Background: an optimization exercise with open tools, aiming at small area. Do not read the settings as production practice. Where RTL was checked, it was by simulation tests only, not by an equivalence proof against the original. The series may have gaps, and a smaller design here may also do less where the tests do not look. Only the layout flow was run in runs 3 and 4; the RTL was not checked for function there. Power and IR drop assume default switching activity.

==> flow/config.mk <==
export PLATFORM = sky130hd
export DESIGN_NAME = chess
export DESIGN_NICKNAME = chess
export VERILOG_FILES = /design/flow/design.v
export SDC_FILE = /design/flow/constraint.sdc
export NUM_CORES = 4
export LEC_CHECK = 0
export CAP_MARGIN = 20
export CELL_PAD_IN_SITES_DETAIL_PLACEMENT = 2
export CELL_PAD_IN_SITES_GLOBAL_PLACEMENT = 4
export CORE_MARGIN = 2
export CORE_UTILIZATION = 20
export PLACE_DENSITY = 0.3
export SLEW_MARGIN = 20
==> flow/constraint.sdc <==
create_clock -name core_clock -period 40.0 [get_ports {clk}]
set_input_delay 8.0000 -clock core_clock [delete_from_list [all_inputs] [get_ports {clk}]]
set_output_delay 8.0000 -clock core_clock [all_outputs]
set_load 0.01 [all_outputs]
==> flow/design.v <==
module debounce(
	input wire clk,          
	input wire rst,
    input wire Btn,
    output reg Btn_pulse);
localparam INIT = 3'b000, WQ = 3'b001, SCEN_St = 3'b010, CCR = 3'b011, WFCR = 3'b100;
reg[2:0] state;
localparam max_i = 2000;  
reg[13:0] I;
always @(posedge clk)
begin
	if (rst) begin
		Btn_pulse <= 0;
		state <= INIT;
		I <= 0;
	end
	else begin
		case (state)
			INIT:
			begin
				if (Btn) state <= WQ;
				I <= 0;
			end
			WQ:
			begin
				if (!Btn) state <= INIT;
				else if (I == max_i) begin 
					state <= SCEN_St;
					Btn_pulse <= 1;
				end
				I <= I + 1;
			end
			SCEN_St:
			begin
				state <= CCR;
				Btn_pulse <= 0;
				I <= 0;
			end
			CCR:
			begin
				if (!Btn) state <= WFCR;
				I <= 0;
			end
			WFCR:
			begin
				if (Btn) state <= CCR;
				else if (I == max_i) state <= INIT;
				I <= I + 1;
			end
		endcase
	end
end
endmodule
`timescale 1 ns / 1 ps
module vga_timing (
                input  wire clk,
                input  wire rst,
                output wire [9:0] vcount,
                output wire vsync,  
                output wire [9:0] hcount,
                output wire hsync,
                output reg inDisplayArea   
        );
        localparam HOR_TOTAL_TIME = 799;
        localparam VER_TOTAL_TIME = 524;
        localparam HOR_BLANK_START = 639;
        localparam VER_BLANK_START = 479;
        localparam HOR_SYNC_START = 655;
        localparam VER_SYNC_START = 489;
        localparam HOR_SYNC_TIME = 96;
        localparam VER_SYNC_TIME = 2;
        reg [11:0] horizontal_counter;
        reg [11:0] vertical_counter;
        reg horizontal_sync;
        reg vertical_sync;
        reg [11:0] horizontal_counter_nxt;
        reg [11:0] vertical_counter_nxt;
        reg horizontal_sync_nxt ; 
        reg vertical_sync_nxt ;
        always @(posedge clk)
                if(rst)
                        inDisplayArea <= 1'b0;
                else
                        inDisplayArea <= (horizontal_counter < 640) && (vertical_counter < 480);
        always @(posedge clk) begin
                if(rst) begin
                        horizontal_sync    <=  1'b0;
                        vertical_sync      <=  1'b0;
                        vertical_counter   <=  12'b0;
                        horizontal_counter <=  12'b0;
                end else begin
                        horizontal_sync    <= horizontal_sync_nxt;
                        vertical_sync      <= vertical_sync_nxt;
                        horizontal_counter <= horizontal_counter_nxt;
                        vertical_counter   <= vertical_counter_nxt;
                end
        end
        always @* begin 
        if (horizontal_counter == HOR_TOTAL_TIME) begin
                horizontal_counter_nxt = 0;
                if (vertical_counter == VER_TOTAL_TIME)
                        vertical_counter_nxt = 0;
                else
                        vertical_counter_nxt = vertical_counter + 1;
                if (vertical_counter >= VER_SYNC_START && vertical_counter < (VER_SYNC_START + VER_SYNC_TIME))
                        vertical_sync_nxt  = 1'b1;
                else
                        vertical_sync_nxt  = 1'b0;
        end else begin
                horizontal_counter_nxt = horizontal_counter + 1;
                vertical_counter_nxt   = vertical_counter;
                vertical_sync_nxt      = vertical_sync;
        end
        if (horizontal_counter >= HOR_SYNC_START && horizontal_counter < (HOR_SYNC_START + HOR_SYNC_TIME ))
                horizontal_sync_nxt  = 1'b1;
        else
                horizontal_sync_nxt  = 1'b0;
        end
        assign   hcount = horizontal_counter;
        assign   vcount = vertical_counter;
        assign   hsync  = horizontal_sync;
        assign   vsync  = vertical_sync;
endmodule
`timescale 1ns / 1ps
module logic_unit( 
    clk, rst,
    board_input,
    board_out_addr,
    board_out_piece,
	 board_change_en_wire,
    BtnL,  
    BtnU,
    BtnR,
    BtnD,
    BtnC,
    cursor_addr,
    selected_addr,
    hilite_selected_square,
	 state, move_is_legal, is_in_initial_state
    );
input wire clk, rst;
input wire BtnL, BtnU, BtnR, BtnD, BtnC;
input wire [255:0] board_input;
wire [3:0] board[63:0];
genvar i;
generate for (i=0; i<64; i=i+1) begin: BOARD
	assign board[i] = board_input[i*4+3 : i*4];
end
endgenerate
output reg[5:0] board_out_addr;
output reg[3:0] board_out_piece;
reg board_change_enable;  
output wire board_change_en_wire;
assign board_change_en_wire = board_change_enable;
output reg[5:0] cursor_addr;
output reg[5:0] selected_addr;
output wire hilite_selected_square;
localparam INITIAL = 3'b000,
    PIECE_SEL = 3'b001, PIECE_MOVE= 3'b010,
    WRITE_NEW_PIECE = 3'b011, ERASE_OLD_PIECE = 3'b100;
output wire is_in_initial_state;
assign is_in_initial_state = (state == INITIAL);
wire[3:0] cursor_contents, selected_contents;
assign cursor_contents = board[cursor_addr];  
assign selected_contents = board[selected_addr];  
localparam PIECE_NONE   = 3'b000;
localparam PIECE_PAWN   = 3'b001;
localparam PIECE_KNIGHT = 3'b010;
localparam PIECE_BISHOP = 3'b011;
localparam PIECE_ROOK   = 3'b100;
localparam PIECE_QUEEN  = 3'b101;
localparam PIECE_KING   = 3'b110;
localparam COLOR_WHITE  = 0;
localparam COLOR_BLACK  = 1;
reg player_to_move;
output reg move_is_legal;  
reg move_is_legal_nxt;  
output reg[2:0] state;
assign hilite_selected_square = (state == PIECE_MOVE);
always @ (posedge clk) begin
    if (rst) begin
        state <= INITIAL;
        player_to_move <= COLOR_WHITE;
        cursor_addr <= 6'b110_100;  
        selected_addr <= 6'bXXXXXX;
        board_out_addr <= 6'b000000;
        board_out_piece <= 4'b0000;
        board_change_enable <= 0;
        move_is_legal <= 1'b0;
    end
    else begin
        move_is_legal <= move_is_legal_nxt;
        case (state)
            INITIAL :
            begin
                state <= PIECE_SEL;  
            end
            PIECE_SEL:
            begin
                if (BtnC 
                    && cursor_contents[3] == player_to_move
                    && cursor_contents[2:0] != PIECE_NONE) 
						  begin
                        state <= PIECE_MOVE;
								selected_addr <= cursor_addr;
						  end
            end
            PIECE_MOVE:
            begin
                if (BtnC) begin
                    if (      (cursor_contents[3] != player_to_move
                            || cursor_contents[2:0] == PIECE_NONE)
                            && move_is_legal)
                    begin
								state <= WRITE_NEW_PIECE; 
                        board_out_addr <= cursor_addr;
                        board_out_piece <= selected_contents;
                        board_change_enable <= 1;
                    end
                    else if (cursor_contents[3] == player_to_move
                        && cursor_contents[2:0] != PIECE_NONE)
                    begin
                        selected_addr <= cursor_addr;
                    end
						  else begin
								state <= PIECE_SEL;
						  end
					end
            end
            WRITE_NEW_PIECE:
            begin
                state <= ERASE_OLD_PIECE;
                board_change_enable <= 1;  
                board_out_addr <= selected_addr;
                board_out_piece <= 4'b0000;  
            end
            ERASE_OLD_PIECE:
            begin
                state <= PIECE_SEL;
                board_change_enable <= 0;
                board_out_addr <= 6'bXXXXXX;
                board_out_piece <= 4'bXXXX;
                player_to_move <= ~player_to_move;
            end
			endcase
		 if      (BtnL && cursor_addr[2:0] != 3'b000) cursor_addr <= cursor_addr - 6'b000_001;
		 else if (BtnR && cursor_addr[2:0] != 3'b111) cursor_addr <= cursor_addr + 6'b000_001;
		 else if (BtnU && cursor_addr[5:3] != 3'b000) cursor_addr <= cursor_addr - 6'b001_000;
		 else if (BtnD && cursor_addr[5:3] != 3'b111) cursor_addr <= cursor_addr + 6'b001_000;
    end
end
reg[3:0] h_delta;
reg[3:0] v_delta;
always @(*) begin
	if (cursor_addr[2:0] >= selected_addr[2:0]) h_delta = cursor_addr[2:0] - selected_addr[2:0];
	else													  h_delta = selected_addr[2:0] - cursor_addr[2:0];
	if (cursor_addr[5:3] >= selected_addr[5:3]) v_delta = cursor_addr[5:3] - selected_addr[5:3];
	else													  v_delta = selected_addr[5:3] - cursor_addr[5:3];
end
always @(*) begin
    move_is_legal_nxt = move_is_legal;
    if(selected_contents[2:0] == PIECE_PAWN)
        begin
            if (player_to_move == COLOR_WHITE) begin  
                if (v_delta == 2  
                    && h_delta == 0  
                    && selected_addr[5:3] == 3'b110  
                    && cursor_contents[2:0] == PIECE_NONE  
                    && board[selected_addr - 6'b001_000][2:0] == PIECE_NONE  
						  && cursor_addr[5:3] < selected_addr[5:3] )
                    move_is_legal_nxt = 1;  
                else if(v_delta == 1  
                    && h_delta == 0
                    && cursor_contents[2:0] == PIECE_NONE
						  && cursor_addr[5:3] < selected_addr[5:3] )
                    move_is_legal_nxt = 1;
                else if(v_delta == 1
                    && (h_delta == 1)  
                    && cursor_contents[3] == COLOR_BLACK  
                    && cursor_contents[2:0] != PIECE_NONE  
						  && cursor_addr[5:3] < selected_addr[5:3] )
                    move_is_legal_nxt = 1;
                else move_is_legal_nxt = 0;
            end
            else if (player_to_move == COLOR_BLACK) begin
                if (v_delta == 2  
                    && h_delta == 0  
                    && selected_addr[5:3] == 3'b001  
                    && cursor_contents[2:0] == PIECE_NONE  
                    && board[selected_addr + 6'b001_000][2:0] == PIECE_NONE  
						  && cursor_addr[5:3] > selected_addr[5:3] )
                    move_is_legal_nxt = 1;  
                else if(v_delta == 1  
                    && h_delta == 0
                    && cursor_contents[2:0] == PIECE_NONE
						  && cursor_addr[5:3] > selected_addr[5:3] )
                    move_is_legal_nxt = 1;
                else if(v_delta == 1
                    && (h_delta==1)  
                    && cursor_contents[3] == COLOR_WHITE  
                    && cursor_contents[2:0] != PIECE_NONE  
						  && cursor_addr[5:3] > selected_addr[5:3] )
                    move_is_legal_nxt = 1;
                else move_is_legal_nxt = 0;
            end
        end
    else if(selected_contents[2:0] == PIECE_ROOK)
        begin
            move_is_legal_nxt = (h_delta==0 || v_delta==0);
        end
    else if(selected_contents[2:0] == PIECE_QUEEN)
        begin
            move_is_legal_nxt =
                (  h_delta==0 || v_delta==0   
                || h_delta == v_delta );      
        end
    else if(selected_contents[2:0] == PIECE_KING)
        begin
            move_is_legal_nxt =
                ( h_delta == 0 || h_delta == 1)
				 && ( v_delta == 0 || v_delta == 1);
        end
    else if(selected_contents[2:0] == PIECE_BISHOP)
        begin
            move_is_legal_nxt =
                (  h_delta == v_delta );
        end
    else if(selected_contents[2:0] == PIECE_KNIGHT)
        begin
            move_is_legal_nxt =
                (   h_delta==2 && v_delta==1 
                ||  v_delta==2 && h_delta==1 );
        end
	 else move_is_legal_nxt = 0;
end 
endmodule
`timescale 1ns / 1ps
module display_unit(
    input wire clk,
	input wire rst,
	input wire [255:0] board_in,
	input wire [5:0] cursor_addr,
	input wire [5:0] select_addr,
	input wire select_en,
	output wire hsync,
	output wire vsync,
	output wire [2:0] r,
	output wire [2:0] g,
	output wire [1:0] b
    );
reg [7:0] output_color;
wire inDisplayArea;
wire[3:0] board[63:0];
genvar i;
generate for (i=0; i<64; i=i+1) begin: REWIRE_BOARD
	assign board[i] = board_in[i*4+3 : i*4];
end
endgenerate
wire [9:0] CounterX;
wire [9:0] CounterY;
vga_timing syncgen(.clk(clk), .rst(rst),
	.hsync(hsync), 
	.vsync(vsync), 
	.inDisplayArea(inDisplayArea), 
	.hcount(CounterX), 
	.vcount(CounterY));
localparam PIECE_NONE   = 3'b000;
localparam PIECE_PAWN   = 3'b001;
localparam PIECE_KNIGHT = 3'b010;
localparam PIECE_BISHOP = 3'b011;
localparam PIECE_ROOK   = 3'b100;
localparam PIECE_QUEEN  = 3'b101;
localparam PIECE_KING   = 3'b110;
localparam COLOR_WHITE  = 0;
localparam COLOR_BLACK  = 1;
reg [0:7] pawnArt [0:7];
reg [0:7] bishopArt [0:7];
reg [0:7] knightArt [0:7];
reg [0:7] queenArt [0:7];
reg [0:7] kingArt [0:7];
reg [0:7] rookArt [0:7];
initial $readmemb("_pawn_art.mem", 	pawnArt);
initial $readmemb("_bishop_art.mem",bishopArt);
initial $readmemb("_knight_art.mem",knightArt);
initial $readmemb("_queen_art.mem", queenArt);
initial $readmemb("_king_art.mem", 	kingArt);
initial $readmemb("_rook_art.mem", 	rookArt);
localparam RGB_OUTSIDE = 8'b000_000_00;   
localparam RGB_DARK_SQ = 8'b101_000_00;   
localparam RGB_LIGHT_SQ = 8'b111_110_10;  
localparam RGB_BLACK_PIECE = 8'b001_001_01;  
localparam RGB_WHITE_PIECE = 8'b111_111_11;  
localparam RGB_CURSOR = 8'b000_000_11;  
localparam RGB_SELECTED = 8'b111_000_00;  
reg [2:0] counter_row;  
reg [2:0] counter_col;
reg [6:0] square_x;  
reg [6:0] square_y;
reg [4:0] art_x;  
reg [4:0] art_y; 
wire in_square_border;
wire in_board;
wire dark_square;  
always @(CounterX) begin
	if 	    (CounterX <= 170) begin counter_col <= 0; square_x <= CounterX - 120; end
	else if (CounterX <= 220) begin counter_col <= 1; square_x <= CounterX - 170; end
	else if (CounterX <= 270) begin counter_col <= 2; square_x <= CounterX - 220; end
	else if (CounterX <= 320) begin counter_col <= 3; square_x <= CounterX - 270; end
	else if (CounterX <= 370) begin counter_col <= 4; square_x <= CounterX - 320; end
	else if (CounterX <= 420) begin counter_col <= 5; square_x <= CounterX - 370; end
	else if (CounterX <= 470) begin counter_col <= 6; square_x <= CounterX - 420; end
	else 				      begin counter_col <= 7; square_x <= CounterX - 470; end
end
always @(CounterY) begin
	if 	    (CounterY <=  90) begin counter_row <= 0; square_y <= CounterY - 40; end
	else if (CounterY <= 140) begin counter_row <= 1; square_y <= CounterY - 90; end
	else if (CounterY <= 190) begin counter_row <= 2; square_y <= CounterY - 140; end
	else if (CounterY <= 240) begin counter_row <= 3; square_y <= CounterY - 190; end
	else if (CounterY <= 290) begin counter_row <= 4; square_y <= CounterY - 240; end
	else if (CounterY <= 340) begin counter_row <= 5; square_y <= CounterY - 290; end
	else if (CounterY <= 390) begin counter_row <= 6; square_y <= CounterY - 340; end
	else 					  begin counter_row <= 7; square_y <= CounterY - 390; end
end
always @(square_x) begin
	if 	    (square_x <= 10) art_x <= 0;
	else if (square_x <= 15) art_x <= 1;
	else if (square_x <= 20) art_x <= 2;
	else if (square_x <= 25) art_x <= 3;
	else if (square_x <= 30) art_x <= 4;
	else if (square_x <= 35) art_x <= 5;
	else if (square_x <= 40) art_x <= 6;
	else 				     art_x <= 7;	
end
always @(square_y) begin
	if 	    (square_y <= 10) art_y <= 0;
	else if (square_y <= 15) art_y <= 1;
	else if (square_y <= 20) art_y <= 2;
	else if (square_y <= 25) art_y <= 3;
	else if (square_y <= 30) art_y <= 4;
	else if (square_y <= 35) art_y <= 5;
	else if (square_y <= 40) art_y <= 6;
	else 				     art_y <= 7;	
end
assign in_square_border = (   square_x <= 5 
						   || square_x >= 45
						   || square_y <= 5 
						   || square_y >= 45	);
assign in_board = (CounterX >= 120 && CounterX < 520)
					 &&(CounterY >= 40  && CounterY < 440);
assign dark_square = counter_row[0] ^ counter_col[0];  
always @(posedge clk) begin
	if (!in_board) output_color <= RGB_OUTSIDE;
	else begin
		if (in_square_border) begin
			if (cursor_addr == { counter_row, counter_col }) 
				output_color <= RGB_CURSOR;
			else if (in_square_border && select_addr == { counter_row, counter_col } && select_en)
				output_color <= RGB_SELECTED;
			else if (dark_square) 
				output_color <= RGB_DARK_SQ;
			else
				output_color <= RGB_LIGHT_SQ;
		end
		else begin
			case (board[{counter_row, counter_col}][2:0])
				PIECE_NONE  : begin
					if (dark_square) 
						output_color <= RGB_DARK_SQ;
					else
						output_color <= RGB_LIGHT_SQ;
				end
				PIECE_PAWN  : begin
					if (pawnArt[art_y][art_x]) begin
						if(board[{counter_row, counter_col}][3] == COLOR_BLACK)
							output_color <= RGB_BLACK_PIECE;
						else
							output_color <= RGB_WHITE_PIECE;
					end
					else begin
						if (dark_square) 
							output_color <= RGB_DARK_SQ;
						else
							output_color <= RGB_LIGHT_SQ;
					end
				end
				PIECE_KNIGHT: begin
					if (knightArt[art_y][art_x]) begin
						if(board[{counter_row, counter_col}][3] == COLOR_BLACK)
							output_color <= RGB_BLACK_PIECE;
						else
							output_color <= RGB_WHITE_PIECE;
					end
					else begin
						if (dark_square) 
							output_color <= RGB_DARK_SQ;
						else
							output_color <= RGB_LIGHT_SQ;
					end
				end
				PIECE_BISHOP: begin
					if (bishopArt[art_y][art_x]) begin
						if(board[{counter_row, counter_col}][3] == COLOR_BLACK)
							output_color <= RGB_BLACK_PIECE;
						else
							output_color <= RGB_WHITE_PIECE;
					end
					else begin
						if (dark_square) 
							output_color <= RGB_DARK_SQ;
						else
							output_color <= RGB_LIGHT_SQ;
					end
				end
				PIECE_ROOK  : begin
					if (rookArt[art_y][art_x]) begin
						if(board[{counter_row, counter_col}][3] == COLOR_BLACK)
							output_color <= RGB_BLACK_PIECE;
						else
							output_color <= RGB_WHITE_PIECE;
					end
					else begin
						if (dark_square) 
							output_color <= RGB_DARK_SQ;
						else
							output_color <= RGB_LIGHT_SQ;
					end
				end
				PIECE_QUEEN : begin
					if (queenArt[art_y][art_x]) begin
						if(board[{counter_row, counter_col}][3] == COLOR_BLACK)
							output_color <= RGB_BLACK_PIECE;
						else
							output_color <= RGB_WHITE_PIECE;
					end
					else begin
						if (dark_square) 
							output_color <= RGB_DARK_SQ;
						else
							output_color <= RGB_LIGHT_SQ;
					end
				end
				PIECE_KING  : begin
					if (kingArt[art_y][art_x]) begin
						if(board[{counter_row, counter_col}][3] == COLOR_BLACK)
							output_color <= RGB_BLACK_PIECE;
						else
							output_color <= RGB_WHITE_PIECE;
					end
					else begin
						if (dark_square) 
							output_color <= RGB_DARK_SQ;
						else
							output_color <= RGB_LIGHT_SQ;
					end
				end
				default: output_color <= RGB_OUTSIDE;
			endcase
		end
	end
end
assign r = {output_color[7] & inDisplayArea,output_color[6] & inDisplayArea,output_color[5] & inDisplayArea};
assign g = {output_color[4] & inDisplayArea,output_color[3] & inDisplayArea,output_color[2] & inDisplayArea};
assign b = {output_color[1] & inDisplayArea,output_color[0] & inDisplayArea};
endmodule
`timescale 1ns / 1ps
module chess(
      	input wire clk,
		input wire rst,  
		input wire [4:0] btn,
		output wire vga_hsync,
		output wire vga_vsync, 
		output wire [2:0] vga_r,
		output wire [2:0] vga_g,
		output wire [1:0] vga_b
    );
wire clk_25MHz = clk;
wire Reset = rst;
genvar i;
wire [4:0] Btn_pulse;
generate for (i = 0;i < 5;i = i + 1) begin
	debounce u_debounce(
	.clk(clk_25MHz), .rst(Reset),
	.Btn(btn[i]), .Btn_pulse(Btn_pulse[i]));
end
endgenerate
reg [3:0] board[63:0];
wire [255:0] passable_board;
generate for (i=0; i<64; i=i+1) begin: BOARD
	assign passable_board[i*4+3 : i*4] = board[i];
end
endgenerate
wire[5:0] board_change_addr;
wire[3:0] board_change_piece;
wire[5:0] cursor_addr;
wire[5:0] selected_piece_addr;
wire hilite_selected_square;
wire board_change_en_wire;
wire is_in_initial_state;
logic_unit u_logic_unit (
	.clk(clk_25MHz), 
	.rst(Reset),
	.board_input(passable_board),
	.board_out_addr(board_change_addr),
	.board_out_piece(board_change_piece),
	.board_change_en_wire(board_change_en_wire),
	.cursor_addr(cursor_addr),
	.selected_addr(selected_piece_addr),
	.hilite_selected_square(hilite_selected_square),
	.BtnU(Btn_pulse[1]), .BtnL(Btn_pulse[2]), .BtnC(Btn_pulse[0]),
	.BtnR(Btn_pulse[3]), .BtnD(Btn_pulse[4]),
	.state(), .move_is_legal(), .is_in_initial_state(is_in_initial_state)
	);
always @(posedge clk_25MHz)
begin 
	if (Reset != 1) begin 
		if (board_change_en_wire == 1)  
		begin
			board[board_change_addr] <= board_change_piece;
		end
	end
	if (is_in_initial_state)
	begin
		board[6'b111_000] <= { 1'b0, 3'b100 };
		board[6'b111_001] <= { 1'b0, 3'b010 };
		board[6'b111_010] <= { 1'b0, 3'b011 };
		board[6'b111_011] <= { 1'b0, 3'b101 };
		board[6'b111_100] <= { 1'b0, 3'b110 };
		board[6'b111_101] <= { 1'b0, 3'b011 };
		board[6'b111_110] <= { 1'b0, 3'b010 };
		board[6'b111_111] <= { 1'b0, 3'b100 };
		board[6'b110_000] <= { 1'b0, 3'b001 };
		board[6'b110_001] <= { 1'b0, 3'b001 };
		board[6'b110_010] <= { 1'b0, 3'b001 };
		board[6'b110_011] <= { 1'b0, 3'b001 };
		board[6'b110_100] <= { 1'b0, 3'b001 };
		board[6'b110_101] <= { 1'b0, 3'b001 };
		board[6'b110_110] <= { 1'b0, 3'b001 };
		board[6'b110_111] <= { 1'b0, 3'b001 };
		board[6'b101_000] <= { 1'b0, 3'b000 };
		board[6'b101_001] <= { 1'b0, 3'b000 };
		board[6'b101_010] <= { 1'b0, 3'b000 };
		board[6'b101_011] <= { 1'b0, 3'b000 };
		board[6'b101_100] <= { 1'b0, 3'b000 };
		board[6'b101_101] <= { 1'b0, 3'b000 };
		board[6'b101_110] <= { 1'b0, 3'b000 };
		board[6'b101_111] <= { 1'b0, 3'b000 };
		board[6'b100_000] <= { 1'b0, 3'b000 };
		board[6'b100_001] <= { 1'b0, 3'b000 };
		board[6'b100_010] <= { 1'b0, 3'b000 };
		board[6'b100_011] <= { 1'b0, 3'b000 };
		board[6'b100_100] <= { 1'b0, 3'b000 };
		board[6'b100_101] <= { 1'b0, 3'b000 };
		board[6'b100_110] <= { 1'b0, 3'b000 };
		board[6'b100_111] <= { 1'b0, 3'b000 };
		board[6'b011_000] <= { 1'b0, 3'b000 };
		board[6'b011_001] <= { 1'b0, 3'b000 };
		board[6'b011_010] <= { 1'b0, 3'b000 };
		board[6'b011_011] <= { 1'b0, 3'b000 };
		board[6'b011_100] <= { 1'b0, 3'b000 };
		board[6'b011_101] <= { 1'b0, 3'b000 };
		board[6'b011_110] <= { 1'b0, 3'b000 };
		board[6'b011_111] <= { 1'b0, 3'b000 };
		board[6'b010_000] <= { 1'b0, 3'b000 };
		board[6'b010_001] <= { 1'b0, 3'b000 };
		board[6'b010_010] <= { 1'b0, 3'b000 };
		board[6'b010_011] <= { 1'b0, 3'b000 };
		board[6'b010_100] <= { 1'b0, 3'b000 };
		board[6'b010_101] <= { 1'b0, 3'b000 };
		board[6'b010_110] <= { 1'b0, 3'b000 };
		board[6'b010_111] <= { 1'b0, 3'b000 };
		board[6'b001_000] <= { 1'b1, 3'b001 };
		board[6'b001_001] <= { 1'b1, 3'b001 };
		board[6'b001_010] <= { 1'b1, 3'b001 };
		board[6'b001_011] <= { 1'b1, 3'b001 };
		board[6'b001_100] <= { 1'b1, 3'b001 };
		board[6'b001_101] <= { 1'b1, 3'b001 };
		board[6'b001_110] <= { 1'b1, 3'b001 };
		board[6'b001_111] <= { 1'b1, 3'b001 };
		board[6'b000_000] <= { 1'b1, 3'b100 };
		board[6'b000_001] <= { 1'b1, 3'b010 };
		board[6'b000_010] <= { 1'b1, 3'b011 };
		board[6'b000_011] <= { 1'b1, 3'b101 };
		board[6'b000_100] <= { 1'b1, 3'b110 };
		board[6'b000_101] <= { 1'b1, 3'b011 };
		board[6'b000_110] <= { 1'b1, 3'b010 };
		board[6'b000_111] <= { 1'b1, 3'b100 };
	end
end
display_unit u_display_unit (
	.clk(clk_25MHz), 
	.rst(Reset),
	.hsync(vga_hsync),  
	.vsync(vga_vsync),
	.r(vga_r),
	.g(vga_g),
	.b(vga_b),
	.board_in(passable_board),  
	.cursor_addr(cursor_addr),  
	.select_addr(selected_piece_addr),  
	.select_en(hilite_selected_square));  
endmodule
==> flow/_bishop_art.mem <==
00000000
00011000
00111100
00111100
00011000
00011000
00111100
11100111
==> flow/_king_art.mem <==
00011000
01111110
00011000
00011000
00111100
01111110
01111110
00111100
==> flow/_knight_art.mem <==
00011000
01111100
11111110
11101111
00000111
00011111
00111111
01111110
==> flow/_pawn_art.mem <==
00000000
00000000
00000000
00000000
00011000
00111100
01111110
01111110
==> flow/_queen_art.mem <==
00000000
01010101
01010101
01010101
01010101
01111111
01111111
01111111
==> flow/_rook_art.mem <==
00000000
01011010
01111110
00111100
00011000
00011000
00111100
01111110
==> flow/run.sh <==
#!/bin/bash
# synth_recipe.tcl (not shown) runs the flow's synth.tcl, then flattens the netlist and writes it again
# the make line also repeats each setting of config.mk as NAME=value (left out here)
make -C /OpenROAD-flow-scripts/flow DESIGN_CONFIG=/design/flow/config.mk WORK_HOME=/design/flow/orfs CLKGATE_MAP_FILE= SYNTH_SCRIPT=/design/flow/synth_recipe.tcl finish
### Metal 1, run 1

Scale: 1.5 px per um. Supply wires on this layer in grey.
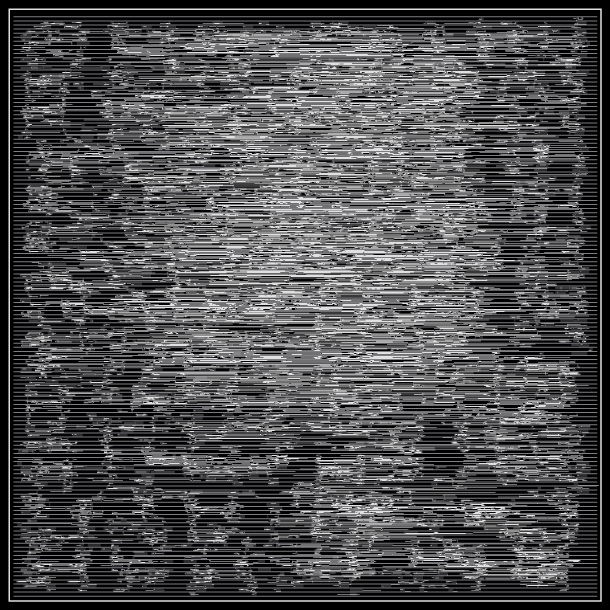
The layer holds 44% of the routed length. The wires run mostly horizontal.
DR vias: 37100
Routed Wire Length: 246000 um

### Signal wires on met2, run 1

Scale: 1 px per um.
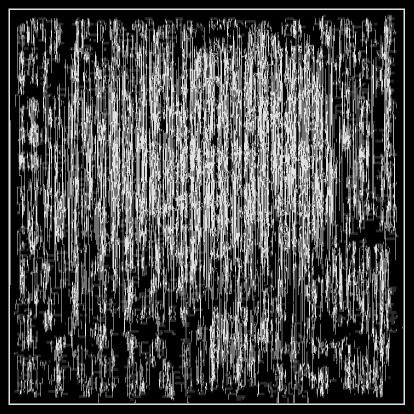
The layer holds 42% of the routed length. The layer carries 104 mm of wire. The longest straight run is 170 um.
routing usage on met2: 0.456

### Signal wires on met3, run 1

Scale: 1 px per um.
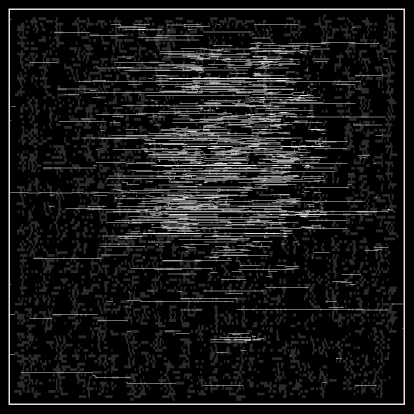
The wires run mostly horizontal. The longest straight run is 282 um. 468 nets have wire on it. The layer carries 20.5 mm of wire.
M3 GR Usage: 0.0764

==> metrics.yaml, run 1 <==
worst_setup_path:
  required_ns: 40.51
  timing.rr.start: "u_display_unit.syncgen.vertical_counter[4]"
global_routing:
  grt.met1_usage: 0.410
  grt_start_max_net_pins: 144
  grt_first_pass_wirelength_um: 333000
timing:
  setup_viol: 0
  fin_skew_ns: 0.0246
  tightest_slew_ns: 1.23
  finalSetupTns_ns: 0
power_and_ir_drop:
  power.leakage_nw: 11.9
  p_per_area_mw_per_mm2: 28.8
drt:
  post_drt_wl_per_cell_um: 39.9
  wl_met1_um: 108000
  first_pass_iters: 10
  wl_met2_um: 104000
worst_hold_path:
  hold_class: "reg -> reg"
  min-delay-start: "genblk1[1].u_debounce.Btn_pulse"
layout:
  finalInstanceArea_mm2: 0.0357
  fillCellCount: 17600
  drive_gt1_frac: 0.111
  layout_common_cells: "nand2_1 (521), dfxtp_1 (394), nor2_1 (360)"
job:
  maxCapViolCount: 0
logic_synthesis:
  synth_area_mm2: 0.0303
  ys_types: 115
floorplanning:
  rows: 142
  die_w_um: 394
run_status:
  status: "no timing/DRC/antenna violations"
placed_design:
  dpl.hpwl_um: 181000
clocking:
  numCtsBuffers: 56
  cts.sinks: 408
[run 1: sequential cells by signal (all words and copies together) (netlist names), 3 cells and up]
register	flops
board	256
genblk1.u_debounce.Btn_pulse	5
genblk1.u_debounce.I	70
genblk1.u_debounce.state	15
u_display_unit.output_color	7
u_display_unit.syncgen.horizontal_counter	12
u_display_unit.syncgen.vertical_counter	12
u_logic_unit.board_out_addr	6
u_logic_unit.board_out_piece	4
u_logic_unit.cursor_addr	6
u_logic_unit.selected_addr	6
u_logic_unit.state	3
[run 1: worst paths after layout]
kind	depth (start not counted)	to	slack, ns
worst max-delay path	7	board[36][2]	29.89
worst min-delay path	2	genblk1[1].u_debounce.Btn_pulse	0.48
worst max register to register	21	u_display_unit.output_color[4]	32.91
worst min register to register	2	genblk1[1].u_debounce.Btn_pulse	0.48
[run 1: worst max-delay path, stage by stage]
cell and delay [ns]:
buf_4 0.20, nor3b_1 0.55, nor3b_2 0.71, buf_4 0.55, nand2_1 0.24, nand2_1 0.14, a21oi_1 0.09
[run 1: per-stage QoR]
stage	power, mW	std cells	setup WS, ns	utilization	hold WS (ns)
2_1_floorplan	0.457	4135	30.57	-	0.446
3_3_place_gp	0.479	6048	29.48	0.224	0.466
3_5_place_dp	0.481	6048	29.27	0.224	0.474
4_1_cts	1.05	6153	29.98	0.237	0.482
5_1_grt	1.07	6154	29.74	0.237	0.524
6_report	1.03	6161	29.89	0.237	0.477
[run 1: where the power goes]
group	internal, mW	leakage, nW	switching, mW
Sequential	0.409	3.30	0.00498
Combinational	0.0178	7.60	0.0404
Clock	0.332	0.989	0.224
[run 1: area by class of cell]
cell class / instances / area, um^2 / share of cell area
Timing Repair Buffer: 239 / 1850 / 0.0520
Clock inverter: 22 / 329 / 0.00923
Multi-Input combinational cell: 3303 / 20700 / 0.580
Inverter: 83 / 312 / 0.00873
Clock buffer: 83 / 1690 / 0.0475
Sequential cell: 408 / 8240 / 0.231
Tap cell: 2016 / 2520 / 0.0707
Antenna cell: 7 / 17.5 / 0.000491
[run 1: logic make-up after synthesis]
| family | after synthesis | share of synthesized area |
|---|---|---|
| and+or+nand+nor | 1673 | 0.266 |
| adders and majority gates | 83 | 0.0356 |
| muxes | 135 | 0.0473 |
| DFF | 408 | 0.271 |
| buffers and inverters | 424 | 0.0559 |
| xor gates and xnor gates | 122 | 0.0352 |
| AOI/OAI and AO/OA | 1290 | 0.289 |
### Signal wires on met4, run 1

Scale: 1 px per um. Supply wires on this layer in grey.
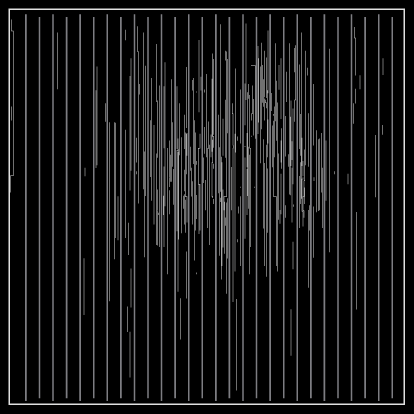

## Run 2: files that changed since run 1, shown whole
removed: flow/_bishop_art.mem
removed: flow/_king_art.mem
removed: flow/_knight_art.mem
removed: flow/_pawn_art.mem
removed: flow/_queen_art.mem
removed: flow/_rook_art.mem
==> flow/design.v <==
module debounce(
    input  wire clk,
    input  wire rst,
    input  wire btn,
    output reg  pulse,       
    output wire pulse_next   
);
    localparam [10:0] TERM = 11'b100_1110_1001;
    reg        a;
    reg [10:0] s;
    wire x    = btn ^ a;           
    wire idle = (s == 11'd0);
    wire term = (s == TERM);
    wire adv  = x & ~term;         
    wire fin  = x & term;          
    assign pulse_next = fin & ~a & ~rst;
    always @(posedge clk) begin
        if (rst) begin
            a     <= 1'b0;
            pulse <= 1'b0;
            s     <= 11'd0;
        end else begin
            pulse <= fin & ~a;
            if (fin) a <= ~a;
            s <= adv ? {s[9:0], (s[10] ^ s[8]) | (idle & ~pulse)} : 11'd0;
        end
    end
endmodule
module chess(
    input  wire       clk,
    input  wire       rst,
    input  wire [4:0] btn,
    output wire       vga_hsync,
    output wire       vga_vsync,
    output wire [2:0] vga_r,
    output wire [2:0] vga_g,
    output wire [1:0] vga_b
);
    genvar i;
    wire [4:0] bp;
    wire [4:0] bnext;
    generate for (i = 0; i < 5; i = i + 1) begin : DB
        debounce u_db(.clk(clk), .rst(rst), .btn(btn[i]),
                      .pulse(bp[i]), .pulse_next(bnext[i]));
    end endgenerate
    wire btn_c = bp[0], btn_u = bp[1], btn_l = bp[2], btn_r = bp[3], btn_d = bp[4];
    wire steal = bp[0] | bnext[0];
    reg [2:0] hb;  reg [3:0] ha;  reg [3:0] hk;
    reg [2:0] vb;  reg [3:0] va;  reg [3:0] vk;
    wire hb4  = (hb == 3'd4);
    wire hend = (hk == 4'd13) & (ha == 4'd4) & (hb == 3'd3);    
    wire vb4  = (vb == 3'd4);
    wire vwrap = (vk == 4'd10) & (va == 4'd3) & vb4;           
    always @(posedge clk) begin
        if (rst) begin
            hb <= 3'd4; ha <= 4'd4; hk <= 4'd13;
            vb <= 3'd4; va <= 4'd5; vk <= 4'd9;
        end else begin
            hb <= hb4 ? 3'd0 : hb + 3'd1;
            if (hb4) begin
                ha <= (ha == 4'd9) ? 4'd0 : ha + 4'd1;
                if (ha == 4'd8) hk <= hk + 4'd1;
            end
            if (hend) begin
                if (vwrap) begin
                    vb <= 3'd0; va <= 4'd9; vk <= 4'd0;
                end else begin
                    vb <= vb4 ? 3'd0 : vb + 3'd1;
                    if (vb4) begin
                        va <= (va == 4'd9) ? 4'd0 : va + 4'd1;
                        if (va == 4'd8) vk <= vk + 4'd1;
                    end
                end
            end
        end
    end
    assign vga_hsync = ((hk == 4'd10) & (ha >= 4'd6) & (ha <= 4'd8))
                     | (hk == 4'd11)
                     | ((hk == 4'd12) & ((ha == 4'd9) | (ha <= 4'd4) | ((ha == 4'd5) & (hb == 3'd0))));
    assign vga_vsync = ((vk == 4'd8) & (va == 4'd8) & vb4)
                     | ((vk == 4'd9) & (va == 4'd9) & (vb == 3'd0));
    wire hpre = (hk == 4'd15) & (ha == 4'd8) & hb4;    
    wire vpre = vwrap;                                 
    wire in_x = (~hk[3] & ~((hk == 4'd7) & (ha == 4'd8) & hb4)) | hpre;
    wire in_y = (~vk[3] & ~((vk == 4'd7) & (va == 4'd8) & vb4)) | vpre;
    wire [2:0] col = hpre ? 3'd0 : hk[2:0];
    wire [2:0] row = vpre ? 3'd0 : vk[2:0];
    wire bord = ha[3] | ((ha == 4'd7) & hb4) | hpre
              | va[3] | ((va == 4'd7) & vb4) | vpre;
    wire [2:0] art_x = ha[2:0];
    wire [2:0] art_y = va[2:0];
    localparam S_SEL = 2'd0, S_MOVE = 2'd1, S_WRITE = 2'd2, S_ERASE = 2'd3;
    reg [1:0] state;
    reg       player;
    reg [5:0] cursor;
    reg [5:0] sel;
    reg [2:0] sel_type;
    reg [5:0] cprev;
    reg       legal;
    function [3:0] init_sq(input integer k);
        begin
            case (k / 8)
                0: init_sq = {1'b1, (k%8 == 0 || k%8 == 7) ? 3'd4 :
                                    (k%8 == 1 || k%8 == 6) ? 3'd2 :
                                    (k%8 == 2 || k%8 == 5) ? 3'd3 :
                                    (k%8 == 3) ? 3'd5 : 3'd6};
                1: init_sq = 4'b1001;
                6: init_sq = 4'b0001;
                7: init_sq = {1'b0, (k%8 == 0 || k%8 == 7) ? 3'd4 :
                                    (k%8 == 1 || k%8 == 6) ? 3'd2 :
                                    (k%8 == 2 || k%8 == 5) ? 3'd3 :
                                    (k%8 == 3) ? 3'd5 : 3'd6};
                default: init_sq = 4'b0000;
            endcase
        end
    endfunction
    reg [255:0] bq;
    wire       wen = state[1];
    wire [5:0] wa  = state[0] ? sel : cprev;
    wire [3:0] wd  = state[0] ? 4'b0000 : {player, sel_type};
    wire [7:0] rsel, csel;
    generate for (i = 0; i < 8; i = i + 1) begin : DEC
        assign rsel[i] = rst | (wen & (wa[5:3] == i));
        assign csel[i] = rst | (wen & (wa[2:0] == i));
    end endgenerate
    generate for (i = 0; i < 64; i = i + 1) begin : SQ
        always @(posedge clk)
            if (rsel[i/8] & csel[i%8])
                bq[4*i +: 4] <= rst ? init_sq(i) : wd;
    end endgenerate
    wire [5:0] ra = steal ? cursor : {row, col};
    wire [3:0] port = bq[{ra, 2'b00} +: 4];
    reg [3:0] dcopy;
    always @(posedge clk)
        if (!steal) dcopy <= port;
    wire [3:0] dsq = steal ? dcopy : port;
    wire c_occ   = |port[2:0];
    wire c_col   = port[3];
    wire c_own   = c_occ & (c_col == player);
    wire c_opp   = c_occ & (c_col != player);
    wire c_empty = ~c_occ;
    wire [7:0] empty2, empty5;
    generate for (i = 0; i < 8; i = i + 1) begin : PASS
        assign empty2[i] = ~|bq[4*(16+i) +: 3];
        assign empty5[i] = ~|bq[4*(40+i) +: 3];
    end endgenerate
    wire pass_empty = player ? empty2[sel[2:0]] : empty5[sel[2:0]];
    wire [2:0] cc = cursor[2:0], cr = cursor[5:3];
    wire [2:0] sc = sel[2:0],    sr = sel[5:3];
    wire [2:0] dh = (cc >= sc) ? cc - sc : sc - cc;
    wire [2:0] dv = (cr >= sr) ? cr - sr : sr - cr;
    wire fwd  = player ? (cr > sr) : (cr < sr);
    wire home = player ? (sr == 3'd1) : (sr == 3'd6);
    wire h0 = (dh == 3'd0), h1 = (dh == 3'd1), h2 = (dh == 3'd2);
    wire v0 = (dv == 3'd0), v1 = (dv == 3'd1), v2 = (dv == 3'd2);
    reg legal_n;
    always @(*) begin
        case (sel_type)
            3'd1: legal_n = fwd & ((v1 & h0 & c_empty) | (v1 & h1 & c_opp)
                                 | (v2 & h0 & home & c_empty & pass_empty));
            3'd2: legal_n = (h2 & v1) | (h1 & v2);
            3'd3: legal_n = (dh == dv);
            3'd4: legal_n = h0 | v0;
            3'd5: legal_n = h0 | v0 | (dh == dv);
            3'd6: legal_n = (h0 | h1) & (v0 | v1);
            default: legal_n = 1'b0;
        endcase
    end
    always @(posedge clk) begin
        legal <= legal_n;
        cprev <= cursor;
        if (rst) begin
            state  <= S_SEL;
            player <= 1'b0;
            cursor <= 6'd52;
        end else begin
            case (state)
                S_SEL:
                    if (btn_c & c_own) begin
                        state    <= S_MOVE;
                        sel      <= cursor;
                        sel_type <= port[2:0];
                    end
                S_MOVE:
                    if (btn_c) begin
                        if (~c_own & legal)
                            state <= S_WRITE;
                        else if (c_own) begin
                            sel      <= cursor;
                            sel_type <= port[2:0];
                        end else
                            state <= S_SEL;
                    end
                S_WRITE: state <= S_ERASE;
                S_ERASE: begin
                    state  <= S_SEL;
                    player <= ~player;
                end
            endcase
            if      (btn_l && cc != 3'd0) cursor <= cursor - 6'd1;
            else if (btn_r && cc != 3'd7) cursor <= cursor + 6'd1;
            else if (btn_u && cr != 3'd0) cursor <= cursor - 6'd8;
            else if (btn_d && cr != 3'd7) cursor <= cursor + 6'd8;
        end
    end
    localparam [63:0] ART_PAWN   = {8'b00000000, 8'b00000000, 8'b00000000, 8'b00000000,
                                    8'b00011000, 8'b00111100, 8'b01111110, 8'b01111110};
    localparam [63:0] ART_KNIGHT = {8'b00011000, 8'b01111100, 8'b11111110, 8'b11101111,
                                    8'b00000111, 8'b00011111, 8'b00111111, 8'b01111110};
    localparam [63:0] ART_BISHOP = {8'b00000000, 8'b00011000, 8'b00111100, 8'b00111100,
                                    8'b00011000, 8'b00011000, 8'b00111100, 8'b11100111};
    localparam [63:0] ART_ROOK   = {8'b00000000, 8'b01011010, 8'b01111110, 8'b00111100,
                                    8'b00011000, 8'b00011000, 8'b00111100, 8'b01111110};
    localparam [63:0] ART_QUEEN  = {8'b00000000, 8'b01010101, 8'b01010101, 8'b01010101,
                                    8'b01010101, 8'b01111111, 8'b01111111, 8'b01111111};
    localparam [63:0] ART_KING   = {8'b00011000, 8'b01111110, 8'b00011000, 8'b00011000,
                                    8'b00111100, 8'b01111110, 8'b01111110, 8'b00111100};
    wire [5:0] art_i = 6'd63 - {art_y, art_x};
    reg art;
    always @(*) begin
        case (dsq[2:0])
            3'd1: art = ART_PAWN[art_i];
            3'd2: art = ART_KNIGHT[art_i];
            3'd3: art = ART_BISHOP[art_i];
            3'd4: art = ART_ROOK[art_i];
            3'd5: art = ART_QUEEN[art_i];
            3'd6: art = ART_KING[art_i];
            default: art = 1'b0;
        endcase
    end
    wire [5:0] sq = {row, col};
    wire is_cur = (cursor == sq);
    wire is_sel = (state == S_MOVE) & (sel == sq);
    wire dark   = row[0] ^ col[0];
    reg [2:0] code;
    always @(posedge clk) begin
        if (rst | ~(in_x & in_y))
            code <= 3'b000;
        else if (bord)
            code <= is_cur ? 3'b001 : is_sel ? 3'b010 : dark ? 3'b100 : 3'b110;
        else if (art)
            code <= dsq[3] ? 3'b101 : 3'b011;
        else
            code <= dark ? 3'b100 : 3'b110;
    end
    assign vga_r = {code[1] | (code[2] & ~code[0]), code[1], code[2] | code[1]};
    assign vga_g = {code[1] & (code[2] | code[0]), code[1] & (code[2] | code[0]),
                    code[0] & (code[2] | code[1])};
    assign vga_b = {code[2] ? code[1] : code[0], code[0]};
endmodule
### Signal wires on met4, run 2

Scale: 1 px per um. Supply wires on this layer in grey.
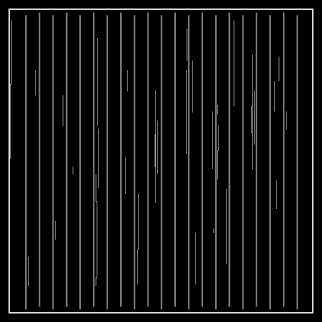
The longest straight run is 115 um. The layer carries 1660 um of wire.

### Signal wires on met2, run 2

Scale: 1 px per um.
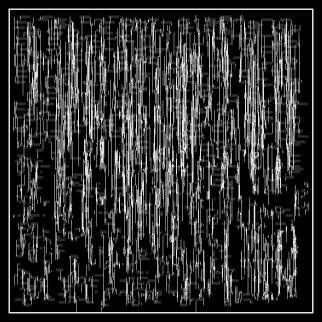
DR vias: 13300
Routed Wire Length: 79200 um

==> metrics.yaml, run 2 <==
timing:
  finalSetupTns_ns: 0  # unchanged
  setup_viol: 0  # unchanged
  tightest_slew_ns: 1.14  # -0.0944 ns
  fin_skew_ns: 0.0391  # +0.0146 ns
logic_synthesis:
  synth_area_mm2: 0.0178  # -41%
clocking:
  numCtsBuffers: 51  # -8.9%
  cts.sinks: 375  # -8.1%
worst_setup_path:
  required_ns: 40.47  # -0.04 ns
  critPathSlowestCell: "o21ai_0"
  timing.rr.start: "hk[2]"
  crit_chain: "buf_2, nor3b_2, a41oi_4, buf_4, mux2_4, buf_4, nand2_1, a31oi_1, o22ai_1, o21ai_0, o31a_1, clkinv_1, ha_1, nand2_1, mux2i_1, o21ai_0, o211ai_1, a2111o_1, a221oi_2, mux2i_1, a21oi_1"
  worst_r2r_path_depth: 19  # -9.5%
  max_stage_delay_ns: 0.88  # +0.17 ns
global_routing:
  grt.met1_usage: 0.252  # -0.158
  grtUsageMet2: 0.282  # -0.174
  grt_first_pass_wirelength_um: 114000  # -66%
  grt_start_max_net_pins: 69  # -52%
power_and_ir_drop:
  power.leakage_nw: 7.19  # -39%
layout:
  fillCellCount: 9712  # -45%
  fin_cells: 2826  # -54%
  reg_top3: "bq x256, DB.u_db.s x55"
  finalInstanceArea_mm2: 0.0209  # -41%
  regMostFlops: "bq"
  drive_gt1_frac: 0.100  # -0.0110
placed_design:
  dpl.hpwl_um: 54900  # -70%
  place_inst: 2732  # -55%
worst_hold_path:
  hold_class: "reg -> reg"
  holdPathStages: 1  # -1
  min-delay-start: "DB[4].u_db.s[1]"
job:
  maxCapViolCount: 0  # unchanged
floorplanning:
  die_w_um: 302  # -23%
run_status:
  status: "no timing/DRC/antenna violations"
### Congestion heat map, run 2

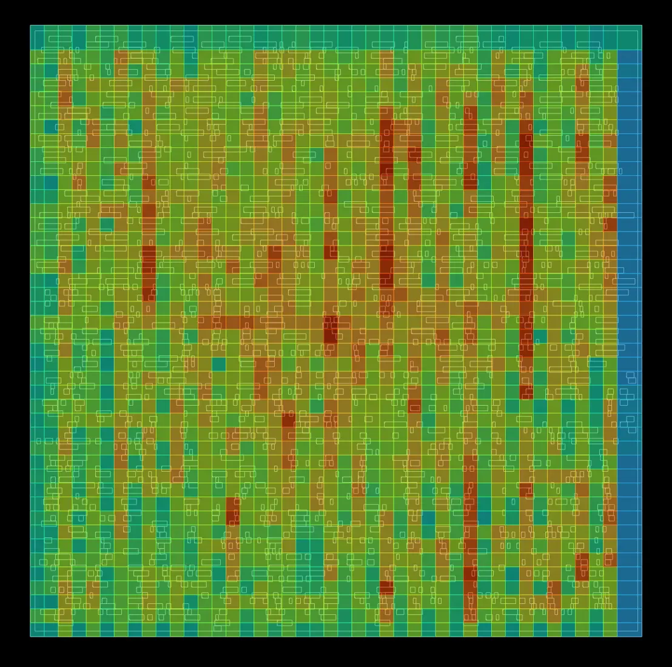
grt peak-use layer: met2
Routed wire per std cell: 28.0 um

### Signal wires on met3, run 2

Scale: 1.5 px per um.
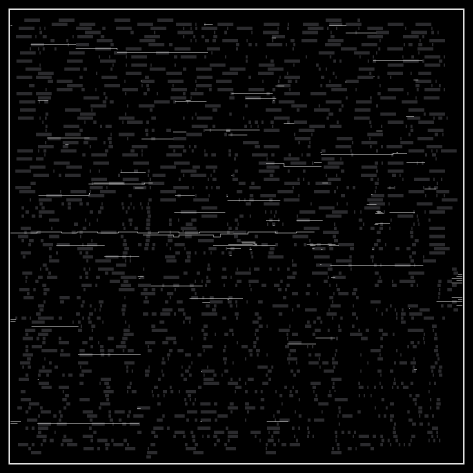
The layer holds 2.1% of the routed length. The wires run mostly horizontal.
M3 GR Usage: 0.0177

==> run 2: changes by cell type after synthesis, sizes merged, moves of 49 or more <==
| cell | change |
|---|---|
| a21oi | -256 |
| a221oi | -60 |
| a22oi | -102 |
| buf | -49 |
| clkbuf | -196 |
| dfxtp | -292 |
| edfxtp | +259 |
| ha | -49 |
| mux2i | -77 |
| nand2 | -319 |
| nand3 | -295 |
| nand4 | -70 |
| nor2 | -238 |
| o21ai | -228 |
==> run 2: how the worst max path moves through the flow <==
| stage | endpoint | depth (start not counted) |
|---|---|---|
| after global routing | code[1] | 21 |
| after floorplan | sel[0] | 17 |
| final | code[1] | 21 |
| after global placement | code[1] | 21 |
| after CTS | code[1] | 21 |
| after detailed placement | code[1] | 21 |
==> run 2: kinds of logic (layout without fill, tap and decap cells) <==
logic type / after synthesis / in the layout / synth area share
XOR/XNOR: 39 / 39 / 0.0192
flip-flops: 375 / 375 / 0.572
other: 0 / 3 / 0
AO/OA/AOI/OAI: 359 / 359 / 0.143
multiplexers: 55 / 55 / 0.0349
adder cells (fa/ha/maj): 33 / 33 / 0.0252
buffers and inverters: 138 / 186 / 0.0341
AND/OR/NAND/NOR: 611 / 611 / 0.171
==> run 2: metrics by stage <==
step           worst slack, ns  total power [mW]   util  hold slack [ns]
3_5_place_dp             24.17             0.508  0.218            0.443
5_1_grt                  24.18             0.999  0.237            0.485
4_1_cts                  24.77             0.978  0.237            0.457
2_1_floorplan            27.71             0.478      -            0.363
6_report                 24.80             0.959  0.237            0.449
3_3_place_gp             24.18             0.509  0.218            0.439
==> run 2: report_power, final <==
| group | switching (mW) | internal [mW] |
|---|---|---|
| sequential | 0.00580 | 0.427 |
| clock | 0.189 | 0.272 |
| combinational | 0.0480 | 0.0164 |
==> run 2: per-layer routing <==
layer,part of all wire,vias to the layer above
li1,-,6098
met1,0.50,6958
met2,0.45,156
met3,0.021,82
met4,0.021,0
met5,0,-
==> run 2: cell type report <==
type	instances	area, um^2	area share
clock inverters	27	293	0.0140
well taps	1165	1460	0.0696
clock buffers	64	1360	0.0648
repair buffers	53	433	0.0207
inverters	42	158	0.00753
multi-input cells	1097	7070	0.338
diodes	3	7.51	0.000359
flip-flops and latches	375	10200	0.485
### IR drop over the die, run 2

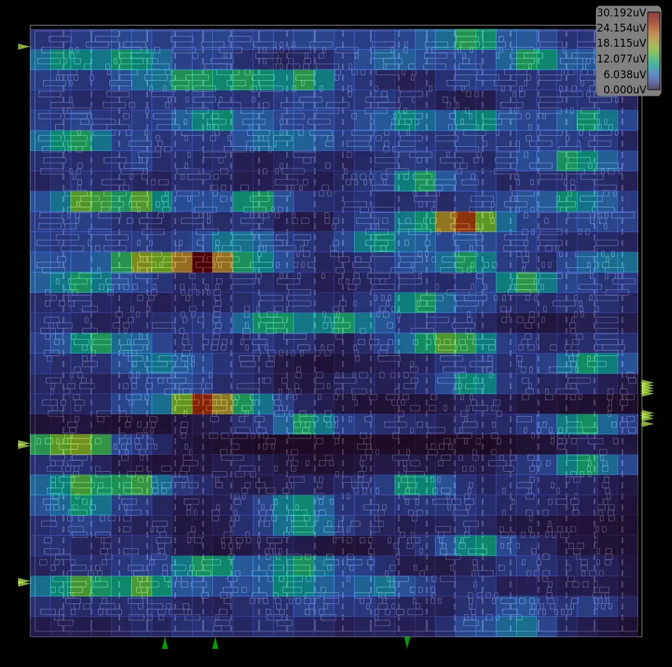

--- run 3 (changed files replaced; the others as in run 2) ---
==> flow/design.v <==
module debounce(
    input  wire clk,
    input  wire rst,
    input  wire btn,
    output reg  pulse,         
    output wire pulse_next,    
    output wire pulse_next2    
);
    localparam [10:0] TERM  = 11'b100_1110_1001;    
    localparam [10:0] TERM1 = 11'b110_0111_0100;    
    localparam [10:0] INV   = 11'b010_1010_1010;
    reg        a;
    reg [10:0] f;
    wire [10:0] s = f ^ INV;
    wire x    = btn ^ a;           
    wire idle = (s == 11'd0);
    wire term = (s == TERM);
    wire adv  = x & ~term;         
    wire fin  = x & term;          
    assign pulse_next  = ~a & term;
    assign pulse_next2 = ~a & (s == TERM1);
    wire [10:0] sn = adv ? {s[9:0], (s[10] ^ s[8]) | (idle & ~pulse)} : 11'd0;
    always @(posedge clk) begin
        if (rst) begin
            a     <= 1'b0;
            pulse <= 1'b0;
            f     <= INV;
        end else begin
            pulse <= fin & ~a;
            if (fin) a <= ~a;
            f <= sn ^ INV;
        end
    end
endmodule
module chess(
    input  wire       clk,
    input  wire       rst,
    input  wire [4:0] btn,
    output wire       vga_hsync,
    output wire       vga_vsync,
    output wire [2:0] vga_r,
    output wire [2:0] vga_g,
    output wire [1:0] vga_b
);
    genvar i;
    localparam [2:0] P_PAWN = 3'd6, P_KNIGHT = 3'd1, P_BISHOP = 3'd7,
                     P_ROOK = 3'd2, P_QUEEN  = 3'd3,  P_KING   = 3'd5;
    wire [4:0] bp, bn1, bn2;
    generate for (i = 0; i < 5; i = i + 1) begin : DB
        debounce u_db(.clk(clk), .rst(rst), .btn(btn[i]), .pulse(bp[i]),
                      .pulse_next(bn1[i]), .pulse_next2(bn2[i]));
    end endgenerate
    wire btn_c = bp[0], btn_u = bp[1], btn_l = bp[2], btn_r = bp[3], btn_d = bp[4];
    wire rd_pass = bn2[0];                  
    wire rd_cur  = bn1[0] | bp[0];          
    wire steal   = rd_pass | rd_cur;
    reg [2:0] hb;  reg [3:0] ha;  reg [3:0] hk;
    reg [2:0] vb;  reg [3:0] va;  reg [3:0] vk;
    wire hb4 = hb[2] & ~hb[1];
    wire hb3 = hb[2] & hb[1];
    wire hb0 = ~(hb[2] | hb[0]);
    wire vb4 = vb[2] & ~vb[1];
    wire vb0 = ~(vb[2] | vb[0]);
    wire hend  = (hk == 4'd13) & (ha == 4'd4) & hb3;      
    wire vwrap = (vk == 4'd10) & (va == 4'd3) & vb4;      
    always @(posedge clk) begin
        if (rst) begin
            hb <= 3'b100; ha <= 4'd4; hk <= 4'd13;
            vb <= 3'b100; va <= 4'd5; vk <= 4'd9;
        end else begin
            hb <= {hb[1:0], ~(hb[2] | hb[1])};
            if (hb4) begin
                ha <= (ha == 4'd9) ? 4'd0 : ha + 4'd1;
                if (ha == 4'd8) hk <= hk + 4'd1;
            end
            if (hend) begin
                if (vwrap) begin
                    vb <= 3'b000; va <= 4'd9; vk <= 4'd0;
                end else begin
                    vb <= {vb[1:0], ~(vb[2] | vb[1])};
                    if (vb4) begin
                        va <= (va == 4'd9) ? 4'd0 : va + 4'd1;
                        if (va == 4'd8) vk <= vk + 4'd1;
                    end
                end
            end
        end
    end
    assign vga_hsync = ((hk == 4'd10) & (ha >= 4'd6) & (ha <= 4'd8))
                     | (hk == 4'd11)
                     | ((hk == 4'd12) & ((ha == 4'd9) | (ha <= 4'd4) | ((ha == 4'd5) & hb0)));
    assign vga_vsync = ((vk == 4'd8) & (va == 4'd8) & vb4)
                     | ((vk == 4'd9) & (va == 4'd9) & vb0);
    wire hpre = (hk == 4'd15) & (ha == 4'd8) & hb4;     
    wire vpre = vwrap;                                  
    wire in_x = (~hk[3] & ~((hk == 4'd7) & (ha == 4'd8) & hb4)) | hpre;
    wire in_y = (~vk[3] & ~((vk == 4'd7) & (va == 4'd8) & vb4)) | vpre;
    wire [2:0] col = hpre ? 3'd0 : hk[2:0];
    wire [2:0] row = vpre ? 3'd0 : vk[2:0];
    wire bord = ha[3] | ((ha == 4'd7) & hb4) | hpre
              | va[3] | ((va == 4'd7) & vb4) | vpre;
    localparam S_SEL = 2'd0, S_MOVE = 2'd1, S_WRITE = 2'd2, S_ERASE = 2'd3;
    reg [1:0] state;
    reg       player;
    reg [2:0] cr, cc;           
    reg [5:0] sel;
    reg [2:0] sel_type;
    reg [5:0] cprev;            
    reg       legal;
    reg       pass_empty;
    wire [5:0] cursor = {cr, cc};
    function [2:0] back_rank(input integer c);
        back_rank = (c == 0 || c == 7) ? P_ROOK :
                    (c == 1 || c == 6) ? P_KNIGHT :
                    (c == 2 || c == 5) ? P_BISHOP :
                    (c == 3) ? P_QUEEN : P_KING;
    endfunction
    function [3:0] init_sq(input integer k);
        case (k / 8)
            0: init_sq = {1'b1, back_rank(k % 8)};
            1: init_sq = {1'b1, P_PAWN};
            6: init_sq = {1'b0, P_PAWN};
            7: init_sq = {1'b0, back_rank(k % 8)};
            default: init_sq = 4'b0000;
        endcase
    endfunction
    reg [255:0] bq;
    wire       wen = state[1];
    wire [5:0] wa  = state[0] ? sel : cprev;
    wire [3:0] wd  = state[0] ? 4'b0000 : {player, sel_type};
    wire [7:0] rsel, csel;
    generate for (i = 0; i < 8; i = i + 1) begin : DEC
        assign rsel[i] = rst | (wen & (wa[5:3] == i));
        assign csel[i] = rst | (wen & (wa[2:0] == i));
    end endgenerate
    generate for (i = 0; i < 64; i = i + 1) begin : SQ
        always @(posedge clk)
            if (rsel[i/8] & csel[i%8])
                bq[4*i +: 4] <= rst ? init_sq(i) : wd;
    end endgenerate
    wire [5:0] ra = rd_pass ? {player ? 3'd2 : 3'd5, sel[2:0]} :
                    rd_cur  ? cursor : {row, col};
    wire [3:0] port = bq[{ra, 2'b00} +: 4];
    reg [3:0] dcopy;
    always @(posedge clk)
        if (!steal) dcopy <= port;
    wire [3:0] dsq = steal ? dcopy : port;
    wire c_occ   = |port[2:0];
    wire c_own   = c_occ & (port[3] == player);
    wire c_opp   = c_occ & (port[3] != player);
    wire c_empty = ~c_occ;
    wire [2:0] sc = sel[2:0], sr = sel[5:3];
    wire [2:0] dh = (cc >= sc) ? cc - sc : sc - cc;
    wire [2:0] dv = (cr >= sr) ? cr - sr : sr - cr;
    wire fwd  = player ? (cr > sr) : (cr < sr);
    wire home = player ? (sr == 3'd1) : (sr == 3'd6);
    wire h0 = (dh == 3'd0), h1 = (dh == 3'd1), h2 = (dh == 3'd2);
    wire v0 = (dv == 3'd0), v1 = (dv == 3'd1), v2 = (dv == 3'd2);
    reg legal_n;
    always @(*) begin
        case (sel_type)
            P_PAWN:   legal_n = fwd & ((v1 & h0 & c_empty) | (v1 & h1 & c_opp)
                                     | (v2 & h0 & home & c_empty & pass_empty));
            P_KNIGHT: legal_n = (h2 & v1) | (h1 & v2);
            P_BISHOP: legal_n = (dh == dv);
            P_ROOK:   legal_n = h0 | v0;
            P_QUEEN:  legal_n = h0 | v0 | (dh == dv);
            P_KING:   legal_n = (h0 | h1) & (v0 | v1);
            default:  legal_n = 1'b0;
        endcase
    end
    always @(posedge clk) begin
        legal <= legal_n;
        cprev <= cursor;
        if (rd_pass) pass_empty <= ~|port[2:0];
        if (rst) begin
            state  <= S_SEL;
            player <= 1'b0;
            cr     <= 3'd6;
            cc     <= 3'd4;
        end else begin
            case (state)
                S_SEL:
                    if (btn_c & c_own) begin
                        state    <= S_MOVE;
                        sel      <= cursor;
                        sel_type <= port[2:0];
                    end
                S_MOVE:
                    if (btn_c) begin
                        if (~c_own & legal)
                            state <= S_WRITE;
                        else if (c_own) begin
                            sel      <= cursor;
                            sel_type <= port[2:0];
                        end else
                            state <= S_SEL;
                    end
                S_WRITE: state <= S_ERASE;
                S_ERASE: begin
                    state  <= S_SEL;
                    player <= ~player;
                end
            endcase
            if      (btn_l && cc != 3'd0) cc <= cc - 3'd1;
            else if (btn_r && cc != 3'd7) cc <= cc + 3'd1;
            else if (btn_u && cr != 3'd0) cr <= cr - 3'd1;
            else if (btn_d && cr != 3'd7) cr <= cr + 3'd1;
        end
    end
    reg art;
    always @(*) begin
        case ({dsq[2:0], va[2:0], ha[2:0]})
            9'd67: art = 1'b1;
            9'd68: art = 1'b1;
            9'd73: art = 1'b1;
            9'd74: art = 1'b1;
            9'd75: art = 1'b1;
            9'd76: art = 1'b1;
            9'd77: art = 1'b1;
            9'd80: art = 1'b1;
            9'd81: art = 1'b1;
            9'd82: art = 1'b1;
            9'd83: art = 1'b1;
            9'd84: art = 1'b1;
            9'd85: art = 1'b1;
            9'd86: art = 1'b1;
            9'd88: art = 1'b1;
            9'd89: art = 1'b1;
            9'd90: art = 1'b1;
            9'd92: art = 1'b1;
            9'd93: art = 1'b1;
            9'd94: art = 1'b1;
            9'd95: art = 1'b1;
            9'd101: art = 1'b1;
            9'd102: art = 1'b1;
            9'd103: art = 1'b1;
            9'd107: art = 1'b1;
            9'd108: art = 1'b1;
            9'd109: art = 1'b1;
            9'd110: art = 1'b1;
            9'd111: art = 1'b1;
            9'd114: art = 1'b1;
            9'd115: art = 1'b1;
            9'd116: art = 1'b1;
            9'd117: art = 1'b1;
            9'd118: art = 1'b1;
            9'd119: art = 1'b1;
            9'd121: art = 1'b1;
            9'd122: art = 1'b1;
            9'd123: art = 1'b1;
            9'd124: art = 1'b1;
            9'd125: art = 1'b1;
            9'd126: art = 1'b1;
            9'd137: art = 1'b1;
            9'd139: art = 1'b1;
            9'd140: art = 1'b1;
            9'd142: art = 1'b1;
            9'd145: art = 1'b1;
            9'd146: art = 1'b1;
            9'd147: art = 1'b1;
            9'd148: art = 1'b1;
            9'd149: art = 1'b1;
            9'd150: art = 1'b1;
            9'd154: art = 1'b1;
            9'd155: art = 1'b1;
            9'd156: art = 1'b1;
            9'd157: art = 1'b1;
            9'd163: art = 1'b1;
            9'd164: art = 1'b1;
            9'd171: art = 1'b1;
            9'd172: art = 1'b1;
            9'd178: art = 1'b1;
            9'd179: art = 1'b1;
            9'd180: art = 1'b1;
            9'd181: art = 1'b1;
            9'd185: art = 1'b1;
            9'd186: art = 1'b1;
            9'd187: art = 1'b1;
            9'd188: art = 1'b1;
            9'd189: art = 1'b1;
            9'd190: art = 1'b1;
            9'd201: art = 1'b1;
            9'd203: art = 1'b1;
            9'd205: art = 1'b1;
            9'd207: art = 1'b1;
            9'd209: art = 1'b1;
            9'd211: art = 1'b1;
            9'd213: art = 1'b1;
            9'd215: art = 1'b1;
            9'd217: art = 1'b1;
            9'd219: art = 1'b1;
            9'd221: art = 1'b1;
            9'd223: art = 1'b1;
            9'd225: art = 1'b1;
            9'd227: art = 1'b1;
            9'd229: art = 1'b1;
            9'd231: art = 1'b1;
            9'd233: art = 1'b1;
            9'd234: art = 1'b1;
            9'd235: art = 1'b1;
            9'd236: art = 1'b1;
            9'd237: art = 1'b1;
            9'd238: art = 1'b1;
            9'd239: art = 1'b1;
            9'd241: art = 1'b1;
            9'd242: art = 1'b1;
            9'd243: art = 1'b1;
            9'd244: art = 1'b1;
            9'd245: art = 1'b1;
            9'd246: art = 1'b1;
            9'd247: art = 1'b1;
            9'd249: art = 1'b1;
            9'd250: art = 1'b1;
            9'd251: art = 1'b1;
            9'd252: art = 1'b1;
            9'd253: art = 1'b1;
            9'd254: art = 1'b1;
            9'd255: art = 1'b1;
            9'd323: art = 1'b1;
            9'd324: art = 1'b1;
            9'd329: art = 1'b1;
            9'd330: art = 1'b1;
            9'd331: art = 1'b1;
            9'd332: art = 1'b1;
            9'd333: art = 1'b1;
            9'd334: art = 1'b1;
            9'd339: art = 1'b1;
            9'd340: art = 1'b1;
            9'd347: art = 1'b1;
            9'd348: art = 1'b1;
            9'd354: art = 1'b1;
            9'd355: art = 1'b1;
            9'd356: art = 1'b1;
            9'd357: art = 1'b1;
            9'd361: art = 1'b1;
            9'd362: art = 1'b1;
            9'd363: art = 1'b1;
            9'd364: art = 1'b1;
            9'd365: art = 1'b1;
            9'd366: art = 1'b1;
            9'd369: art = 1'b1;
            9'd370: art = 1'b1;
            9'd371: art = 1'b1;
            9'd372: art = 1'b1;
            9'd373: art = 1'b1;
            9'd374: art = 1'b1;
            9'd378: art = 1'b1;
            9'd379: art = 1'b1;
            9'd380: art = 1'b1;
            9'd381: art = 1'b1;
            9'd419: art = 1'b1;
            9'd420: art = 1'b1;
            9'd426: art = 1'b1;
            9'd427: art = 1'b1;
            9'd428: art = 1'b1;
            9'd429: art = 1'b1;
            9'd433: art = 1'b1;
            9'd434: art = 1'b1;
            9'd435: art = 1'b1;
            9'd436: art = 1'b1;
            9'd437: art = 1'b1;
            9'd438: art = 1'b1;
            9'd441: art = 1'b1;
            9'd442: art = 1'b1;
            9'd443: art = 1'b1;
            9'd444: art = 1'b1;
            9'd445: art = 1'b1;
            9'd446: art = 1'b1;
            9'd459: art = 1'b1;
            9'd460: art = 1'b1;
            9'd466: art = 1'b1;
            9'd467: art = 1'b1;
            9'd468: art = 1'b1;
            9'd469: art = 1'b1;
            9'd474: art = 1'b1;
            9'd475: art = 1'b1;
            9'd476: art = 1'b1;
            9'd477: art = 1'b1;
            9'd483: art = 1'b1;
            9'd484: art = 1'b1;
            9'd491: art = 1'b1;
            9'd492: art = 1'b1;
            9'd498: art = 1'b1;
            9'd499: art = 1'b1;
            9'd500: art = 1'b1;
            9'd501: art = 1'b1;
            9'd504: art = 1'b1;
            9'd505: art = 1'b1;
            9'd506: art = 1'b1;
            9'd509: art = 1'b1;
            9'd510: art = 1'b1;
            9'd511: art = 1'b1;
            default: art = 1'b0;
        endcase
    end
    wire is_cur = (cursor == {row, col});
    wire is_sel = (state == S_MOVE) & (sel == {row, col});
    wire dark   = row[0] ^ col[0];
    reg [2:0] code;
    always @(posedge clk) begin
        if (rst | ~(in_x & in_y))
            code <= 3'b000;
        else if (bord)
            code <= is_cur ? 3'b001 : is_sel ? 3'b010 : dark ? 3'b100 : 3'b110;
        else if (art)
            code <= dsq[3] ? 3'b101 : 3'b011;
        else
            code <= dark ? 3'b100 : 3'b110;
    end
    assign vga_r = {code[1] | (code[2] & ~code[0]), code[1], code[2] | code[1]};
    assign vga_g = {code[1] & (code[2] | code[0]), code[1] & (code[2] | code[0]),
                    code[0] & (code[2] | code[1])};
    assign vga_b = {code[2] ? code[1] : code[0], code[0]};
endmodule
==> flow/config.mk <==
export PLATFORM = sky130hd
export DESIGN_NAME = chess
export DESIGN_NICKNAME = chess
export VERILOG_FILES = /design/flow/design.v
export SDC_FILE = /design/flow/constraint.sdc
export NUM_CORES = 4
export LEC_CHECK = 0
export CAP_MARGIN = 20
export CELL_PAD_IN_SITES_DETAIL_PLACEMENT = 0
export CELL_PAD_IN_SITES_GLOBAL_PLACEMENT = 0
export CORE_MARGIN = 2
export CORE_UTILIZATION = 50
export PLACE_DENSITY = 0.6
export SLEW_MARGIN = 20
### IR drop over the die, run 3

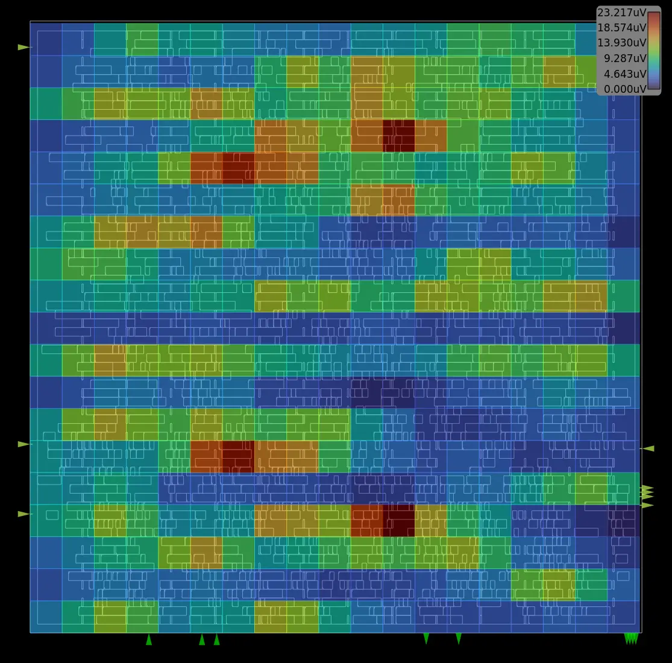
P_int: 0.646 mW
PwrDens: 43.2 mW/mm^2
Pwr Total: 0.831 mW
Switch Pwr: 0.185 mW

### Signal wires on met2, run 3

Scale: 2 px per um.
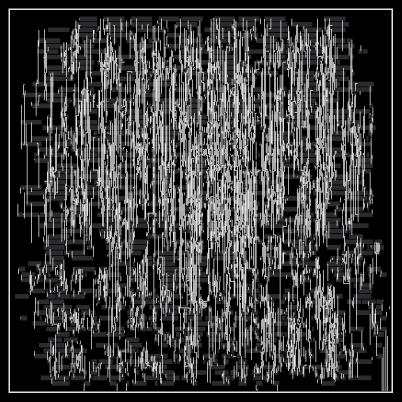
The layer holds 44% of the routed length. The wires run mostly vertical.
Routed Wire Length: 51300 um
DR vias: 12900
routing usage on met2: 0.419

### Congestion heat map, run 3

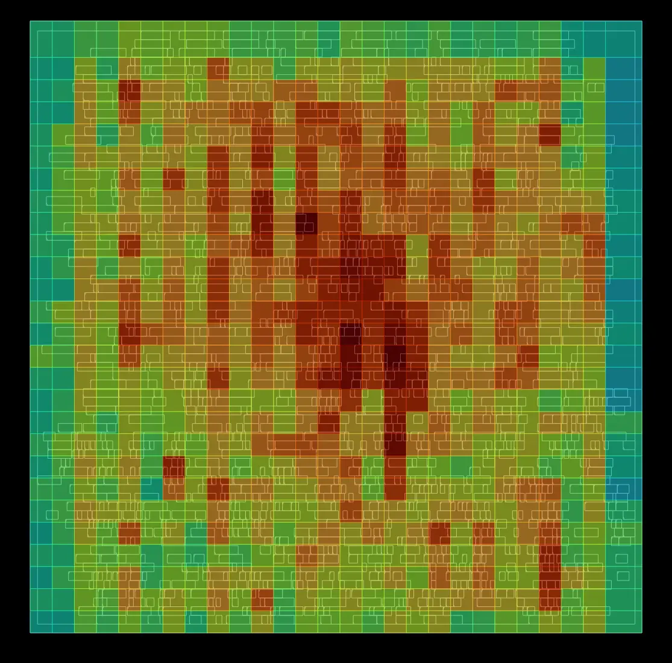
met1 global-route usage: 0.404
Routed wire per std cell: 25.4 um
final design utilization: 0.558
GRT Total Usage: 0.282
M3 GR Usage: 0.0683

### Signal wires on met3, run 3

Scale: 2 px per um.
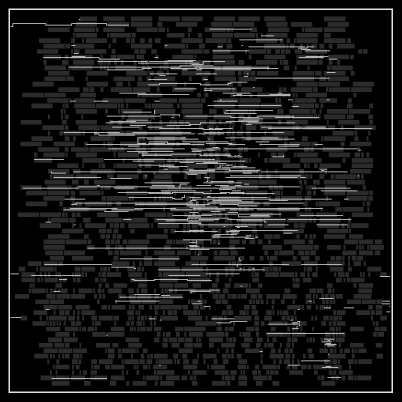
The layer holds 9.6% of the routed length. 170 nets have wire on it.

==> metrics.yaml, run 3 <==
power_and_ir_drop:
  power.share.sequential: 0.519  # +0.067
  power.leakage_nw: 6.83  # -5.0%
  swShare: 0.222  # -0.0308
  pwr-share-comb: 0.038  # -0.029
logic_synthesis:
  synth_top_family_by_area: "simple AND/OR/NAND/NOR gates"
  synth_compound_area_frac: 0.151  # +0.00718
  synth_area_mm2: 0.0174  # -1.8%
  synth_fa_ha_area_frac: 0.0234  # -0.00184
  synth_xor_area_frac: 0.0166  # -0.00267
run_status:
  status: "no timing/DRC/antenna violations"
job:
  maxCapViolCount: 0  # unchanged
global_routing:
  grt_start_max_net_pins: 66  # -4.3%
layout:
  fillCellCount: 3011  # -69%
  antenna_cells: 0  # -3
timing:
  setup_viol: 0  # unchanged
  fin_ws_ns: 29.19  # +4.39 ns
  tightest_slew_ns: 1.17  # +0.0343 ns
  fin_skew_ns: 0.0185  # -0.0206 ns
  finalSetupTns_ns: 0  # unchanged
  whs_ns: 0.377  # -0.0721 ns
clocking:
  numCtsBuffers: 40  # -22%
placed_design:
  dpl.hpwl_um: 33500  # -39%
worst_setup_path:
  critPathSlowestCell: "dfxtp_1"
  max_stage_delay_ns: 0.56  # -0.32 ns
worst_hold_path:
  hold_class: "reg -> reg"
floorplanning:
  die_w_um: 191  # -37%
## run 3: cell count changes in the layout (fill, tap and decap cells not counted), sizes merged, moves of 24 or more
cell   before  now
a21oi      87   59
nor2      124  160
nand2     202  136
a22oi      28    3
and3       31   55
and2       69   24
## run 3: worst paths after layout
check	start	to	slack, ns	depth (start not counted)
worst min-delay path	DB[2].u_db.f[4]	DB[2].u_db.f[5]	0.38	1
worst min register to register	DB[2].u_db.f[4]	DB[2].u_db.f[5]	0.38	1
worst max-delay path	ha[2]	vga_hsync	29.19	8
worst max register to register	DB[0].u_db.f[8]	sel[4]	33.62	14
## run 3: through the flow
stage | cells | area, um^2 | util
floorplan | 1538 | 17400 | -
global placement | 1942 | 17900 | 0.520
detailed placement | 1942 | 17900 | 0.520
CTS | 2016 | 19200 | 0.558
global route | 2016 | 19200 | 0.558
finish | 2016 | 19200 | 0.558
## run 3: power by group through the flow
stage / Combinational [mW] / Sequential (mW) / Clock (mW)
global placement: 0.0305 / 0.439 / 0
global route: 0.0342 / 0.432 / 0.388
CTS: 0.0310 / 0.431 / 0.373
finish: 0.0315 / 0.432 / 0.368
detailed placement: 0.0309 / 0.440 / 0
floorplan: 0.0213 / 0.437 / 0
## run 3: final cells by class
type | count | area, um^2 | area share
clock buffers | 48 | 1090 | 0.0569
clock inverters | 26 | 211 | 0.0110
inverters | 43 | 163 | 0.00846
multi-input cells | 1028 | 6660 | 0.347
flip-flops and latches | 376 | 10200 | 0.530
well taps | 455 | 569 | 0.0296
repair buffers | 40 | 335 | 0.0174
## run 3: cells by family after synthesis
group | Yosys count
flip-flops | 376
AND/OR/NAND/NOR | 557
adder cells (fa/ha/maj) | 29
buffers and inverters | 134
AO/OA/AOI/OAI | 358
multiplexers | 51
XOR/XNOR | 33
## run 3: metal layers
metal  up-vias  share of wire  GRT usage
met1      6343           0.43      0.404
met2       632           0.44      0.419
met4         0          0.034      0.100
met3       128          0.096     0.0683
met5         -              0          0
li1       5807              -          -
### Metal 1, run 3

Scale: 3 px per um. Supply wires on this layer in grey.
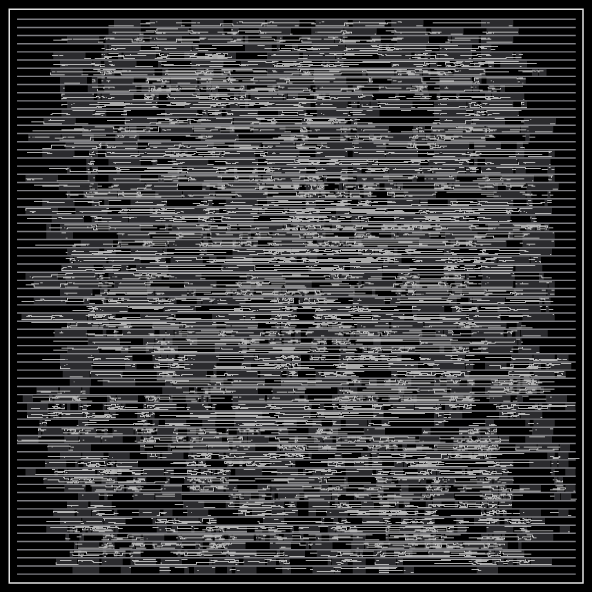

==> inputs of run 4 (changes only) <==
--- a/flow/config.mk
+++ b/flow/config.mk
@@ -10,5 +10,6 @@
 export CELL_PAD_IN_SITES_GLOBAL_PLACEMENT = 0
 export CORE_MARGIN = 2
 export CORE_UTILIZATION = 50
+export CTS_BUF_LIST = sky130_fd_sc_hd__clkbuf_4
 export PLACE_DENSITY = 0.6
 export SLEW_MARGIN = 20
### Metal 1, run 4

Scale: 3 px per um. Supply wires on this layer in grey.
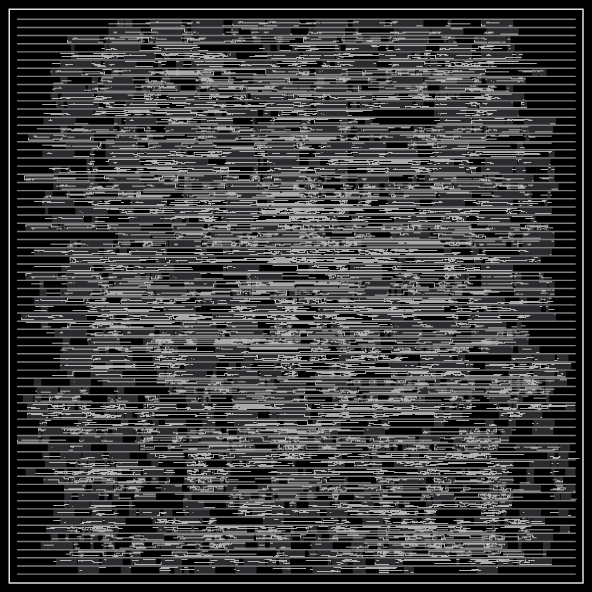
The wires run mostly horizontal. The layer carries 22.2 mm of wire. The longest straight run is 52.0 um. The layer holds 43% of the routed length. 1547 nets have wire on it.
DR vias: 13300
met1 global-route usage: 0.401
Routed Wire Length: 51600 um

### Signal wires on met3, run 4

Scale: 2 px per um.
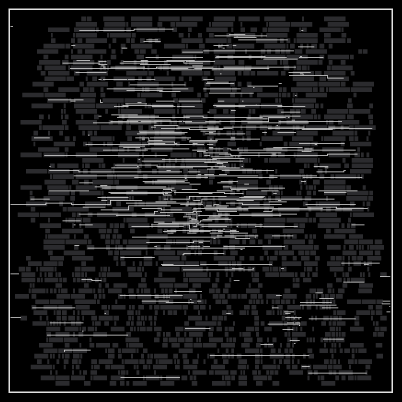
M3 GR Usage: 0.0758

### Signal wires on met4, run 4

Scale: 2 px per um. Supply wires on this layer in grey.
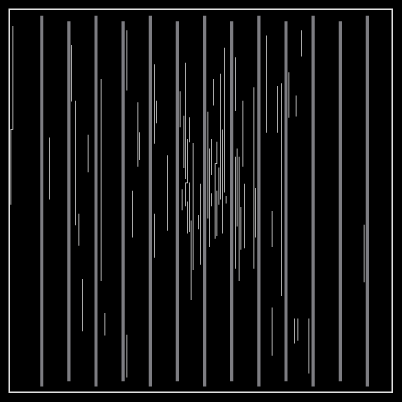

### Congestion heat map, run 4

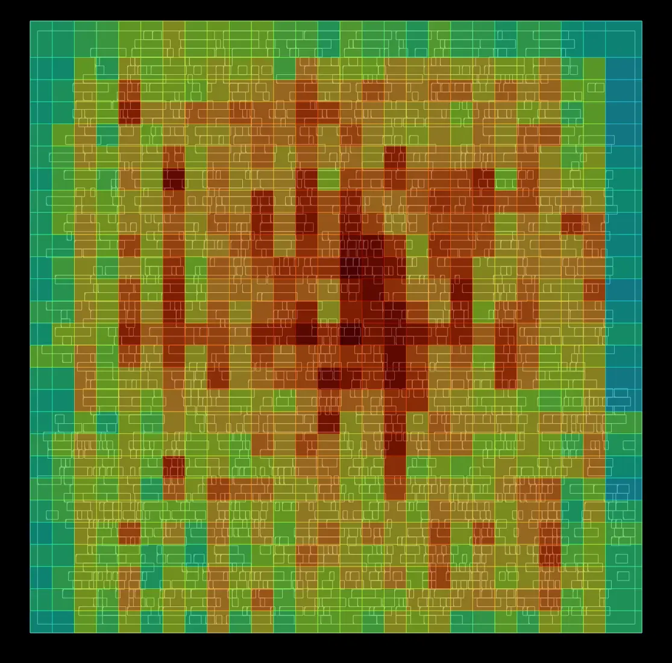
final design utilization: 0.557
routing usage on met2: 0.414
GRT Total Usage: 0.286
Routed wire per std cell: 24.4 um

==> metrics.yaml, run 4 <==
layout:
  multi_input_area_mm2: 0.00666  # unchanged
  ff_latch_area_mm2: 0.0102  # unchanged
  num-nets-final: 1622
  areaGrowthSynthToFinish_pct: 10.1
  fillCellCount: 3039  # +0.93%
floorplanning:
  die_w_um: 191  # unchanged
  rows: 68
  dieArea_mm2: 0.0364
global_routing:
  grt_start_max_net_pins: 66  # unchanged
  grt_antenna_before_repair: 1
timing:
  setup_viol: 0  # unchanged
  finalHoldViolations: 0
  fin_ws_ns: 28.98  # -0.215 ns
  finalSetupTns_ns: 0  # unchanged
  fin_skew_ns: 0.0629  # +0.0443 ns
  slew_headroom: 0.228
  tightest_slew_ns: 1.16  # -0.0150 ns
logic_synthesis:
  synth_compound_area_frac: 0.151  # unchanged
  synth_top_family_by_area: "simple AND/OR/NAND/NOR gates"
  syn-mean-instance-area_um2: 11.3
  synth_xor_area_frac: 0.0166  # unchanged
  yosys-top-cells-count: "edfxtp_1 (266), nor2_1 (155), nand2_1 (134), dfxtp_1 (110), a21oi_1 (59)"
  synth_area_mm2: 0.0174  # unchanged
power_and_ir_drop:
  p_total_mw: 0.801  # -3.6%
  power.leakage_nw: 6.93  # +1.5%
  p_per_area_mw_per_mm2: 41.7  # -3.5%
run_status:
  status: "no timing/DRC/antenna violations"
clocking:
  numCtsBuffers: 97  # +140%
  ctsResizeCount: 0
  insertion_delay_ns: 0.83
  cts.sinks: 376
drt:
  avgViaCountPerCell: 6.29
  route.met3.wl_um: 5320  # +8.6%
  top_layer: "met4"
  wl_met2_um: 22000  # -1.4%
  wl_met1_um: 22200  # -0.47%
worst_hold_path:
  hold_class: "reg -> reg"
worst_setup_path:
  critPathSlowestCell: "dfxtp_1"
  max_stage_delay_ns: 0.56  # about the same
placed_design:
  dpl.hpwl_um: 33500  # unchanged
job:
  maxCapViolCount: 0  # unchanged
[run 4: cell counts after synthesis]
Identical to the previous run, type by type.
[run 4: critical path, delay by kind of cell, from the launching register on]
family / cells / cell delay [ns]
AOI/OAI and AO/OA: 3 / 0.41
adders and majority gates: 1 / 0.26
buffers and inverters: 2 / 0.71
DFF: 1 / 0.56
and+or+nand+nor: 2 / 0.32
[run 4: final timing paths]
kind | start | end | slack, ns | cells after the start
setup / recovery | ha[2] | vga_hsync | 28.98 | 8
hold / removal | DB[1].u_db.f[2] | DB[1].u_db.f[3] | 0.38 | 1
setup reg to reg | DB[0].u_db.f[8] | sel[3] | 33.51 | 14
hold reg to reg | DB[1].u_db.f[2] | DB[1].u_db.f[3] | 0.38 | 1
[run 4: logic make-up (layout without fill, tap and decap cells)]
group | count (synthesis) | count (layout)
compound gates | 358 | 358
fa+ha+maj | 29 | 29
mux | 51 | 51
buf+inv | 134 | 259
simple gates | 557 | 557
xor+xnor | 33 | 33
flops | 376 | 376
other cells | 0 | 1
[run 4: cell type report]
cell class	instances	area share
Antenna cell	1	0.000130
Inverter	43	0.00847
Clock buffer	131	0.0512
Clock inverter	45	0.0149
Sequential cell	376	0.531
Timing Repair Buffer	40	0.0175
Multi-Input combinational cell	1028	0.347
Tap cell	455	0.0297
[run 4: where the power goes]
| part | switching, mW | leakage (nW) | internal [mW] | total (mW) |
|---|---|---|---|---|
| registers | 0.00463 | 3.40 | 0.427 | 0.431 |
| clock network | 0.160 | 0.740 | 0.179 | 0.338 |
| logic | 0.0222 | 2.80 | 0.00933 | 0.0315 |
| total | 0.186 | 6.93 | 0.615 | 0.801 |
[run 4: layer usage]
| layer | track usage | vias to the layer above |
|---|---|---|
| li1 | - | 5987 |
| met4 | 0.132 | 0 |
| met3 | 0.0758 | 154 |
| met1 | 0.401 | 6507 |
| met5 | 0 | - |
| met2 | 0.414 | 689 |
[run 4: metrics by stage]
stage / hold WS, ns / area [um^2] / utilization / cells
3_3_place_gp: 0.364 / 17900 / 0.520 / 1942
5_1_grt: 0.394 / 19200 / 0.557 / 2119
2_1_floorplan: 0.358 / 17400 / - / 1538
4_1_cts: 0.381 / 19200 / 0.557 / 2118
3_5_place_dp: 0.370 / 17900 / 0.520 / 1942
6_report: 0.377 / 19200 / 0.557 / 2119
### IR drop over the die, run 4

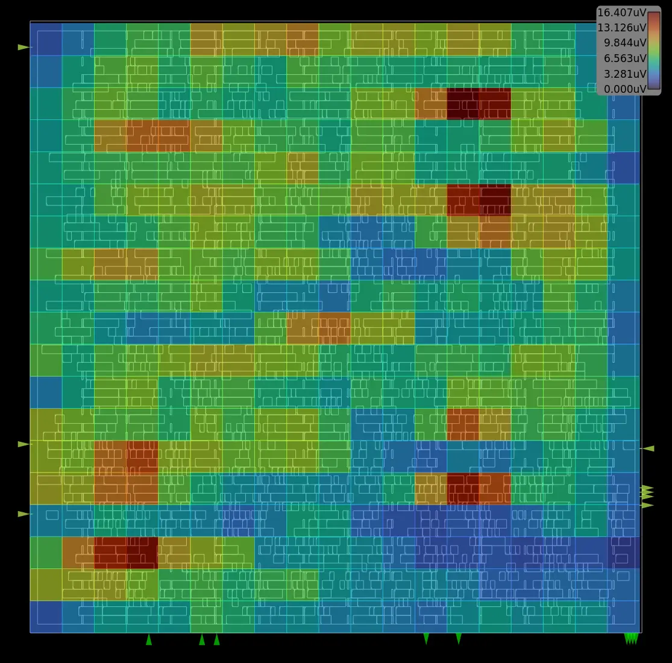

## Run 5: files that changed since run 4, shown whole
removed: flow/run.sh
==> flow/design.v <==
module debounce(
    input  wire clk,
    input  wire rst,
    input  wire btn,
    output reg  pulse,         
    output wire pulse_next,    
    output wire pulse_next2    
);
    localparam [10:0] TERM  = 11'b100_1110_1001;    
    localparam [10:0] TERM1 = 11'b110_0111_0100;    
    localparam [10:0] INV   = 11'b010_1010_1010;
    reg        a;
    reg [10:0] f;
    wire [10:0] s = f ^ INV;
    wire x    = btn ^ a;           
    wire idle = (s == 11'd0);
    wire term = (s == TERM);
    wire adv  = x & ~term;         
    wire fin  = x & term;          
    assign pulse_next  = ~a & term;
    assign pulse_next2 = ~a & (s == TERM1);
    wire [10:0] sn = adv ? {s[9:0], (s[10] ^ s[8]) | (idle & ~pulse)} : 11'd0;
    always @(posedge clk) begin
        if (rst) begin
            a     <= 1'b0;
            pulse <= 1'b0;
            f     <= INV;
        end else begin
            pulse <= fin & ~a;
            if (fin) a <= ~a;
            f <= sn ^ INV;
        end
    end
endmodule
module chess(
    input  wire       clk,
    input  wire       rst,
    input  wire [4:0] btn,
    output wire       vga_hsync,
    output wire       vga_vsync,
    output wire [2:0] vga_r,
    output wire [2:0] vga_g,
    output wire [1:0] vga_b
);
    genvar i;
    localparam [2:0] P_PAWN = 3'd1, P_KNIGHT = 3'd2, P_BISHOP = 3'd3,
                     P_ROOK = 3'd4, P_QUEEN  = 3'd5,  P_KING   = 3'd6;
    wire [4:0] bp, bn1, bn2;
    generate for (i = 0; i < 5; i = i + 1) begin : DB
        debounce u_db(.clk(clk), .rst(rst), .btn(btn[i]), .pulse(bp[i]),
                      .pulse_next(bn1[i]), .pulse_next2(bn2[i]));
    end endgenerate
    wire btn_c = bp[0], btn_u = bp[1], btn_l = bp[2], btn_r = bp[3], btn_d = bp[4];
    wire rd_pass = bn2[0];                  
    wire rd_cur  = bn1[0] | bp[0];          
    wire steal   = rd_pass | rd_cur;
    reg [2:0] hb;  reg [3:0] ha;  reg [3:0] hk;
    reg [2:0] vb;  reg [3:0] va;  reg [3:0] vk;
    wire hb4 = hb[2] & ~hb[1];
    wire hb3 = hb[2] & hb[1];
    wire hb0 = ~(hb[2] | hb[0]);
    wire vb4 = vb[2] & ~vb[1];
    wire vb0 = ~(vb[2] | vb[0]);
    wire hend  = (hk == 4'd13) & (ha == 4'd4) & hb3;      
    wire vwrap = (vk == 4'd10) & (va == 4'd3) & vb4;      
    always @(posedge clk) begin
        if (rst) begin
            hb <= 3'b100; ha <= 4'd4; hk <= 4'd13;
            vb <= 3'b100; va <= 4'd5; vk <= 4'd9;
        end else begin
            hb <= {hb[1:0], ~(hb[2] | hb[1])};
            if (hb4) begin
                ha <= (ha == 4'd9) ? 4'd0 : ha + 4'd1;
                if (ha == 4'd8) hk <= hk + 4'd1;
            end
            if (hend) begin
                if (vwrap) begin
                    vb <= 3'b000; va <= 4'd9; vk <= 4'd0;
                end else begin
                    vb <= {vb[1:0], ~(vb[2] | vb[1])};
                    if (vb4) begin
                        va <= (va == 4'd9) ? 4'd0 : va + 4'd1;
                        if (va == 4'd8) vk <= vk + 4'd1;
                    end
                end
            end
        end
    end
    assign vga_hsync = ((hk == 4'd10) & (ha >= 4'd6) & (ha <= 4'd8))
                     | (hk == 4'd11)
                     | ((hk == 4'd12) & ((ha == 4'd9) | (ha <= 4'd4) | ((ha == 4'd5) & hb0)));
    assign vga_vsync = ((vk == 4'd8) & (va == 4'd8) & vb4)
                     | ((vk == 4'd9) & (va == 4'd9) & vb0);
    wire hpre = (hk == 4'd15) & (ha == 4'd8) & hb4;     
    wire vpre = vwrap;                                  
    wire in_x = (~hk[3] & ~((hk == 4'd7) & (ha == 4'd8) & hb4)) | hpre;
    wire in_y = (~vk[3] & ~((vk == 4'd7) & (va == 4'd8) & vb4)) | vpre;
    wire [2:0] col = hpre ? 3'd0 : hk[2:0];
    wire [2:0] row = vpre ? 3'd0 : vk[2:0];
    wire bord = ha[3] | ((ha == 4'd7) & hb4) | hpre
              | va[3] | ((va == 4'd7) & vb4) | vpre;
    localparam S_SEL = 2'd0, S_MOVE = 2'd1, S_WRITE = 2'd2, S_ERASE = 2'd3;
    reg       st_hi, st_lo;     
    wire [1:0] state = {st_hi, st_lo};
    reg       player;
    reg [2:0] cr, cc;           
    reg [5:0] sel;
    reg [2:0] sel_type;
    reg [5:0] cprev;            
    reg       legal;
    reg       pass_empty;
    wire [5:0] cursor = {cr, cc};
    function [2:0] back_rank(input integer c);
        back_rank = (c == 0 || c == 7) ? P_ROOK :
                    (c == 1 || c == 6) ? P_KNIGHT :
                    (c == 2 || c == 5) ? P_BISHOP :
                    (c == 3) ? P_QUEEN : P_KING;
    endfunction
    function [3:0] init_sq(input integer k);
        case (k / 8)
            0: init_sq = {1'b1, back_rank(k % 8)};
            1: init_sq = {1'b1, P_PAWN};
            6: init_sq = {1'b0, P_PAWN};
            7: init_sq = {1'b0, back_rank(k % 8)};
            default: init_sq = 4'b0000;
        endcase
    endfunction
    reg [255:0] bq;
    wire       wen = state[1];
    wire [5:0] wa  = state[0] ? sel : cprev;
    wire [3:0] wd  = state[0] ? 4'b0000 : {player, sel_type};
    wire [7:0] rsel, csel;
    generate for (i = 0; i < 8; i = i + 1) begin : DEC
        assign rsel[i] = rst | (wen & (wa[5:3] == i));
        assign csel[i] = rst | (wen & (wa[2:0] == i));
    end endgenerate
    generate for (i = 0; i < 64; i = i + 1) begin : SQ
        always @(posedge clk)
            if (rsel[i/8] & csel[i%8])
                bq[4*i +: 4] <= rst ? init_sq(i) : wd;
    end endgenerate
    wire [5:0] ra = rd_pass ? {player ? 3'd2 : 3'd5, sel[2:0]} :
                    rd_cur  ? cursor : {row, col};
    reg [31:0] prow;                       
    always @(*) begin
        case (ra[5:3])
            3'd0: prow = bq[31:0];    3'd1: prow = bq[63:32];
            3'd2: prow = bq[95:64];   3'd3: prow = bq[127:96];
            3'd4: prow = bq[159:128]; 3'd5: prow = bq[191:160];
            3'd6: prow = bq[223:192]; default: prow = bq[255:224];
        endcase
    end
    wire [3:0] port = prow[{ra[2:0], 2'b00} +: 4];
    reg [3:0] dcopy;
    always @(posedge clk)
        if (!steal) dcopy <= port;
    wire [3:0] dsq = steal ? dcopy : port;
    wire c_occ   = |port[2:0];
    wire c_own   = c_occ & (port[3] == player);
    wire c_opp   = c_occ & (port[3] != player);
    wire c_empty = ~c_occ;
    wire [2:0] sc = sel[2:0], sr = sel[5:3];
    wire [2:0] dh = (cc >= sc) ? cc - sc : sc - cc;
    wire [2:0] dv = (cr >= sr) ? cr - sr : sr - cr;
    wire fwd  = player ? (cr > sr) : (cr < sr);
    wire home = player ? (sr == 3'd1) : (sr == 3'd6);
    wire h0 = (dh == 3'd0), h1 = (dh == 3'd1), h2 = (dh == 3'd2);
    wire v0 = (dv == 3'd0), v1 = (dv == 3'd1), v2 = (dv == 3'd2);
    reg legal_n;
    always @(*) begin
        case (sel_type)
            P_PAWN:   legal_n = fwd & ((v1 & h0 & c_empty) | (v1 & h1 & c_opp)
                                     | (v2 & h0 & home & c_empty & pass_empty));
            P_KNIGHT: legal_n = (h2 & v1) | (h1 & v2);
            P_BISHOP: legal_n = (dh == dv);
            P_ROOK:   legal_n = h0 | v0;
            P_QUEEN:  legal_n = h0 | v0 | (dh == dv);
            P_KING:   legal_n = (h0 | h1) & (v0 | v1);
            default:  legal_n = 1'b0;
        endcase
    end
    always @(posedge clk) begin
        legal <= legal_n;
        cprev <= cursor;
        if (rd_pass) pass_empty <= ~|port[2:0];
        if (rst) begin
            {st_hi, st_lo} <= S_SEL;
            player <= 1'b0;
            cr     <= 3'd6;
            cc     <= 3'd4;
        end else begin
            case (state)
                S_SEL:
                    if (btn_c & c_own) begin
                        {st_hi, st_lo} <= S_MOVE;
                        sel      <= cursor;
                        sel_type <= port[2:0];
                    end
                S_MOVE:
                    if (btn_c) begin
                        if (~c_own & legal)
                            {st_hi, st_lo} <= S_WRITE;
                        else if (c_own) begin
                            sel      <= cursor;
                            sel_type <= port[2:0];
                        end else
                            {st_hi, st_lo} <= S_SEL;
                    end
                S_WRITE: {st_hi, st_lo} <= S_ERASE;
                S_ERASE: begin
                    {st_hi, st_lo} <= S_SEL;
                    player <= ~player;
                end
            endcase
            if      (btn_l && cc != 3'd0) cc <= cc - 3'd1;
            else if (btn_r && cc != 3'd7) cc <= cc + 3'd1;
            else if (btn_u && cr != 3'd0) cr <= cr - 3'd1;
            else if (btn_d && cr != 3'd7) cr <= cr + 3'd1;
        end
    end
    reg art;
    always @(*) begin
        case ({dsq[2:0], va[2:0], ha[2:0]})
            9'd99: art = 1'b1;
            9'd100: art = 1'b1;
            9'd106: art = 1'b1;
            9'd107: art = 1'b1;
            9'd108: art = 1'b1;
            9'd109: art = 1'b1;
            9'd113: art = 1'b1;
            9'd114: art = 1'b1;
            9'd115: art = 1'b1;
            9'd116: art = 1'b1;
            9'd117: art = 1'b1;
            9'd118: art = 1'b1;
            9'd121: art = 1'b1;
            9'd122: art = 1'b1;
            9'd123: art = 1'b1;
            9'd124: art = 1'b1;
            9'd125: art = 1'b1;
            9'd126: art = 1'b1;
            9'd131: art = 1'b1;
            9'd132: art = 1'b1;
            9'd137: art = 1'b1;
            9'd138: art = 1'b1;
            9'd139: art = 1'b1;
            9'd140: art = 1'b1;
            9'd141: art = 1'b1;
            9'd144: art = 1'b1;
            9'd145: art = 1'b1;
            9'd146: art = 1'b1;
            9'd147: art = 1'b1;
            9'd148: art = 1'b1;
            9'd149: art = 1'b1;
            9'd150: art = 1'b1;
            9'd152: art = 1'b1;
            9'd153: art = 1'b1;
            9'd154: art = 1'b1;
            9'd156: art = 1'b1;
            9'd157: art = 1'b1;
            9'd158: art = 1'b1;
            9'd159: art = 1'b1;
            9'd165: art = 1'b1;
            9'd166: art = 1'b1;
            9'd167: art = 1'b1;
            9'd171: art = 1'b1;
            9'd172: art = 1'b1;
            9'd173: art = 1'b1;
            9'd174: art = 1'b1;
            9'd175: art = 1'b1;
            9'd178: art = 1'b1;
            9'd179: art = 1'b1;
            9'd180: art = 1'b1;
            9'd181: art = 1'b1;
            9'd182: art = 1'b1;
            9'd183: art = 1'b1;
            9'd185: art = 1'b1;
            9'd186: art = 1'b1;
            9'd187: art = 1'b1;
            9'd188: art = 1'b1;
            9'd189: art = 1'b1;
            9'd190: art = 1'b1;
            9'd203: art = 1'b1;
            9'd204: art = 1'b1;
            9'd210: art = 1'b1;
            9'd211: art = 1'b1;
            9'd212: art = 1'b1;
            9'd213: art = 1'b1;
            9'd218: art = 1'b1;
            9'd219: art = 1'b1;
            9'd220: art = 1'b1;
            9'd221: art = 1'b1;
            9'd227: art = 1'b1;
            9'd228: art = 1'b1;
            9'd235: art = 1'b1;
            9'd236: art = 1'b1;
            9'd242: art = 1'b1;
            9'd243: art = 1'b1;
            9'd244: art = 1'b1;
            9'd245: art = 1'b1;
            9'd248: art = 1'b1;
            9'd249: art = 1'b1;
            9'd250: art = 1'b1;
            9'd253: art = 1'b1;
            9'd254: art = 1'b1;
            9'd255: art = 1'b1;
            9'd265: art = 1'b1;
            9'd267: art = 1'b1;
            9'd268: art = 1'b1;
            9'd270: art = 1'b1;
            9'd273: art = 1'b1;
            9'd274: art = 1'b1;
            9'd275: art = 1'b1;
            9'd276: art = 1'b1;
            9'd277: art = 1'b1;
            9'd278: art = 1'b1;
            9'd282: art = 1'b1;
            9'd283: art = 1'b1;
            9'd284: art = 1'b1;
            9'd285: art = 1'b1;
            9'd291: art = 1'b1;
            9'd292: art = 1'b1;
            9'd299: art = 1'b1;
            9'd300: art = 1'b1;
            9'd306: art = 1'b1;
            9'd307: art = 1'b1;
            9'd308: art = 1'b1;
            9'd309: art = 1'b1;
            9'd313: art = 1'b1;
            9'd314: art = 1'b1;
            9'd315: art = 1'b1;
            9'd316: art = 1'b1;
            9'd317: art = 1'b1;
            9'd318: art = 1'b1;
            9'd329: art = 1'b1;
            9'd331: art = 1'b1;
            9'd333: art = 1'b1;
            9'd335: art = 1'b1;
            9'd337: art = 1'b1;
            9'd339: art = 1'b1;
            9'd341: art = 1'b1;
            9'd343: art = 1'b1;
            9'd345: art = 1'b1;
            9'd347: art = 1'b1;
            9'd349: art = 1'b1;
            9'd351: art = 1'b1;
            9'd353: art = 1'b1;
            9'd355: art = 1'b1;
            9'd357: art = 1'b1;
            9'd359: art = 1'b1;
            9'd361: art = 1'b1;
            9'd362: art = 1'b1;
            9'd363: art = 1'b1;
            9'd364: art = 1'b1;
            9'd365: art = 1'b1;
            9'd366: art = 1'b1;
            9'd367: art = 1'b1;
            9'd369: art = 1'b1;
            9'd370: art = 1'b1;
            9'd371: art = 1'b1;
            9'd372: art = 1'b1;
            9'd373: art = 1'b1;
            9'd374: art = 1'b1;
            9'd375: art = 1'b1;
            9'd377: art = 1'b1;
            9'd378: art = 1'b1;
            9'd379: art = 1'b1;
            9'd380: art = 1'b1;
            9'd381: art = 1'b1;
            9'd382: art = 1'b1;
            9'd383: art = 1'b1;
            9'd387: art = 1'b1;
            9'd388: art = 1'b1;
            9'd393: art = 1'b1;
            9'd394: art = 1'b1;
            9'd395: art = 1'b1;
            9'd396: art = 1'b1;
            9'd397: art = 1'b1;
            9'd398: art = 1'b1;
            9'd403: art = 1'b1;
            9'd404: art = 1'b1;
            9'd411: art = 1'b1;
            9'd412: art = 1'b1;
            9'd418: art = 1'b1;
            9'd419: art = 1'b1;
            9'd420: art = 1'b1;
            9'd421: art = 1'b1;
            9'd425: art = 1'b1;
            9'd426: art = 1'b1;
            9'd427: art = 1'b1;
            9'd428: art = 1'b1;
            9'd429: art = 1'b1;
            9'd430: art = 1'b1;
            9'd433: art = 1'b1;
            9'd434: art = 1'b1;
            9'd435: art = 1'b1;
            9'd436: art = 1'b1;
            9'd437: art = 1'b1;
            9'd438: art = 1'b1;
            9'd442: art = 1'b1;
            9'd443: art = 1'b1;
            9'd444: art = 1'b1;
            9'd445: art = 1'b1;
            default: art = 1'b0;
        endcase
    end
    wire is_cur = (cursor == {row, col});
    wire is_sel = (state == S_MOVE) & (sel == {row, col});
    wire dark   = row[0] ^ col[0];
    reg [2:0] code;
    always @(posedge clk) begin
        if (rst | ~(in_x & in_y))
            code <= 3'b000;
        else if (bord)
            code <= is_cur ? 3'b001 : is_sel ? 3'b010 : dark ? 3'b100 : 3'b110;
        else if (art)
            code <= dsq[3] ? 3'b101 : 3'b011;
        else
            code <= dark ? 3'b100 : 3'b110;
    end
    assign vga_r = {code[1] | (code[2] & ~code[0]), code[1], code[2] | code[1]};
    assign vga_g = {code[1] & (code[2] | code[0]), code[1] & (code[2] | code[0]),
                    code[0] & (code[2] | code[1])};
    assign vga_b = {code[2] ? code[1] : code[0], code[0]};
endmodule
==> flow/flow/run.sh <==
#!/bin/bash
# Layout flow: the standard ORFS flow (standard.sh) with two changes.
#  1. Synthesis maps the logic with an area-oriented ABC script
#     (flow/abc_area.script: no buffering or gate upsizing; the resizer
#     repairs slew and capacitance after placement). Everything else in
#     synthesis, flip-flop mapping and naming included, is the standard one.
#  2. Clock tree synthesis uses small clock buffers and no dummy loads.
# Each make step writes its tool's full log under orfs/logs/; the make
# output goes to flow_make.log in this folder.
set -euo pipefail
W=$PWD
rm -rf "$W/scripts_area"
cp -r "$FLOW_HOME/scripts" "$W/scripts_area"
cp "$W/flow/abc_area.script" "$W/scripts_area/abc_speed.script"
CTS="-sink_clustering_enable -repair_clock_nets -dont_use_dummy_load -buf_list {sky130_fd_sc_hd__clkbuf_8} -sink_clustering_size 20 -sink_clustering_max_diameter 60"
bash standard.sh "SCRIPTS_DIR=$W/scripts_area" "CTS_ARGS=$CTS" "BUFFER_PORTS_ARGS=-inputs -outputs -buffer_cell sky130_fd_sc_hd__buf_1" finish > "$W/flow_make.log" 2>&1
==> flow/flow/abc_area.script <==
&get -n
&st
&dch -f
&nf -R 1000
&st
&dch -f
&nf -R 1000
&st
&dch -f
&nf -R 1000
&put
==> flow/standard.sh <==
#!/bin/bash
# synth_recipe.tcl (not shown) runs the flow's synth.tcl, then flattens the netlist and writes it again
# the make line also repeats each setting of config.mk as NAME=value (left out here)
make -C /OpenROAD-flow-scripts/flow DESIGN_CONFIG=/design/flow/config.mk WORK_HOME=/design/flow/orfs CLKGATE_MAP_FILE= SYNTH_SCRIPT=/design/flow/synth_recipe.tcl "${@:-finish}"
==> flow/config.mk <==
export PLATFORM = sky130hd
export DESIGN_NAME = chess
export DESIGN_NICKNAME = chess
export VERILOG_FILES = /design/flow/design.v
export SDC_FILE = /design/flow/constraint.sdc
export NUM_CORES = 4
export LEC_CHECK = 0
export CAP_MARGIN = 20
export CELL_PAD_IN_SITES_DETAIL_PLACEMENT = 0
export CELL_PAD_IN_SITES_GLOBAL_PLACEMENT = 0
export CORE_MARGIN = 2
export CORE_UTILIZATION = 65
export PLACE_DENSITY = 0.75
export SLEW_MARGIN = 20
### IR drop over the die, run 5

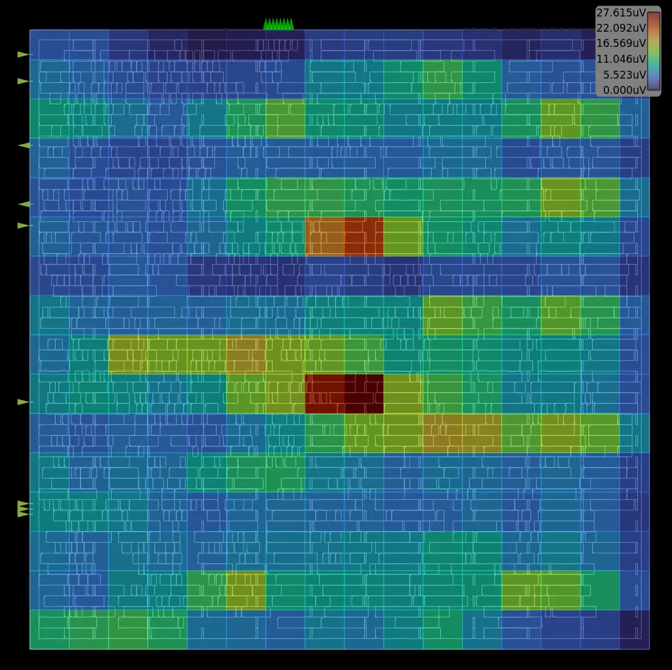
Pwr Total: 0.669 mW
PwrDens: 40.9 mW/mm^2

### Signal wires on met2, run 5

Scale: 2 px per um.
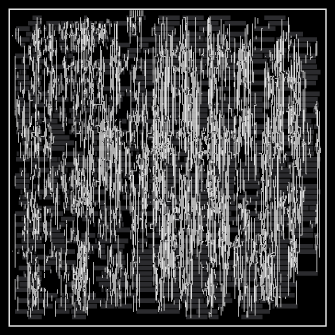
The layer holds 48% of the routed length. The layer carries 17200 um of wire.
DR vias: 10600
Routed Wire Length: 35700 um
routing usage on met2: 0.488

### Congestion heat map, run 5

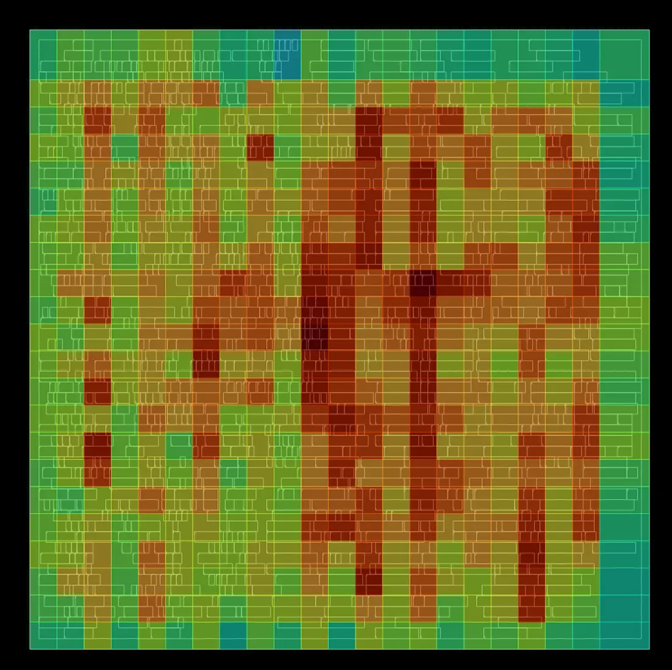
met1 global-route usage: 0.387
final design utilization: 0.701
Routed wire per std cell: 22.3 um

### Signal wires on met4, run 5

Scale: 2 px per um. Supply wires on this layer in grey.
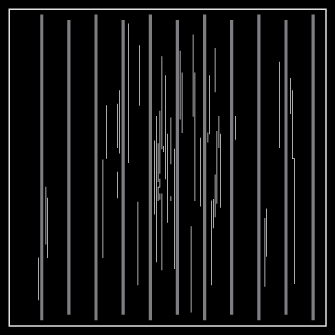
The wires run mostly vertical. 34 nets have wire on it. The layer holds 4.2% of the routed length. The longest straight run is 72.8 um. The layer carries 1500 um of wire.

==> metrics.yaml, run 5 <==
run_status:
  status: "no timing/DRC/antenna violations"
clocking:
  numCtsBuffers: 27  # -72%
  cts.sinks: 376  # unchanged
  insertion_delay_ns: 0.58  # -0.25 ns
  ctsResizeCount: 0  # unchanged
floorplanning:
  n_tap_cell: 319  # -30%
  die_w_um: 158  # -17%
  rows: 56  # -18%
layout:
  num-nets-final: 1328  # -18%
  seq_cells: 376  # unchanged
  largest_class: "registers"
  areaGrowthSynthToFinish_pct: 6.66
  nClkBuffers: 27  # -79%
  multi_input_area_mm2: 0.00505  # -24%
  multi_input_area_share: 0.309  # -0.0383
  final-clk-cell-share: 0.0227  # -0.0434
  multi_input_gates: 814  # -21%
  antenna_cells: 1  # unchanged
  ff_latch_area_mm2: 0.0102  # unchanged
  bufAreaShareNonClock: 0.0129  # -0.00454
  inverters: 33  # -23%
  sh_seq_area: 0.623  # +0.0924
  n_all_buffers: 36  # -10%
worst_setup_path:
  critPathSlowestCell: "dfxtp_1"
  max_stage_delay_ns: 0.63  # +0.07 ns
  worstSetupPathDepth: 6  # -2
  worst_r2r_path_depth: 22  # +8
  crit_chain: "nor2b_1, nand3b_1, nor4b_1, a31oi_1, nor2_1, buf_1"
  path_delay_family: "simple AND/OR/NAND/NOR gates"
  worst-path-buf-inv: 1  # -1
job:
  maxCapViolCount: 0  # unchanged
logic_synthesis:
  yosys-top-cells-count: "edfxtp_1 (266), nor2_1 (176), dfxtp_1 (110), nand2_1 (102), a21oi_1 (71)"
  syn-mean-instance-area_um2: 12.5  # +10%
  synth_area_mm2: 0.0153  # -12%
timing:
  finalHoldViolations: 0  # unchanged
  fin_ws_ns: 29.55  # +0.571 ns
  tightest_slew_ns: 1.16  # +0.00178 ns
  finalSetupTns_ns: 0  # unchanged
  setup_viol: 0  # unchanged
  whs_ns: 0.367  # -0.0107 ns
  fin_crit_sh: 0.261
worst_hold_path:
  holdPathStages: 1  # unchanged
  hold_class: "reg -> reg"
placed_design:
  dpl.hpwl_um: 23000  # -31%
global_routing:
  grt_usage: 0.293  # +0.00695
  grt_start_max_net_pins: 57  # -14%
  grt_antenna_before_repair: 0  # -1
  grt.busiest_layer: "met2"
  met3_usage: 0.0471  # -0.0287
power_and_ir_drop:
  power.leakage_nw: 5.51  # -21%
drt:
  avgViaCountPerCell: 6.58  # +4.5%
## run 5: changes by cell type after synthesis, moves of 28 or more
cell / previous run / this run
clkbuf_1: 50 / 0
a211oi_1: 41 / 8
clkinv_1: 0 / 33
mux2i_1: 40 / 12
inv_1: 40 / 0
nand2_1: 134 / 102
a222oi_1: 1 / 30
a22oi_1: 3 / 41
and3_1: 55 / 6
## run 5: worst reg2reg max path: stages, from the launching register on
cell and delay [ns]:
dfxtp_1 0.36, nor2_1 0.13, nand3_1 0.12, nor3_1 0.23
nand4b_1 0.53, o211ai_1 0.49, o21ai_0 0.38, nor3_2 0.24
buf_4 0.44, a222oi_1 0.24, and3_1 0.24, a31oi_1 0.22
a22o_1 0.25, a21oi_1 0.06, o21ai_0 0.58, nor3_1 0.25
nand2b_1 0.27, nand2_1 0.09, a21oi_1 0.06, a211oi_1 0.38
o21ai_0 0.14, o21ai_0 0.11, nor2_1 0.06
## run 5: cells by family (layout without fill, tap and decap cells)
| group | count (synthesis) | after routing | synth area share |
|---|---|---|---|
| AO/OA/AOI/OAI | 313 | 313 | 0.142 |
| AND/OR/NAND/NOR | 428 | 428 | 0.129 |
| multiplexers | 15 | 15 | 0.0100 |
| other | 0 | 1 | 0 |
| adder cells (fa/ha/maj) | 33 | 33 | 0.0299 |
| buffers and inverters | 36 | 96 | 0.00955 |
| flip-flops | 376 | 376 | 0.665 |
| XOR/XNOR | 25 | 25 | 0.0143 |
## run 5: worst paths after layout
check	from	endpoint	slack [ns]
hold reg to reg	DB[0].u_db.f[8]	DB[0].u_db.f[9]	0.37
hold / removal	DB[0].u_db.f[8]	DB[0].u_db.f[9]	0.37
setup / recovery	va[0]	vga_vsync	29.55
setup reg to reg	DB[0].u_db.f[5]	st_lo	33.98
## run 5: metal layers
layer  up-vias  routed length, um
li1       4871                  -
met1      5074              14100
met2       514              17200
met3       101               2960
met4         0               1500
met5         -                  0
## run 5: per-stage QoR
stage,power [mW],std cells,area [um^2]
floorplan,0.486,1226,15300
finish,0.669,1606,16300
global placement,0.506,1578,16000
CTS,0.670,1605,16300
global route,0.691,1605,16300
detailed placement,0.507,1578,16000
## run 5: where the power goes
group / internal (mW) / switching [mW]
sequential: 0.440 / 0.00870
combinational: 0.0127 / 0.0378
clock: 0.0602 / 0.109
### Metal 1, run 5

Scale: 4 px per um. Supply wires on this layer in grey.
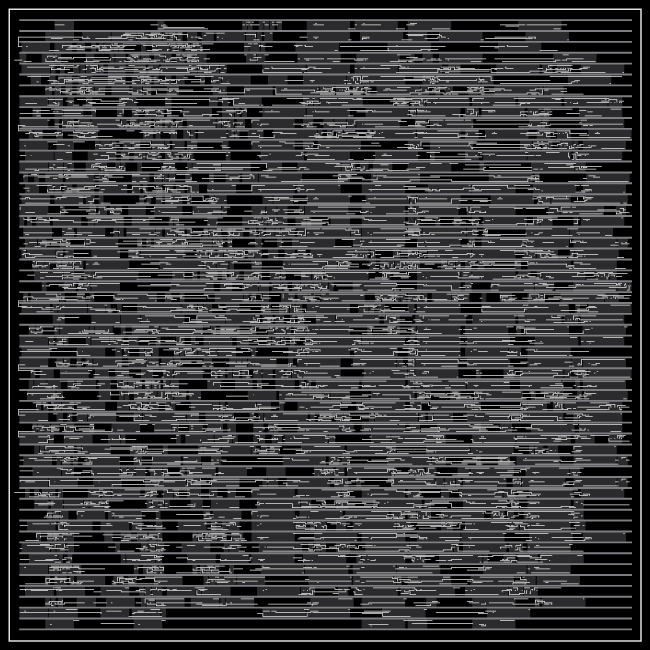

==> inputs of run 6 (changes only) <==
==> flow/flow/abc_area.script (replaced) <==
&get -n
&st
&deepsyn -T 60
&st
&dch -f
&nf -R 1000
&st
&dch -f
&nf -R 1000
&st
&dch -f
&nf -R 1000
&put
### Metal 1, run 6

Scale: 4 px per um. Supply wires on this layer in grey.
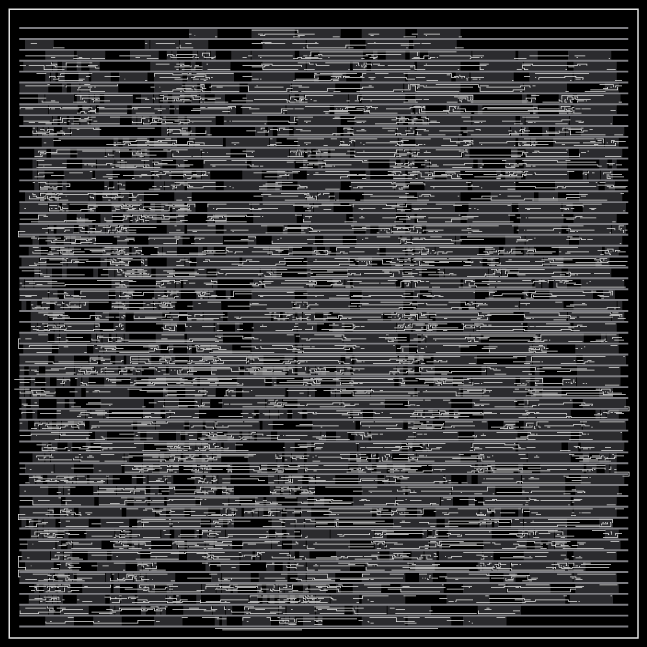
The wires run mostly horizontal. The layer holds 40% of the routed length. 1251 nets have wire on it.

### Signal wires on met2, run 6

Scale: 2 px per um.
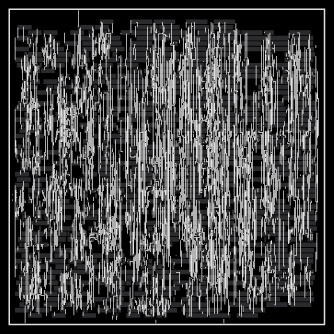
DR vias: 10400
Routed Wire Length: 36100 um
routing usage on met2: 0.485

### Congestion heat map, run 6

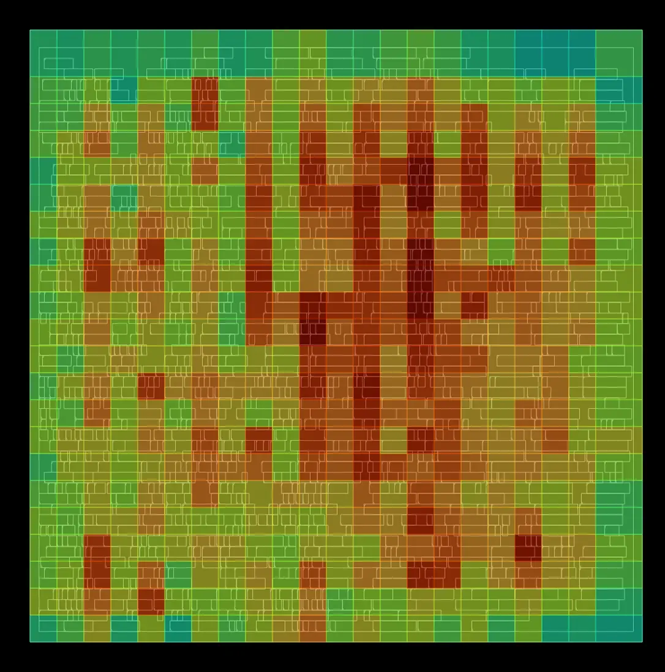
Routed wire per std cell: 22.7 um
met1 global-route usage: 0.407
final design utilization: 0.710

### IR drop over the die, run 6

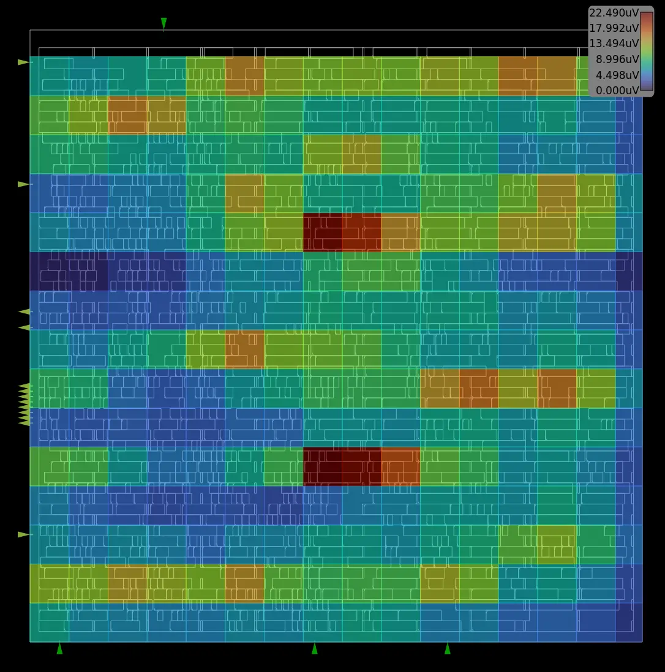
Switch Pwr: 0.134 mW
P_int: 0.491 mW
Pwr Total: 0.625 mW
PwrDens: 38.6 mW/mm^2

==> metrics.yaml, run 6 <==
layout:
  antenna_cells: 0  # -1
  drive_gt1_frac: 0.0478
  areaGrowthSynthToFinish_pct: 6.53
  finalInstanceArea_mm2: 0.0162  # -1.1%
  num-nets-final: 1318  # -0.75%
worst_setup_path:
  max_stage_delay_ns: 0.50  # -0.13 ns
  required_ns: 32.00
  critPathSlowestCell: "dfxtp_1"
  worst-path-buf-inv: 2  # +1
  crit_chain: "clkinv_1, ha_1, nand3b_1, o21ai_0, a21oi_1, o32ai_1, buf_1"
  cp-start-kind: "flop"
  path_delay_family: "flip-flops"
placed_design:
  dpl-instance-area_mm2: 0.0158  # -0.98%
  dpl.hpwl_um: 23500  # +2.3%
timing:
  setup_viol: 0  # unchanged
  fin_skew_ns: 0.0728
  finalHoldViolations: 0  # unchanged
  layout_min_cycle_time_ns: 10.18
  fin_crit_sh: 0.254  # -0.00688
  slew_headroom: 0.266
  whs_ns: 0.379  # +0.0123 ns
  finalSetupTns_ns: 0  # unchanged
  tightest_slew_ns: 1.10  # -0.0586 ns
worst_hold_path:
  hold_class: "reg -> reg"
logic_synthesis:
  syn-num-nets: 1257
  syn-mean-instance-area_um2: 12.5  # -0.21%
  yosys-top-cells-count: "edfxtp_1 (266), nor2_1 (168), nand2_1 (127), dfxtp_1 (110), a21oi_1 (86)"
  synth_area_mm2: 0.0152  # -0.94%
  synthesis.instances: 1217
  seq_area_frac_synth: 0.671
  async_flop_share: 0
  synth_area_leaders: "edfxtp_1 (53%), dfxtp_1 (15%), nor2_1 (4.2%)"
floorplanning:
  dieArea_mm2: 0.0246
  die_w_um: 157  # -0.46%
  start_util: 0.667
  core_area_mm2: 0.0228
  pin_count: 17
  rows: 55  # -1.8%
clocking:
  path_clk_slew_ns: 0.11
  insertion_delay_ns: 0.59  # about the same
  cts_buffer_depth: 3
  numCtsBuffers: 25  # -7.4%
  ctsResizeCount: 0  # unchanged
  h-tree-depth: 1
  cts_tree: "done"
  cts.sinks: 376  # unchanged
  post-cts-setup-buffers: 0
global_routing:
  grt_antenna_before_repair: 0  # unchanged
  grt_pass1_vias: 9939
  grt_start_max_net_pins: 59  # +3.5%
  grt_usage: 0.299  # +0.00605
run_status:
  status: "no timing/DRC/antenna violations"
drt:
  avgViaCountPerCell: 6.52  # -0.88%
job:
  maxCapViolCount: 0  # unchanged
power_and_ir_drop:
  power.leakage_nw: 5.60  # +1.6%
==> run 6: changes by cell type after synthesis, moves of 8 or more <==
cell / delta
a22oi_1: -12
nand2_1: +25
nor2_1: -8
o211ai_1: -11
a21oi_1: +15
o21ai_0: -23
==> run 6: worst paths after layout <==
check                                      from              end  slack (ns)  cells after the start
worst max register to register            vk[0]          code[1]       33.76                     26
worst max-delay path                      ha[2]        vga_hsync       29.82                      7
worst min register to register  DB[1].u_db.f[4]  DB[1].u_db.f[5]        0.38                      1
worst min-delay path            DB[1].u_db.f[4]  DB[1].u_db.f[5]        0.38                      1
==> run 6: layer usage <==
metal | GRT usage | wire length (um) | vias up
met3 | 0.0529 | 3230 | 83
met4 | 0.114 | 1310 | 0
met2 | 0.485 | 17000 | 530
met1 | 0.407 | 14500 | 4969
met5 | 0 | 0 | -
li1 | - | - | 4774
==> run 6: kinds of logic (layout without fill, tap and decap cells) <==
| logic type | count (synthesis) | count (layout) | share of synthesized area |
|---|---|---|---|
| mux | 10 | 10 | 0.00684 |
| xor+xnor | 24 | 24 | 0.0138 |
| fa+ha+maj | 33 | 33 | 0.0302 |
| compound gates | 293 | 293 | 0.136 |
| flops | 376 | 376 | 0.671 |
| buf+inv | 40 | 99 | 0.0106 |
| simple gates | 441 | 441 | 0.131 |
==> run 6: through the flow <==
step                std cells  worst slack [ns]
floorplan                1217             29.95
global placement         1562             29.51
detailed placement       1563             29.48
CTS                      1588             29.78
global route             1589             29.69
finish                   1589             29.82
==> run 6: cell type report <==
| class | count | area, um^2 | share of cell area |
|---|---|---|---|
| sequential | 376 | 10200 | 0.630 |
| multi-input combinational | 801 | 4890 | 0.302 |
| tap | 313 | 392 | 0.0242 |
| clock buffer | 25 | 344 | 0.0213 |
| timing repair buffer | 37 | 223 | 0.0138 |
| inverter | 37 | 139 | 0.00859 |
==> run 6: power by group <==
part	total, mW	internal [mW]	switching, mW
sequential	0.432	0.427	0.00480
combinational	0.0277	0.00771	0.0199
clock	0.165	0.0563	0.109

-- separate check: timing with driven ports --
In the flow no input, the clock included, has a driving cell. The finished layouts below were timed again as built, in two steps. Step 1: set_driving_cell puts a clkbuf_16 on clk and a buf_2 on each other input, an assumption about the parent block. Step 2 times the ports against the registers' clock, not the clock port: input delays grow and output delays shrink by t, the midpoint of the rising clock arrivals with the driver on. Slacks: ideal ports / drivers / drivers and shift; pairs: ideal ports / drivers.
run | t, ns | setup WS [ns] | hold WS [ns] | slew at the worst register clock pin (ns)
run 1 | 0.764 | 29.894 / 29.950 / 29.186 | 0.477 / 0.477 / 0.477 | 0.06 / 0.06
run 2 | 0.659 | 24.799 / 24.838 / 24.179 | 0.449 / 0.449 / 0.449 | 0.06 / 0.06
run 3 | 0.609 | 29.193 / 29.139 / 29.748 | 0.377 / 0.377 / 0.377 | 0.07 / 0.07
run 4 | 0.844 | 28.977 / 28.928 / 29.772 | 0.377 / 0.377 / 0.377 | 0.08 / 0.08
run 5 | 0.614 | 29.548 / 29.502 / 29.933 | 0.367 / 0.367 / 0.367 | 0.11 / 0.11
run 6 | 0.599 | 29.824 / 29.781 / 29.523 | 0.379 / 0.379 / 0.379 | 0.12 / 0.12
After both steps setup and hold are still met in every run listed. The setup slack of run 1, which loses most, moves by +0.056 ns with the drivers and by -0.708 ns with both steps.
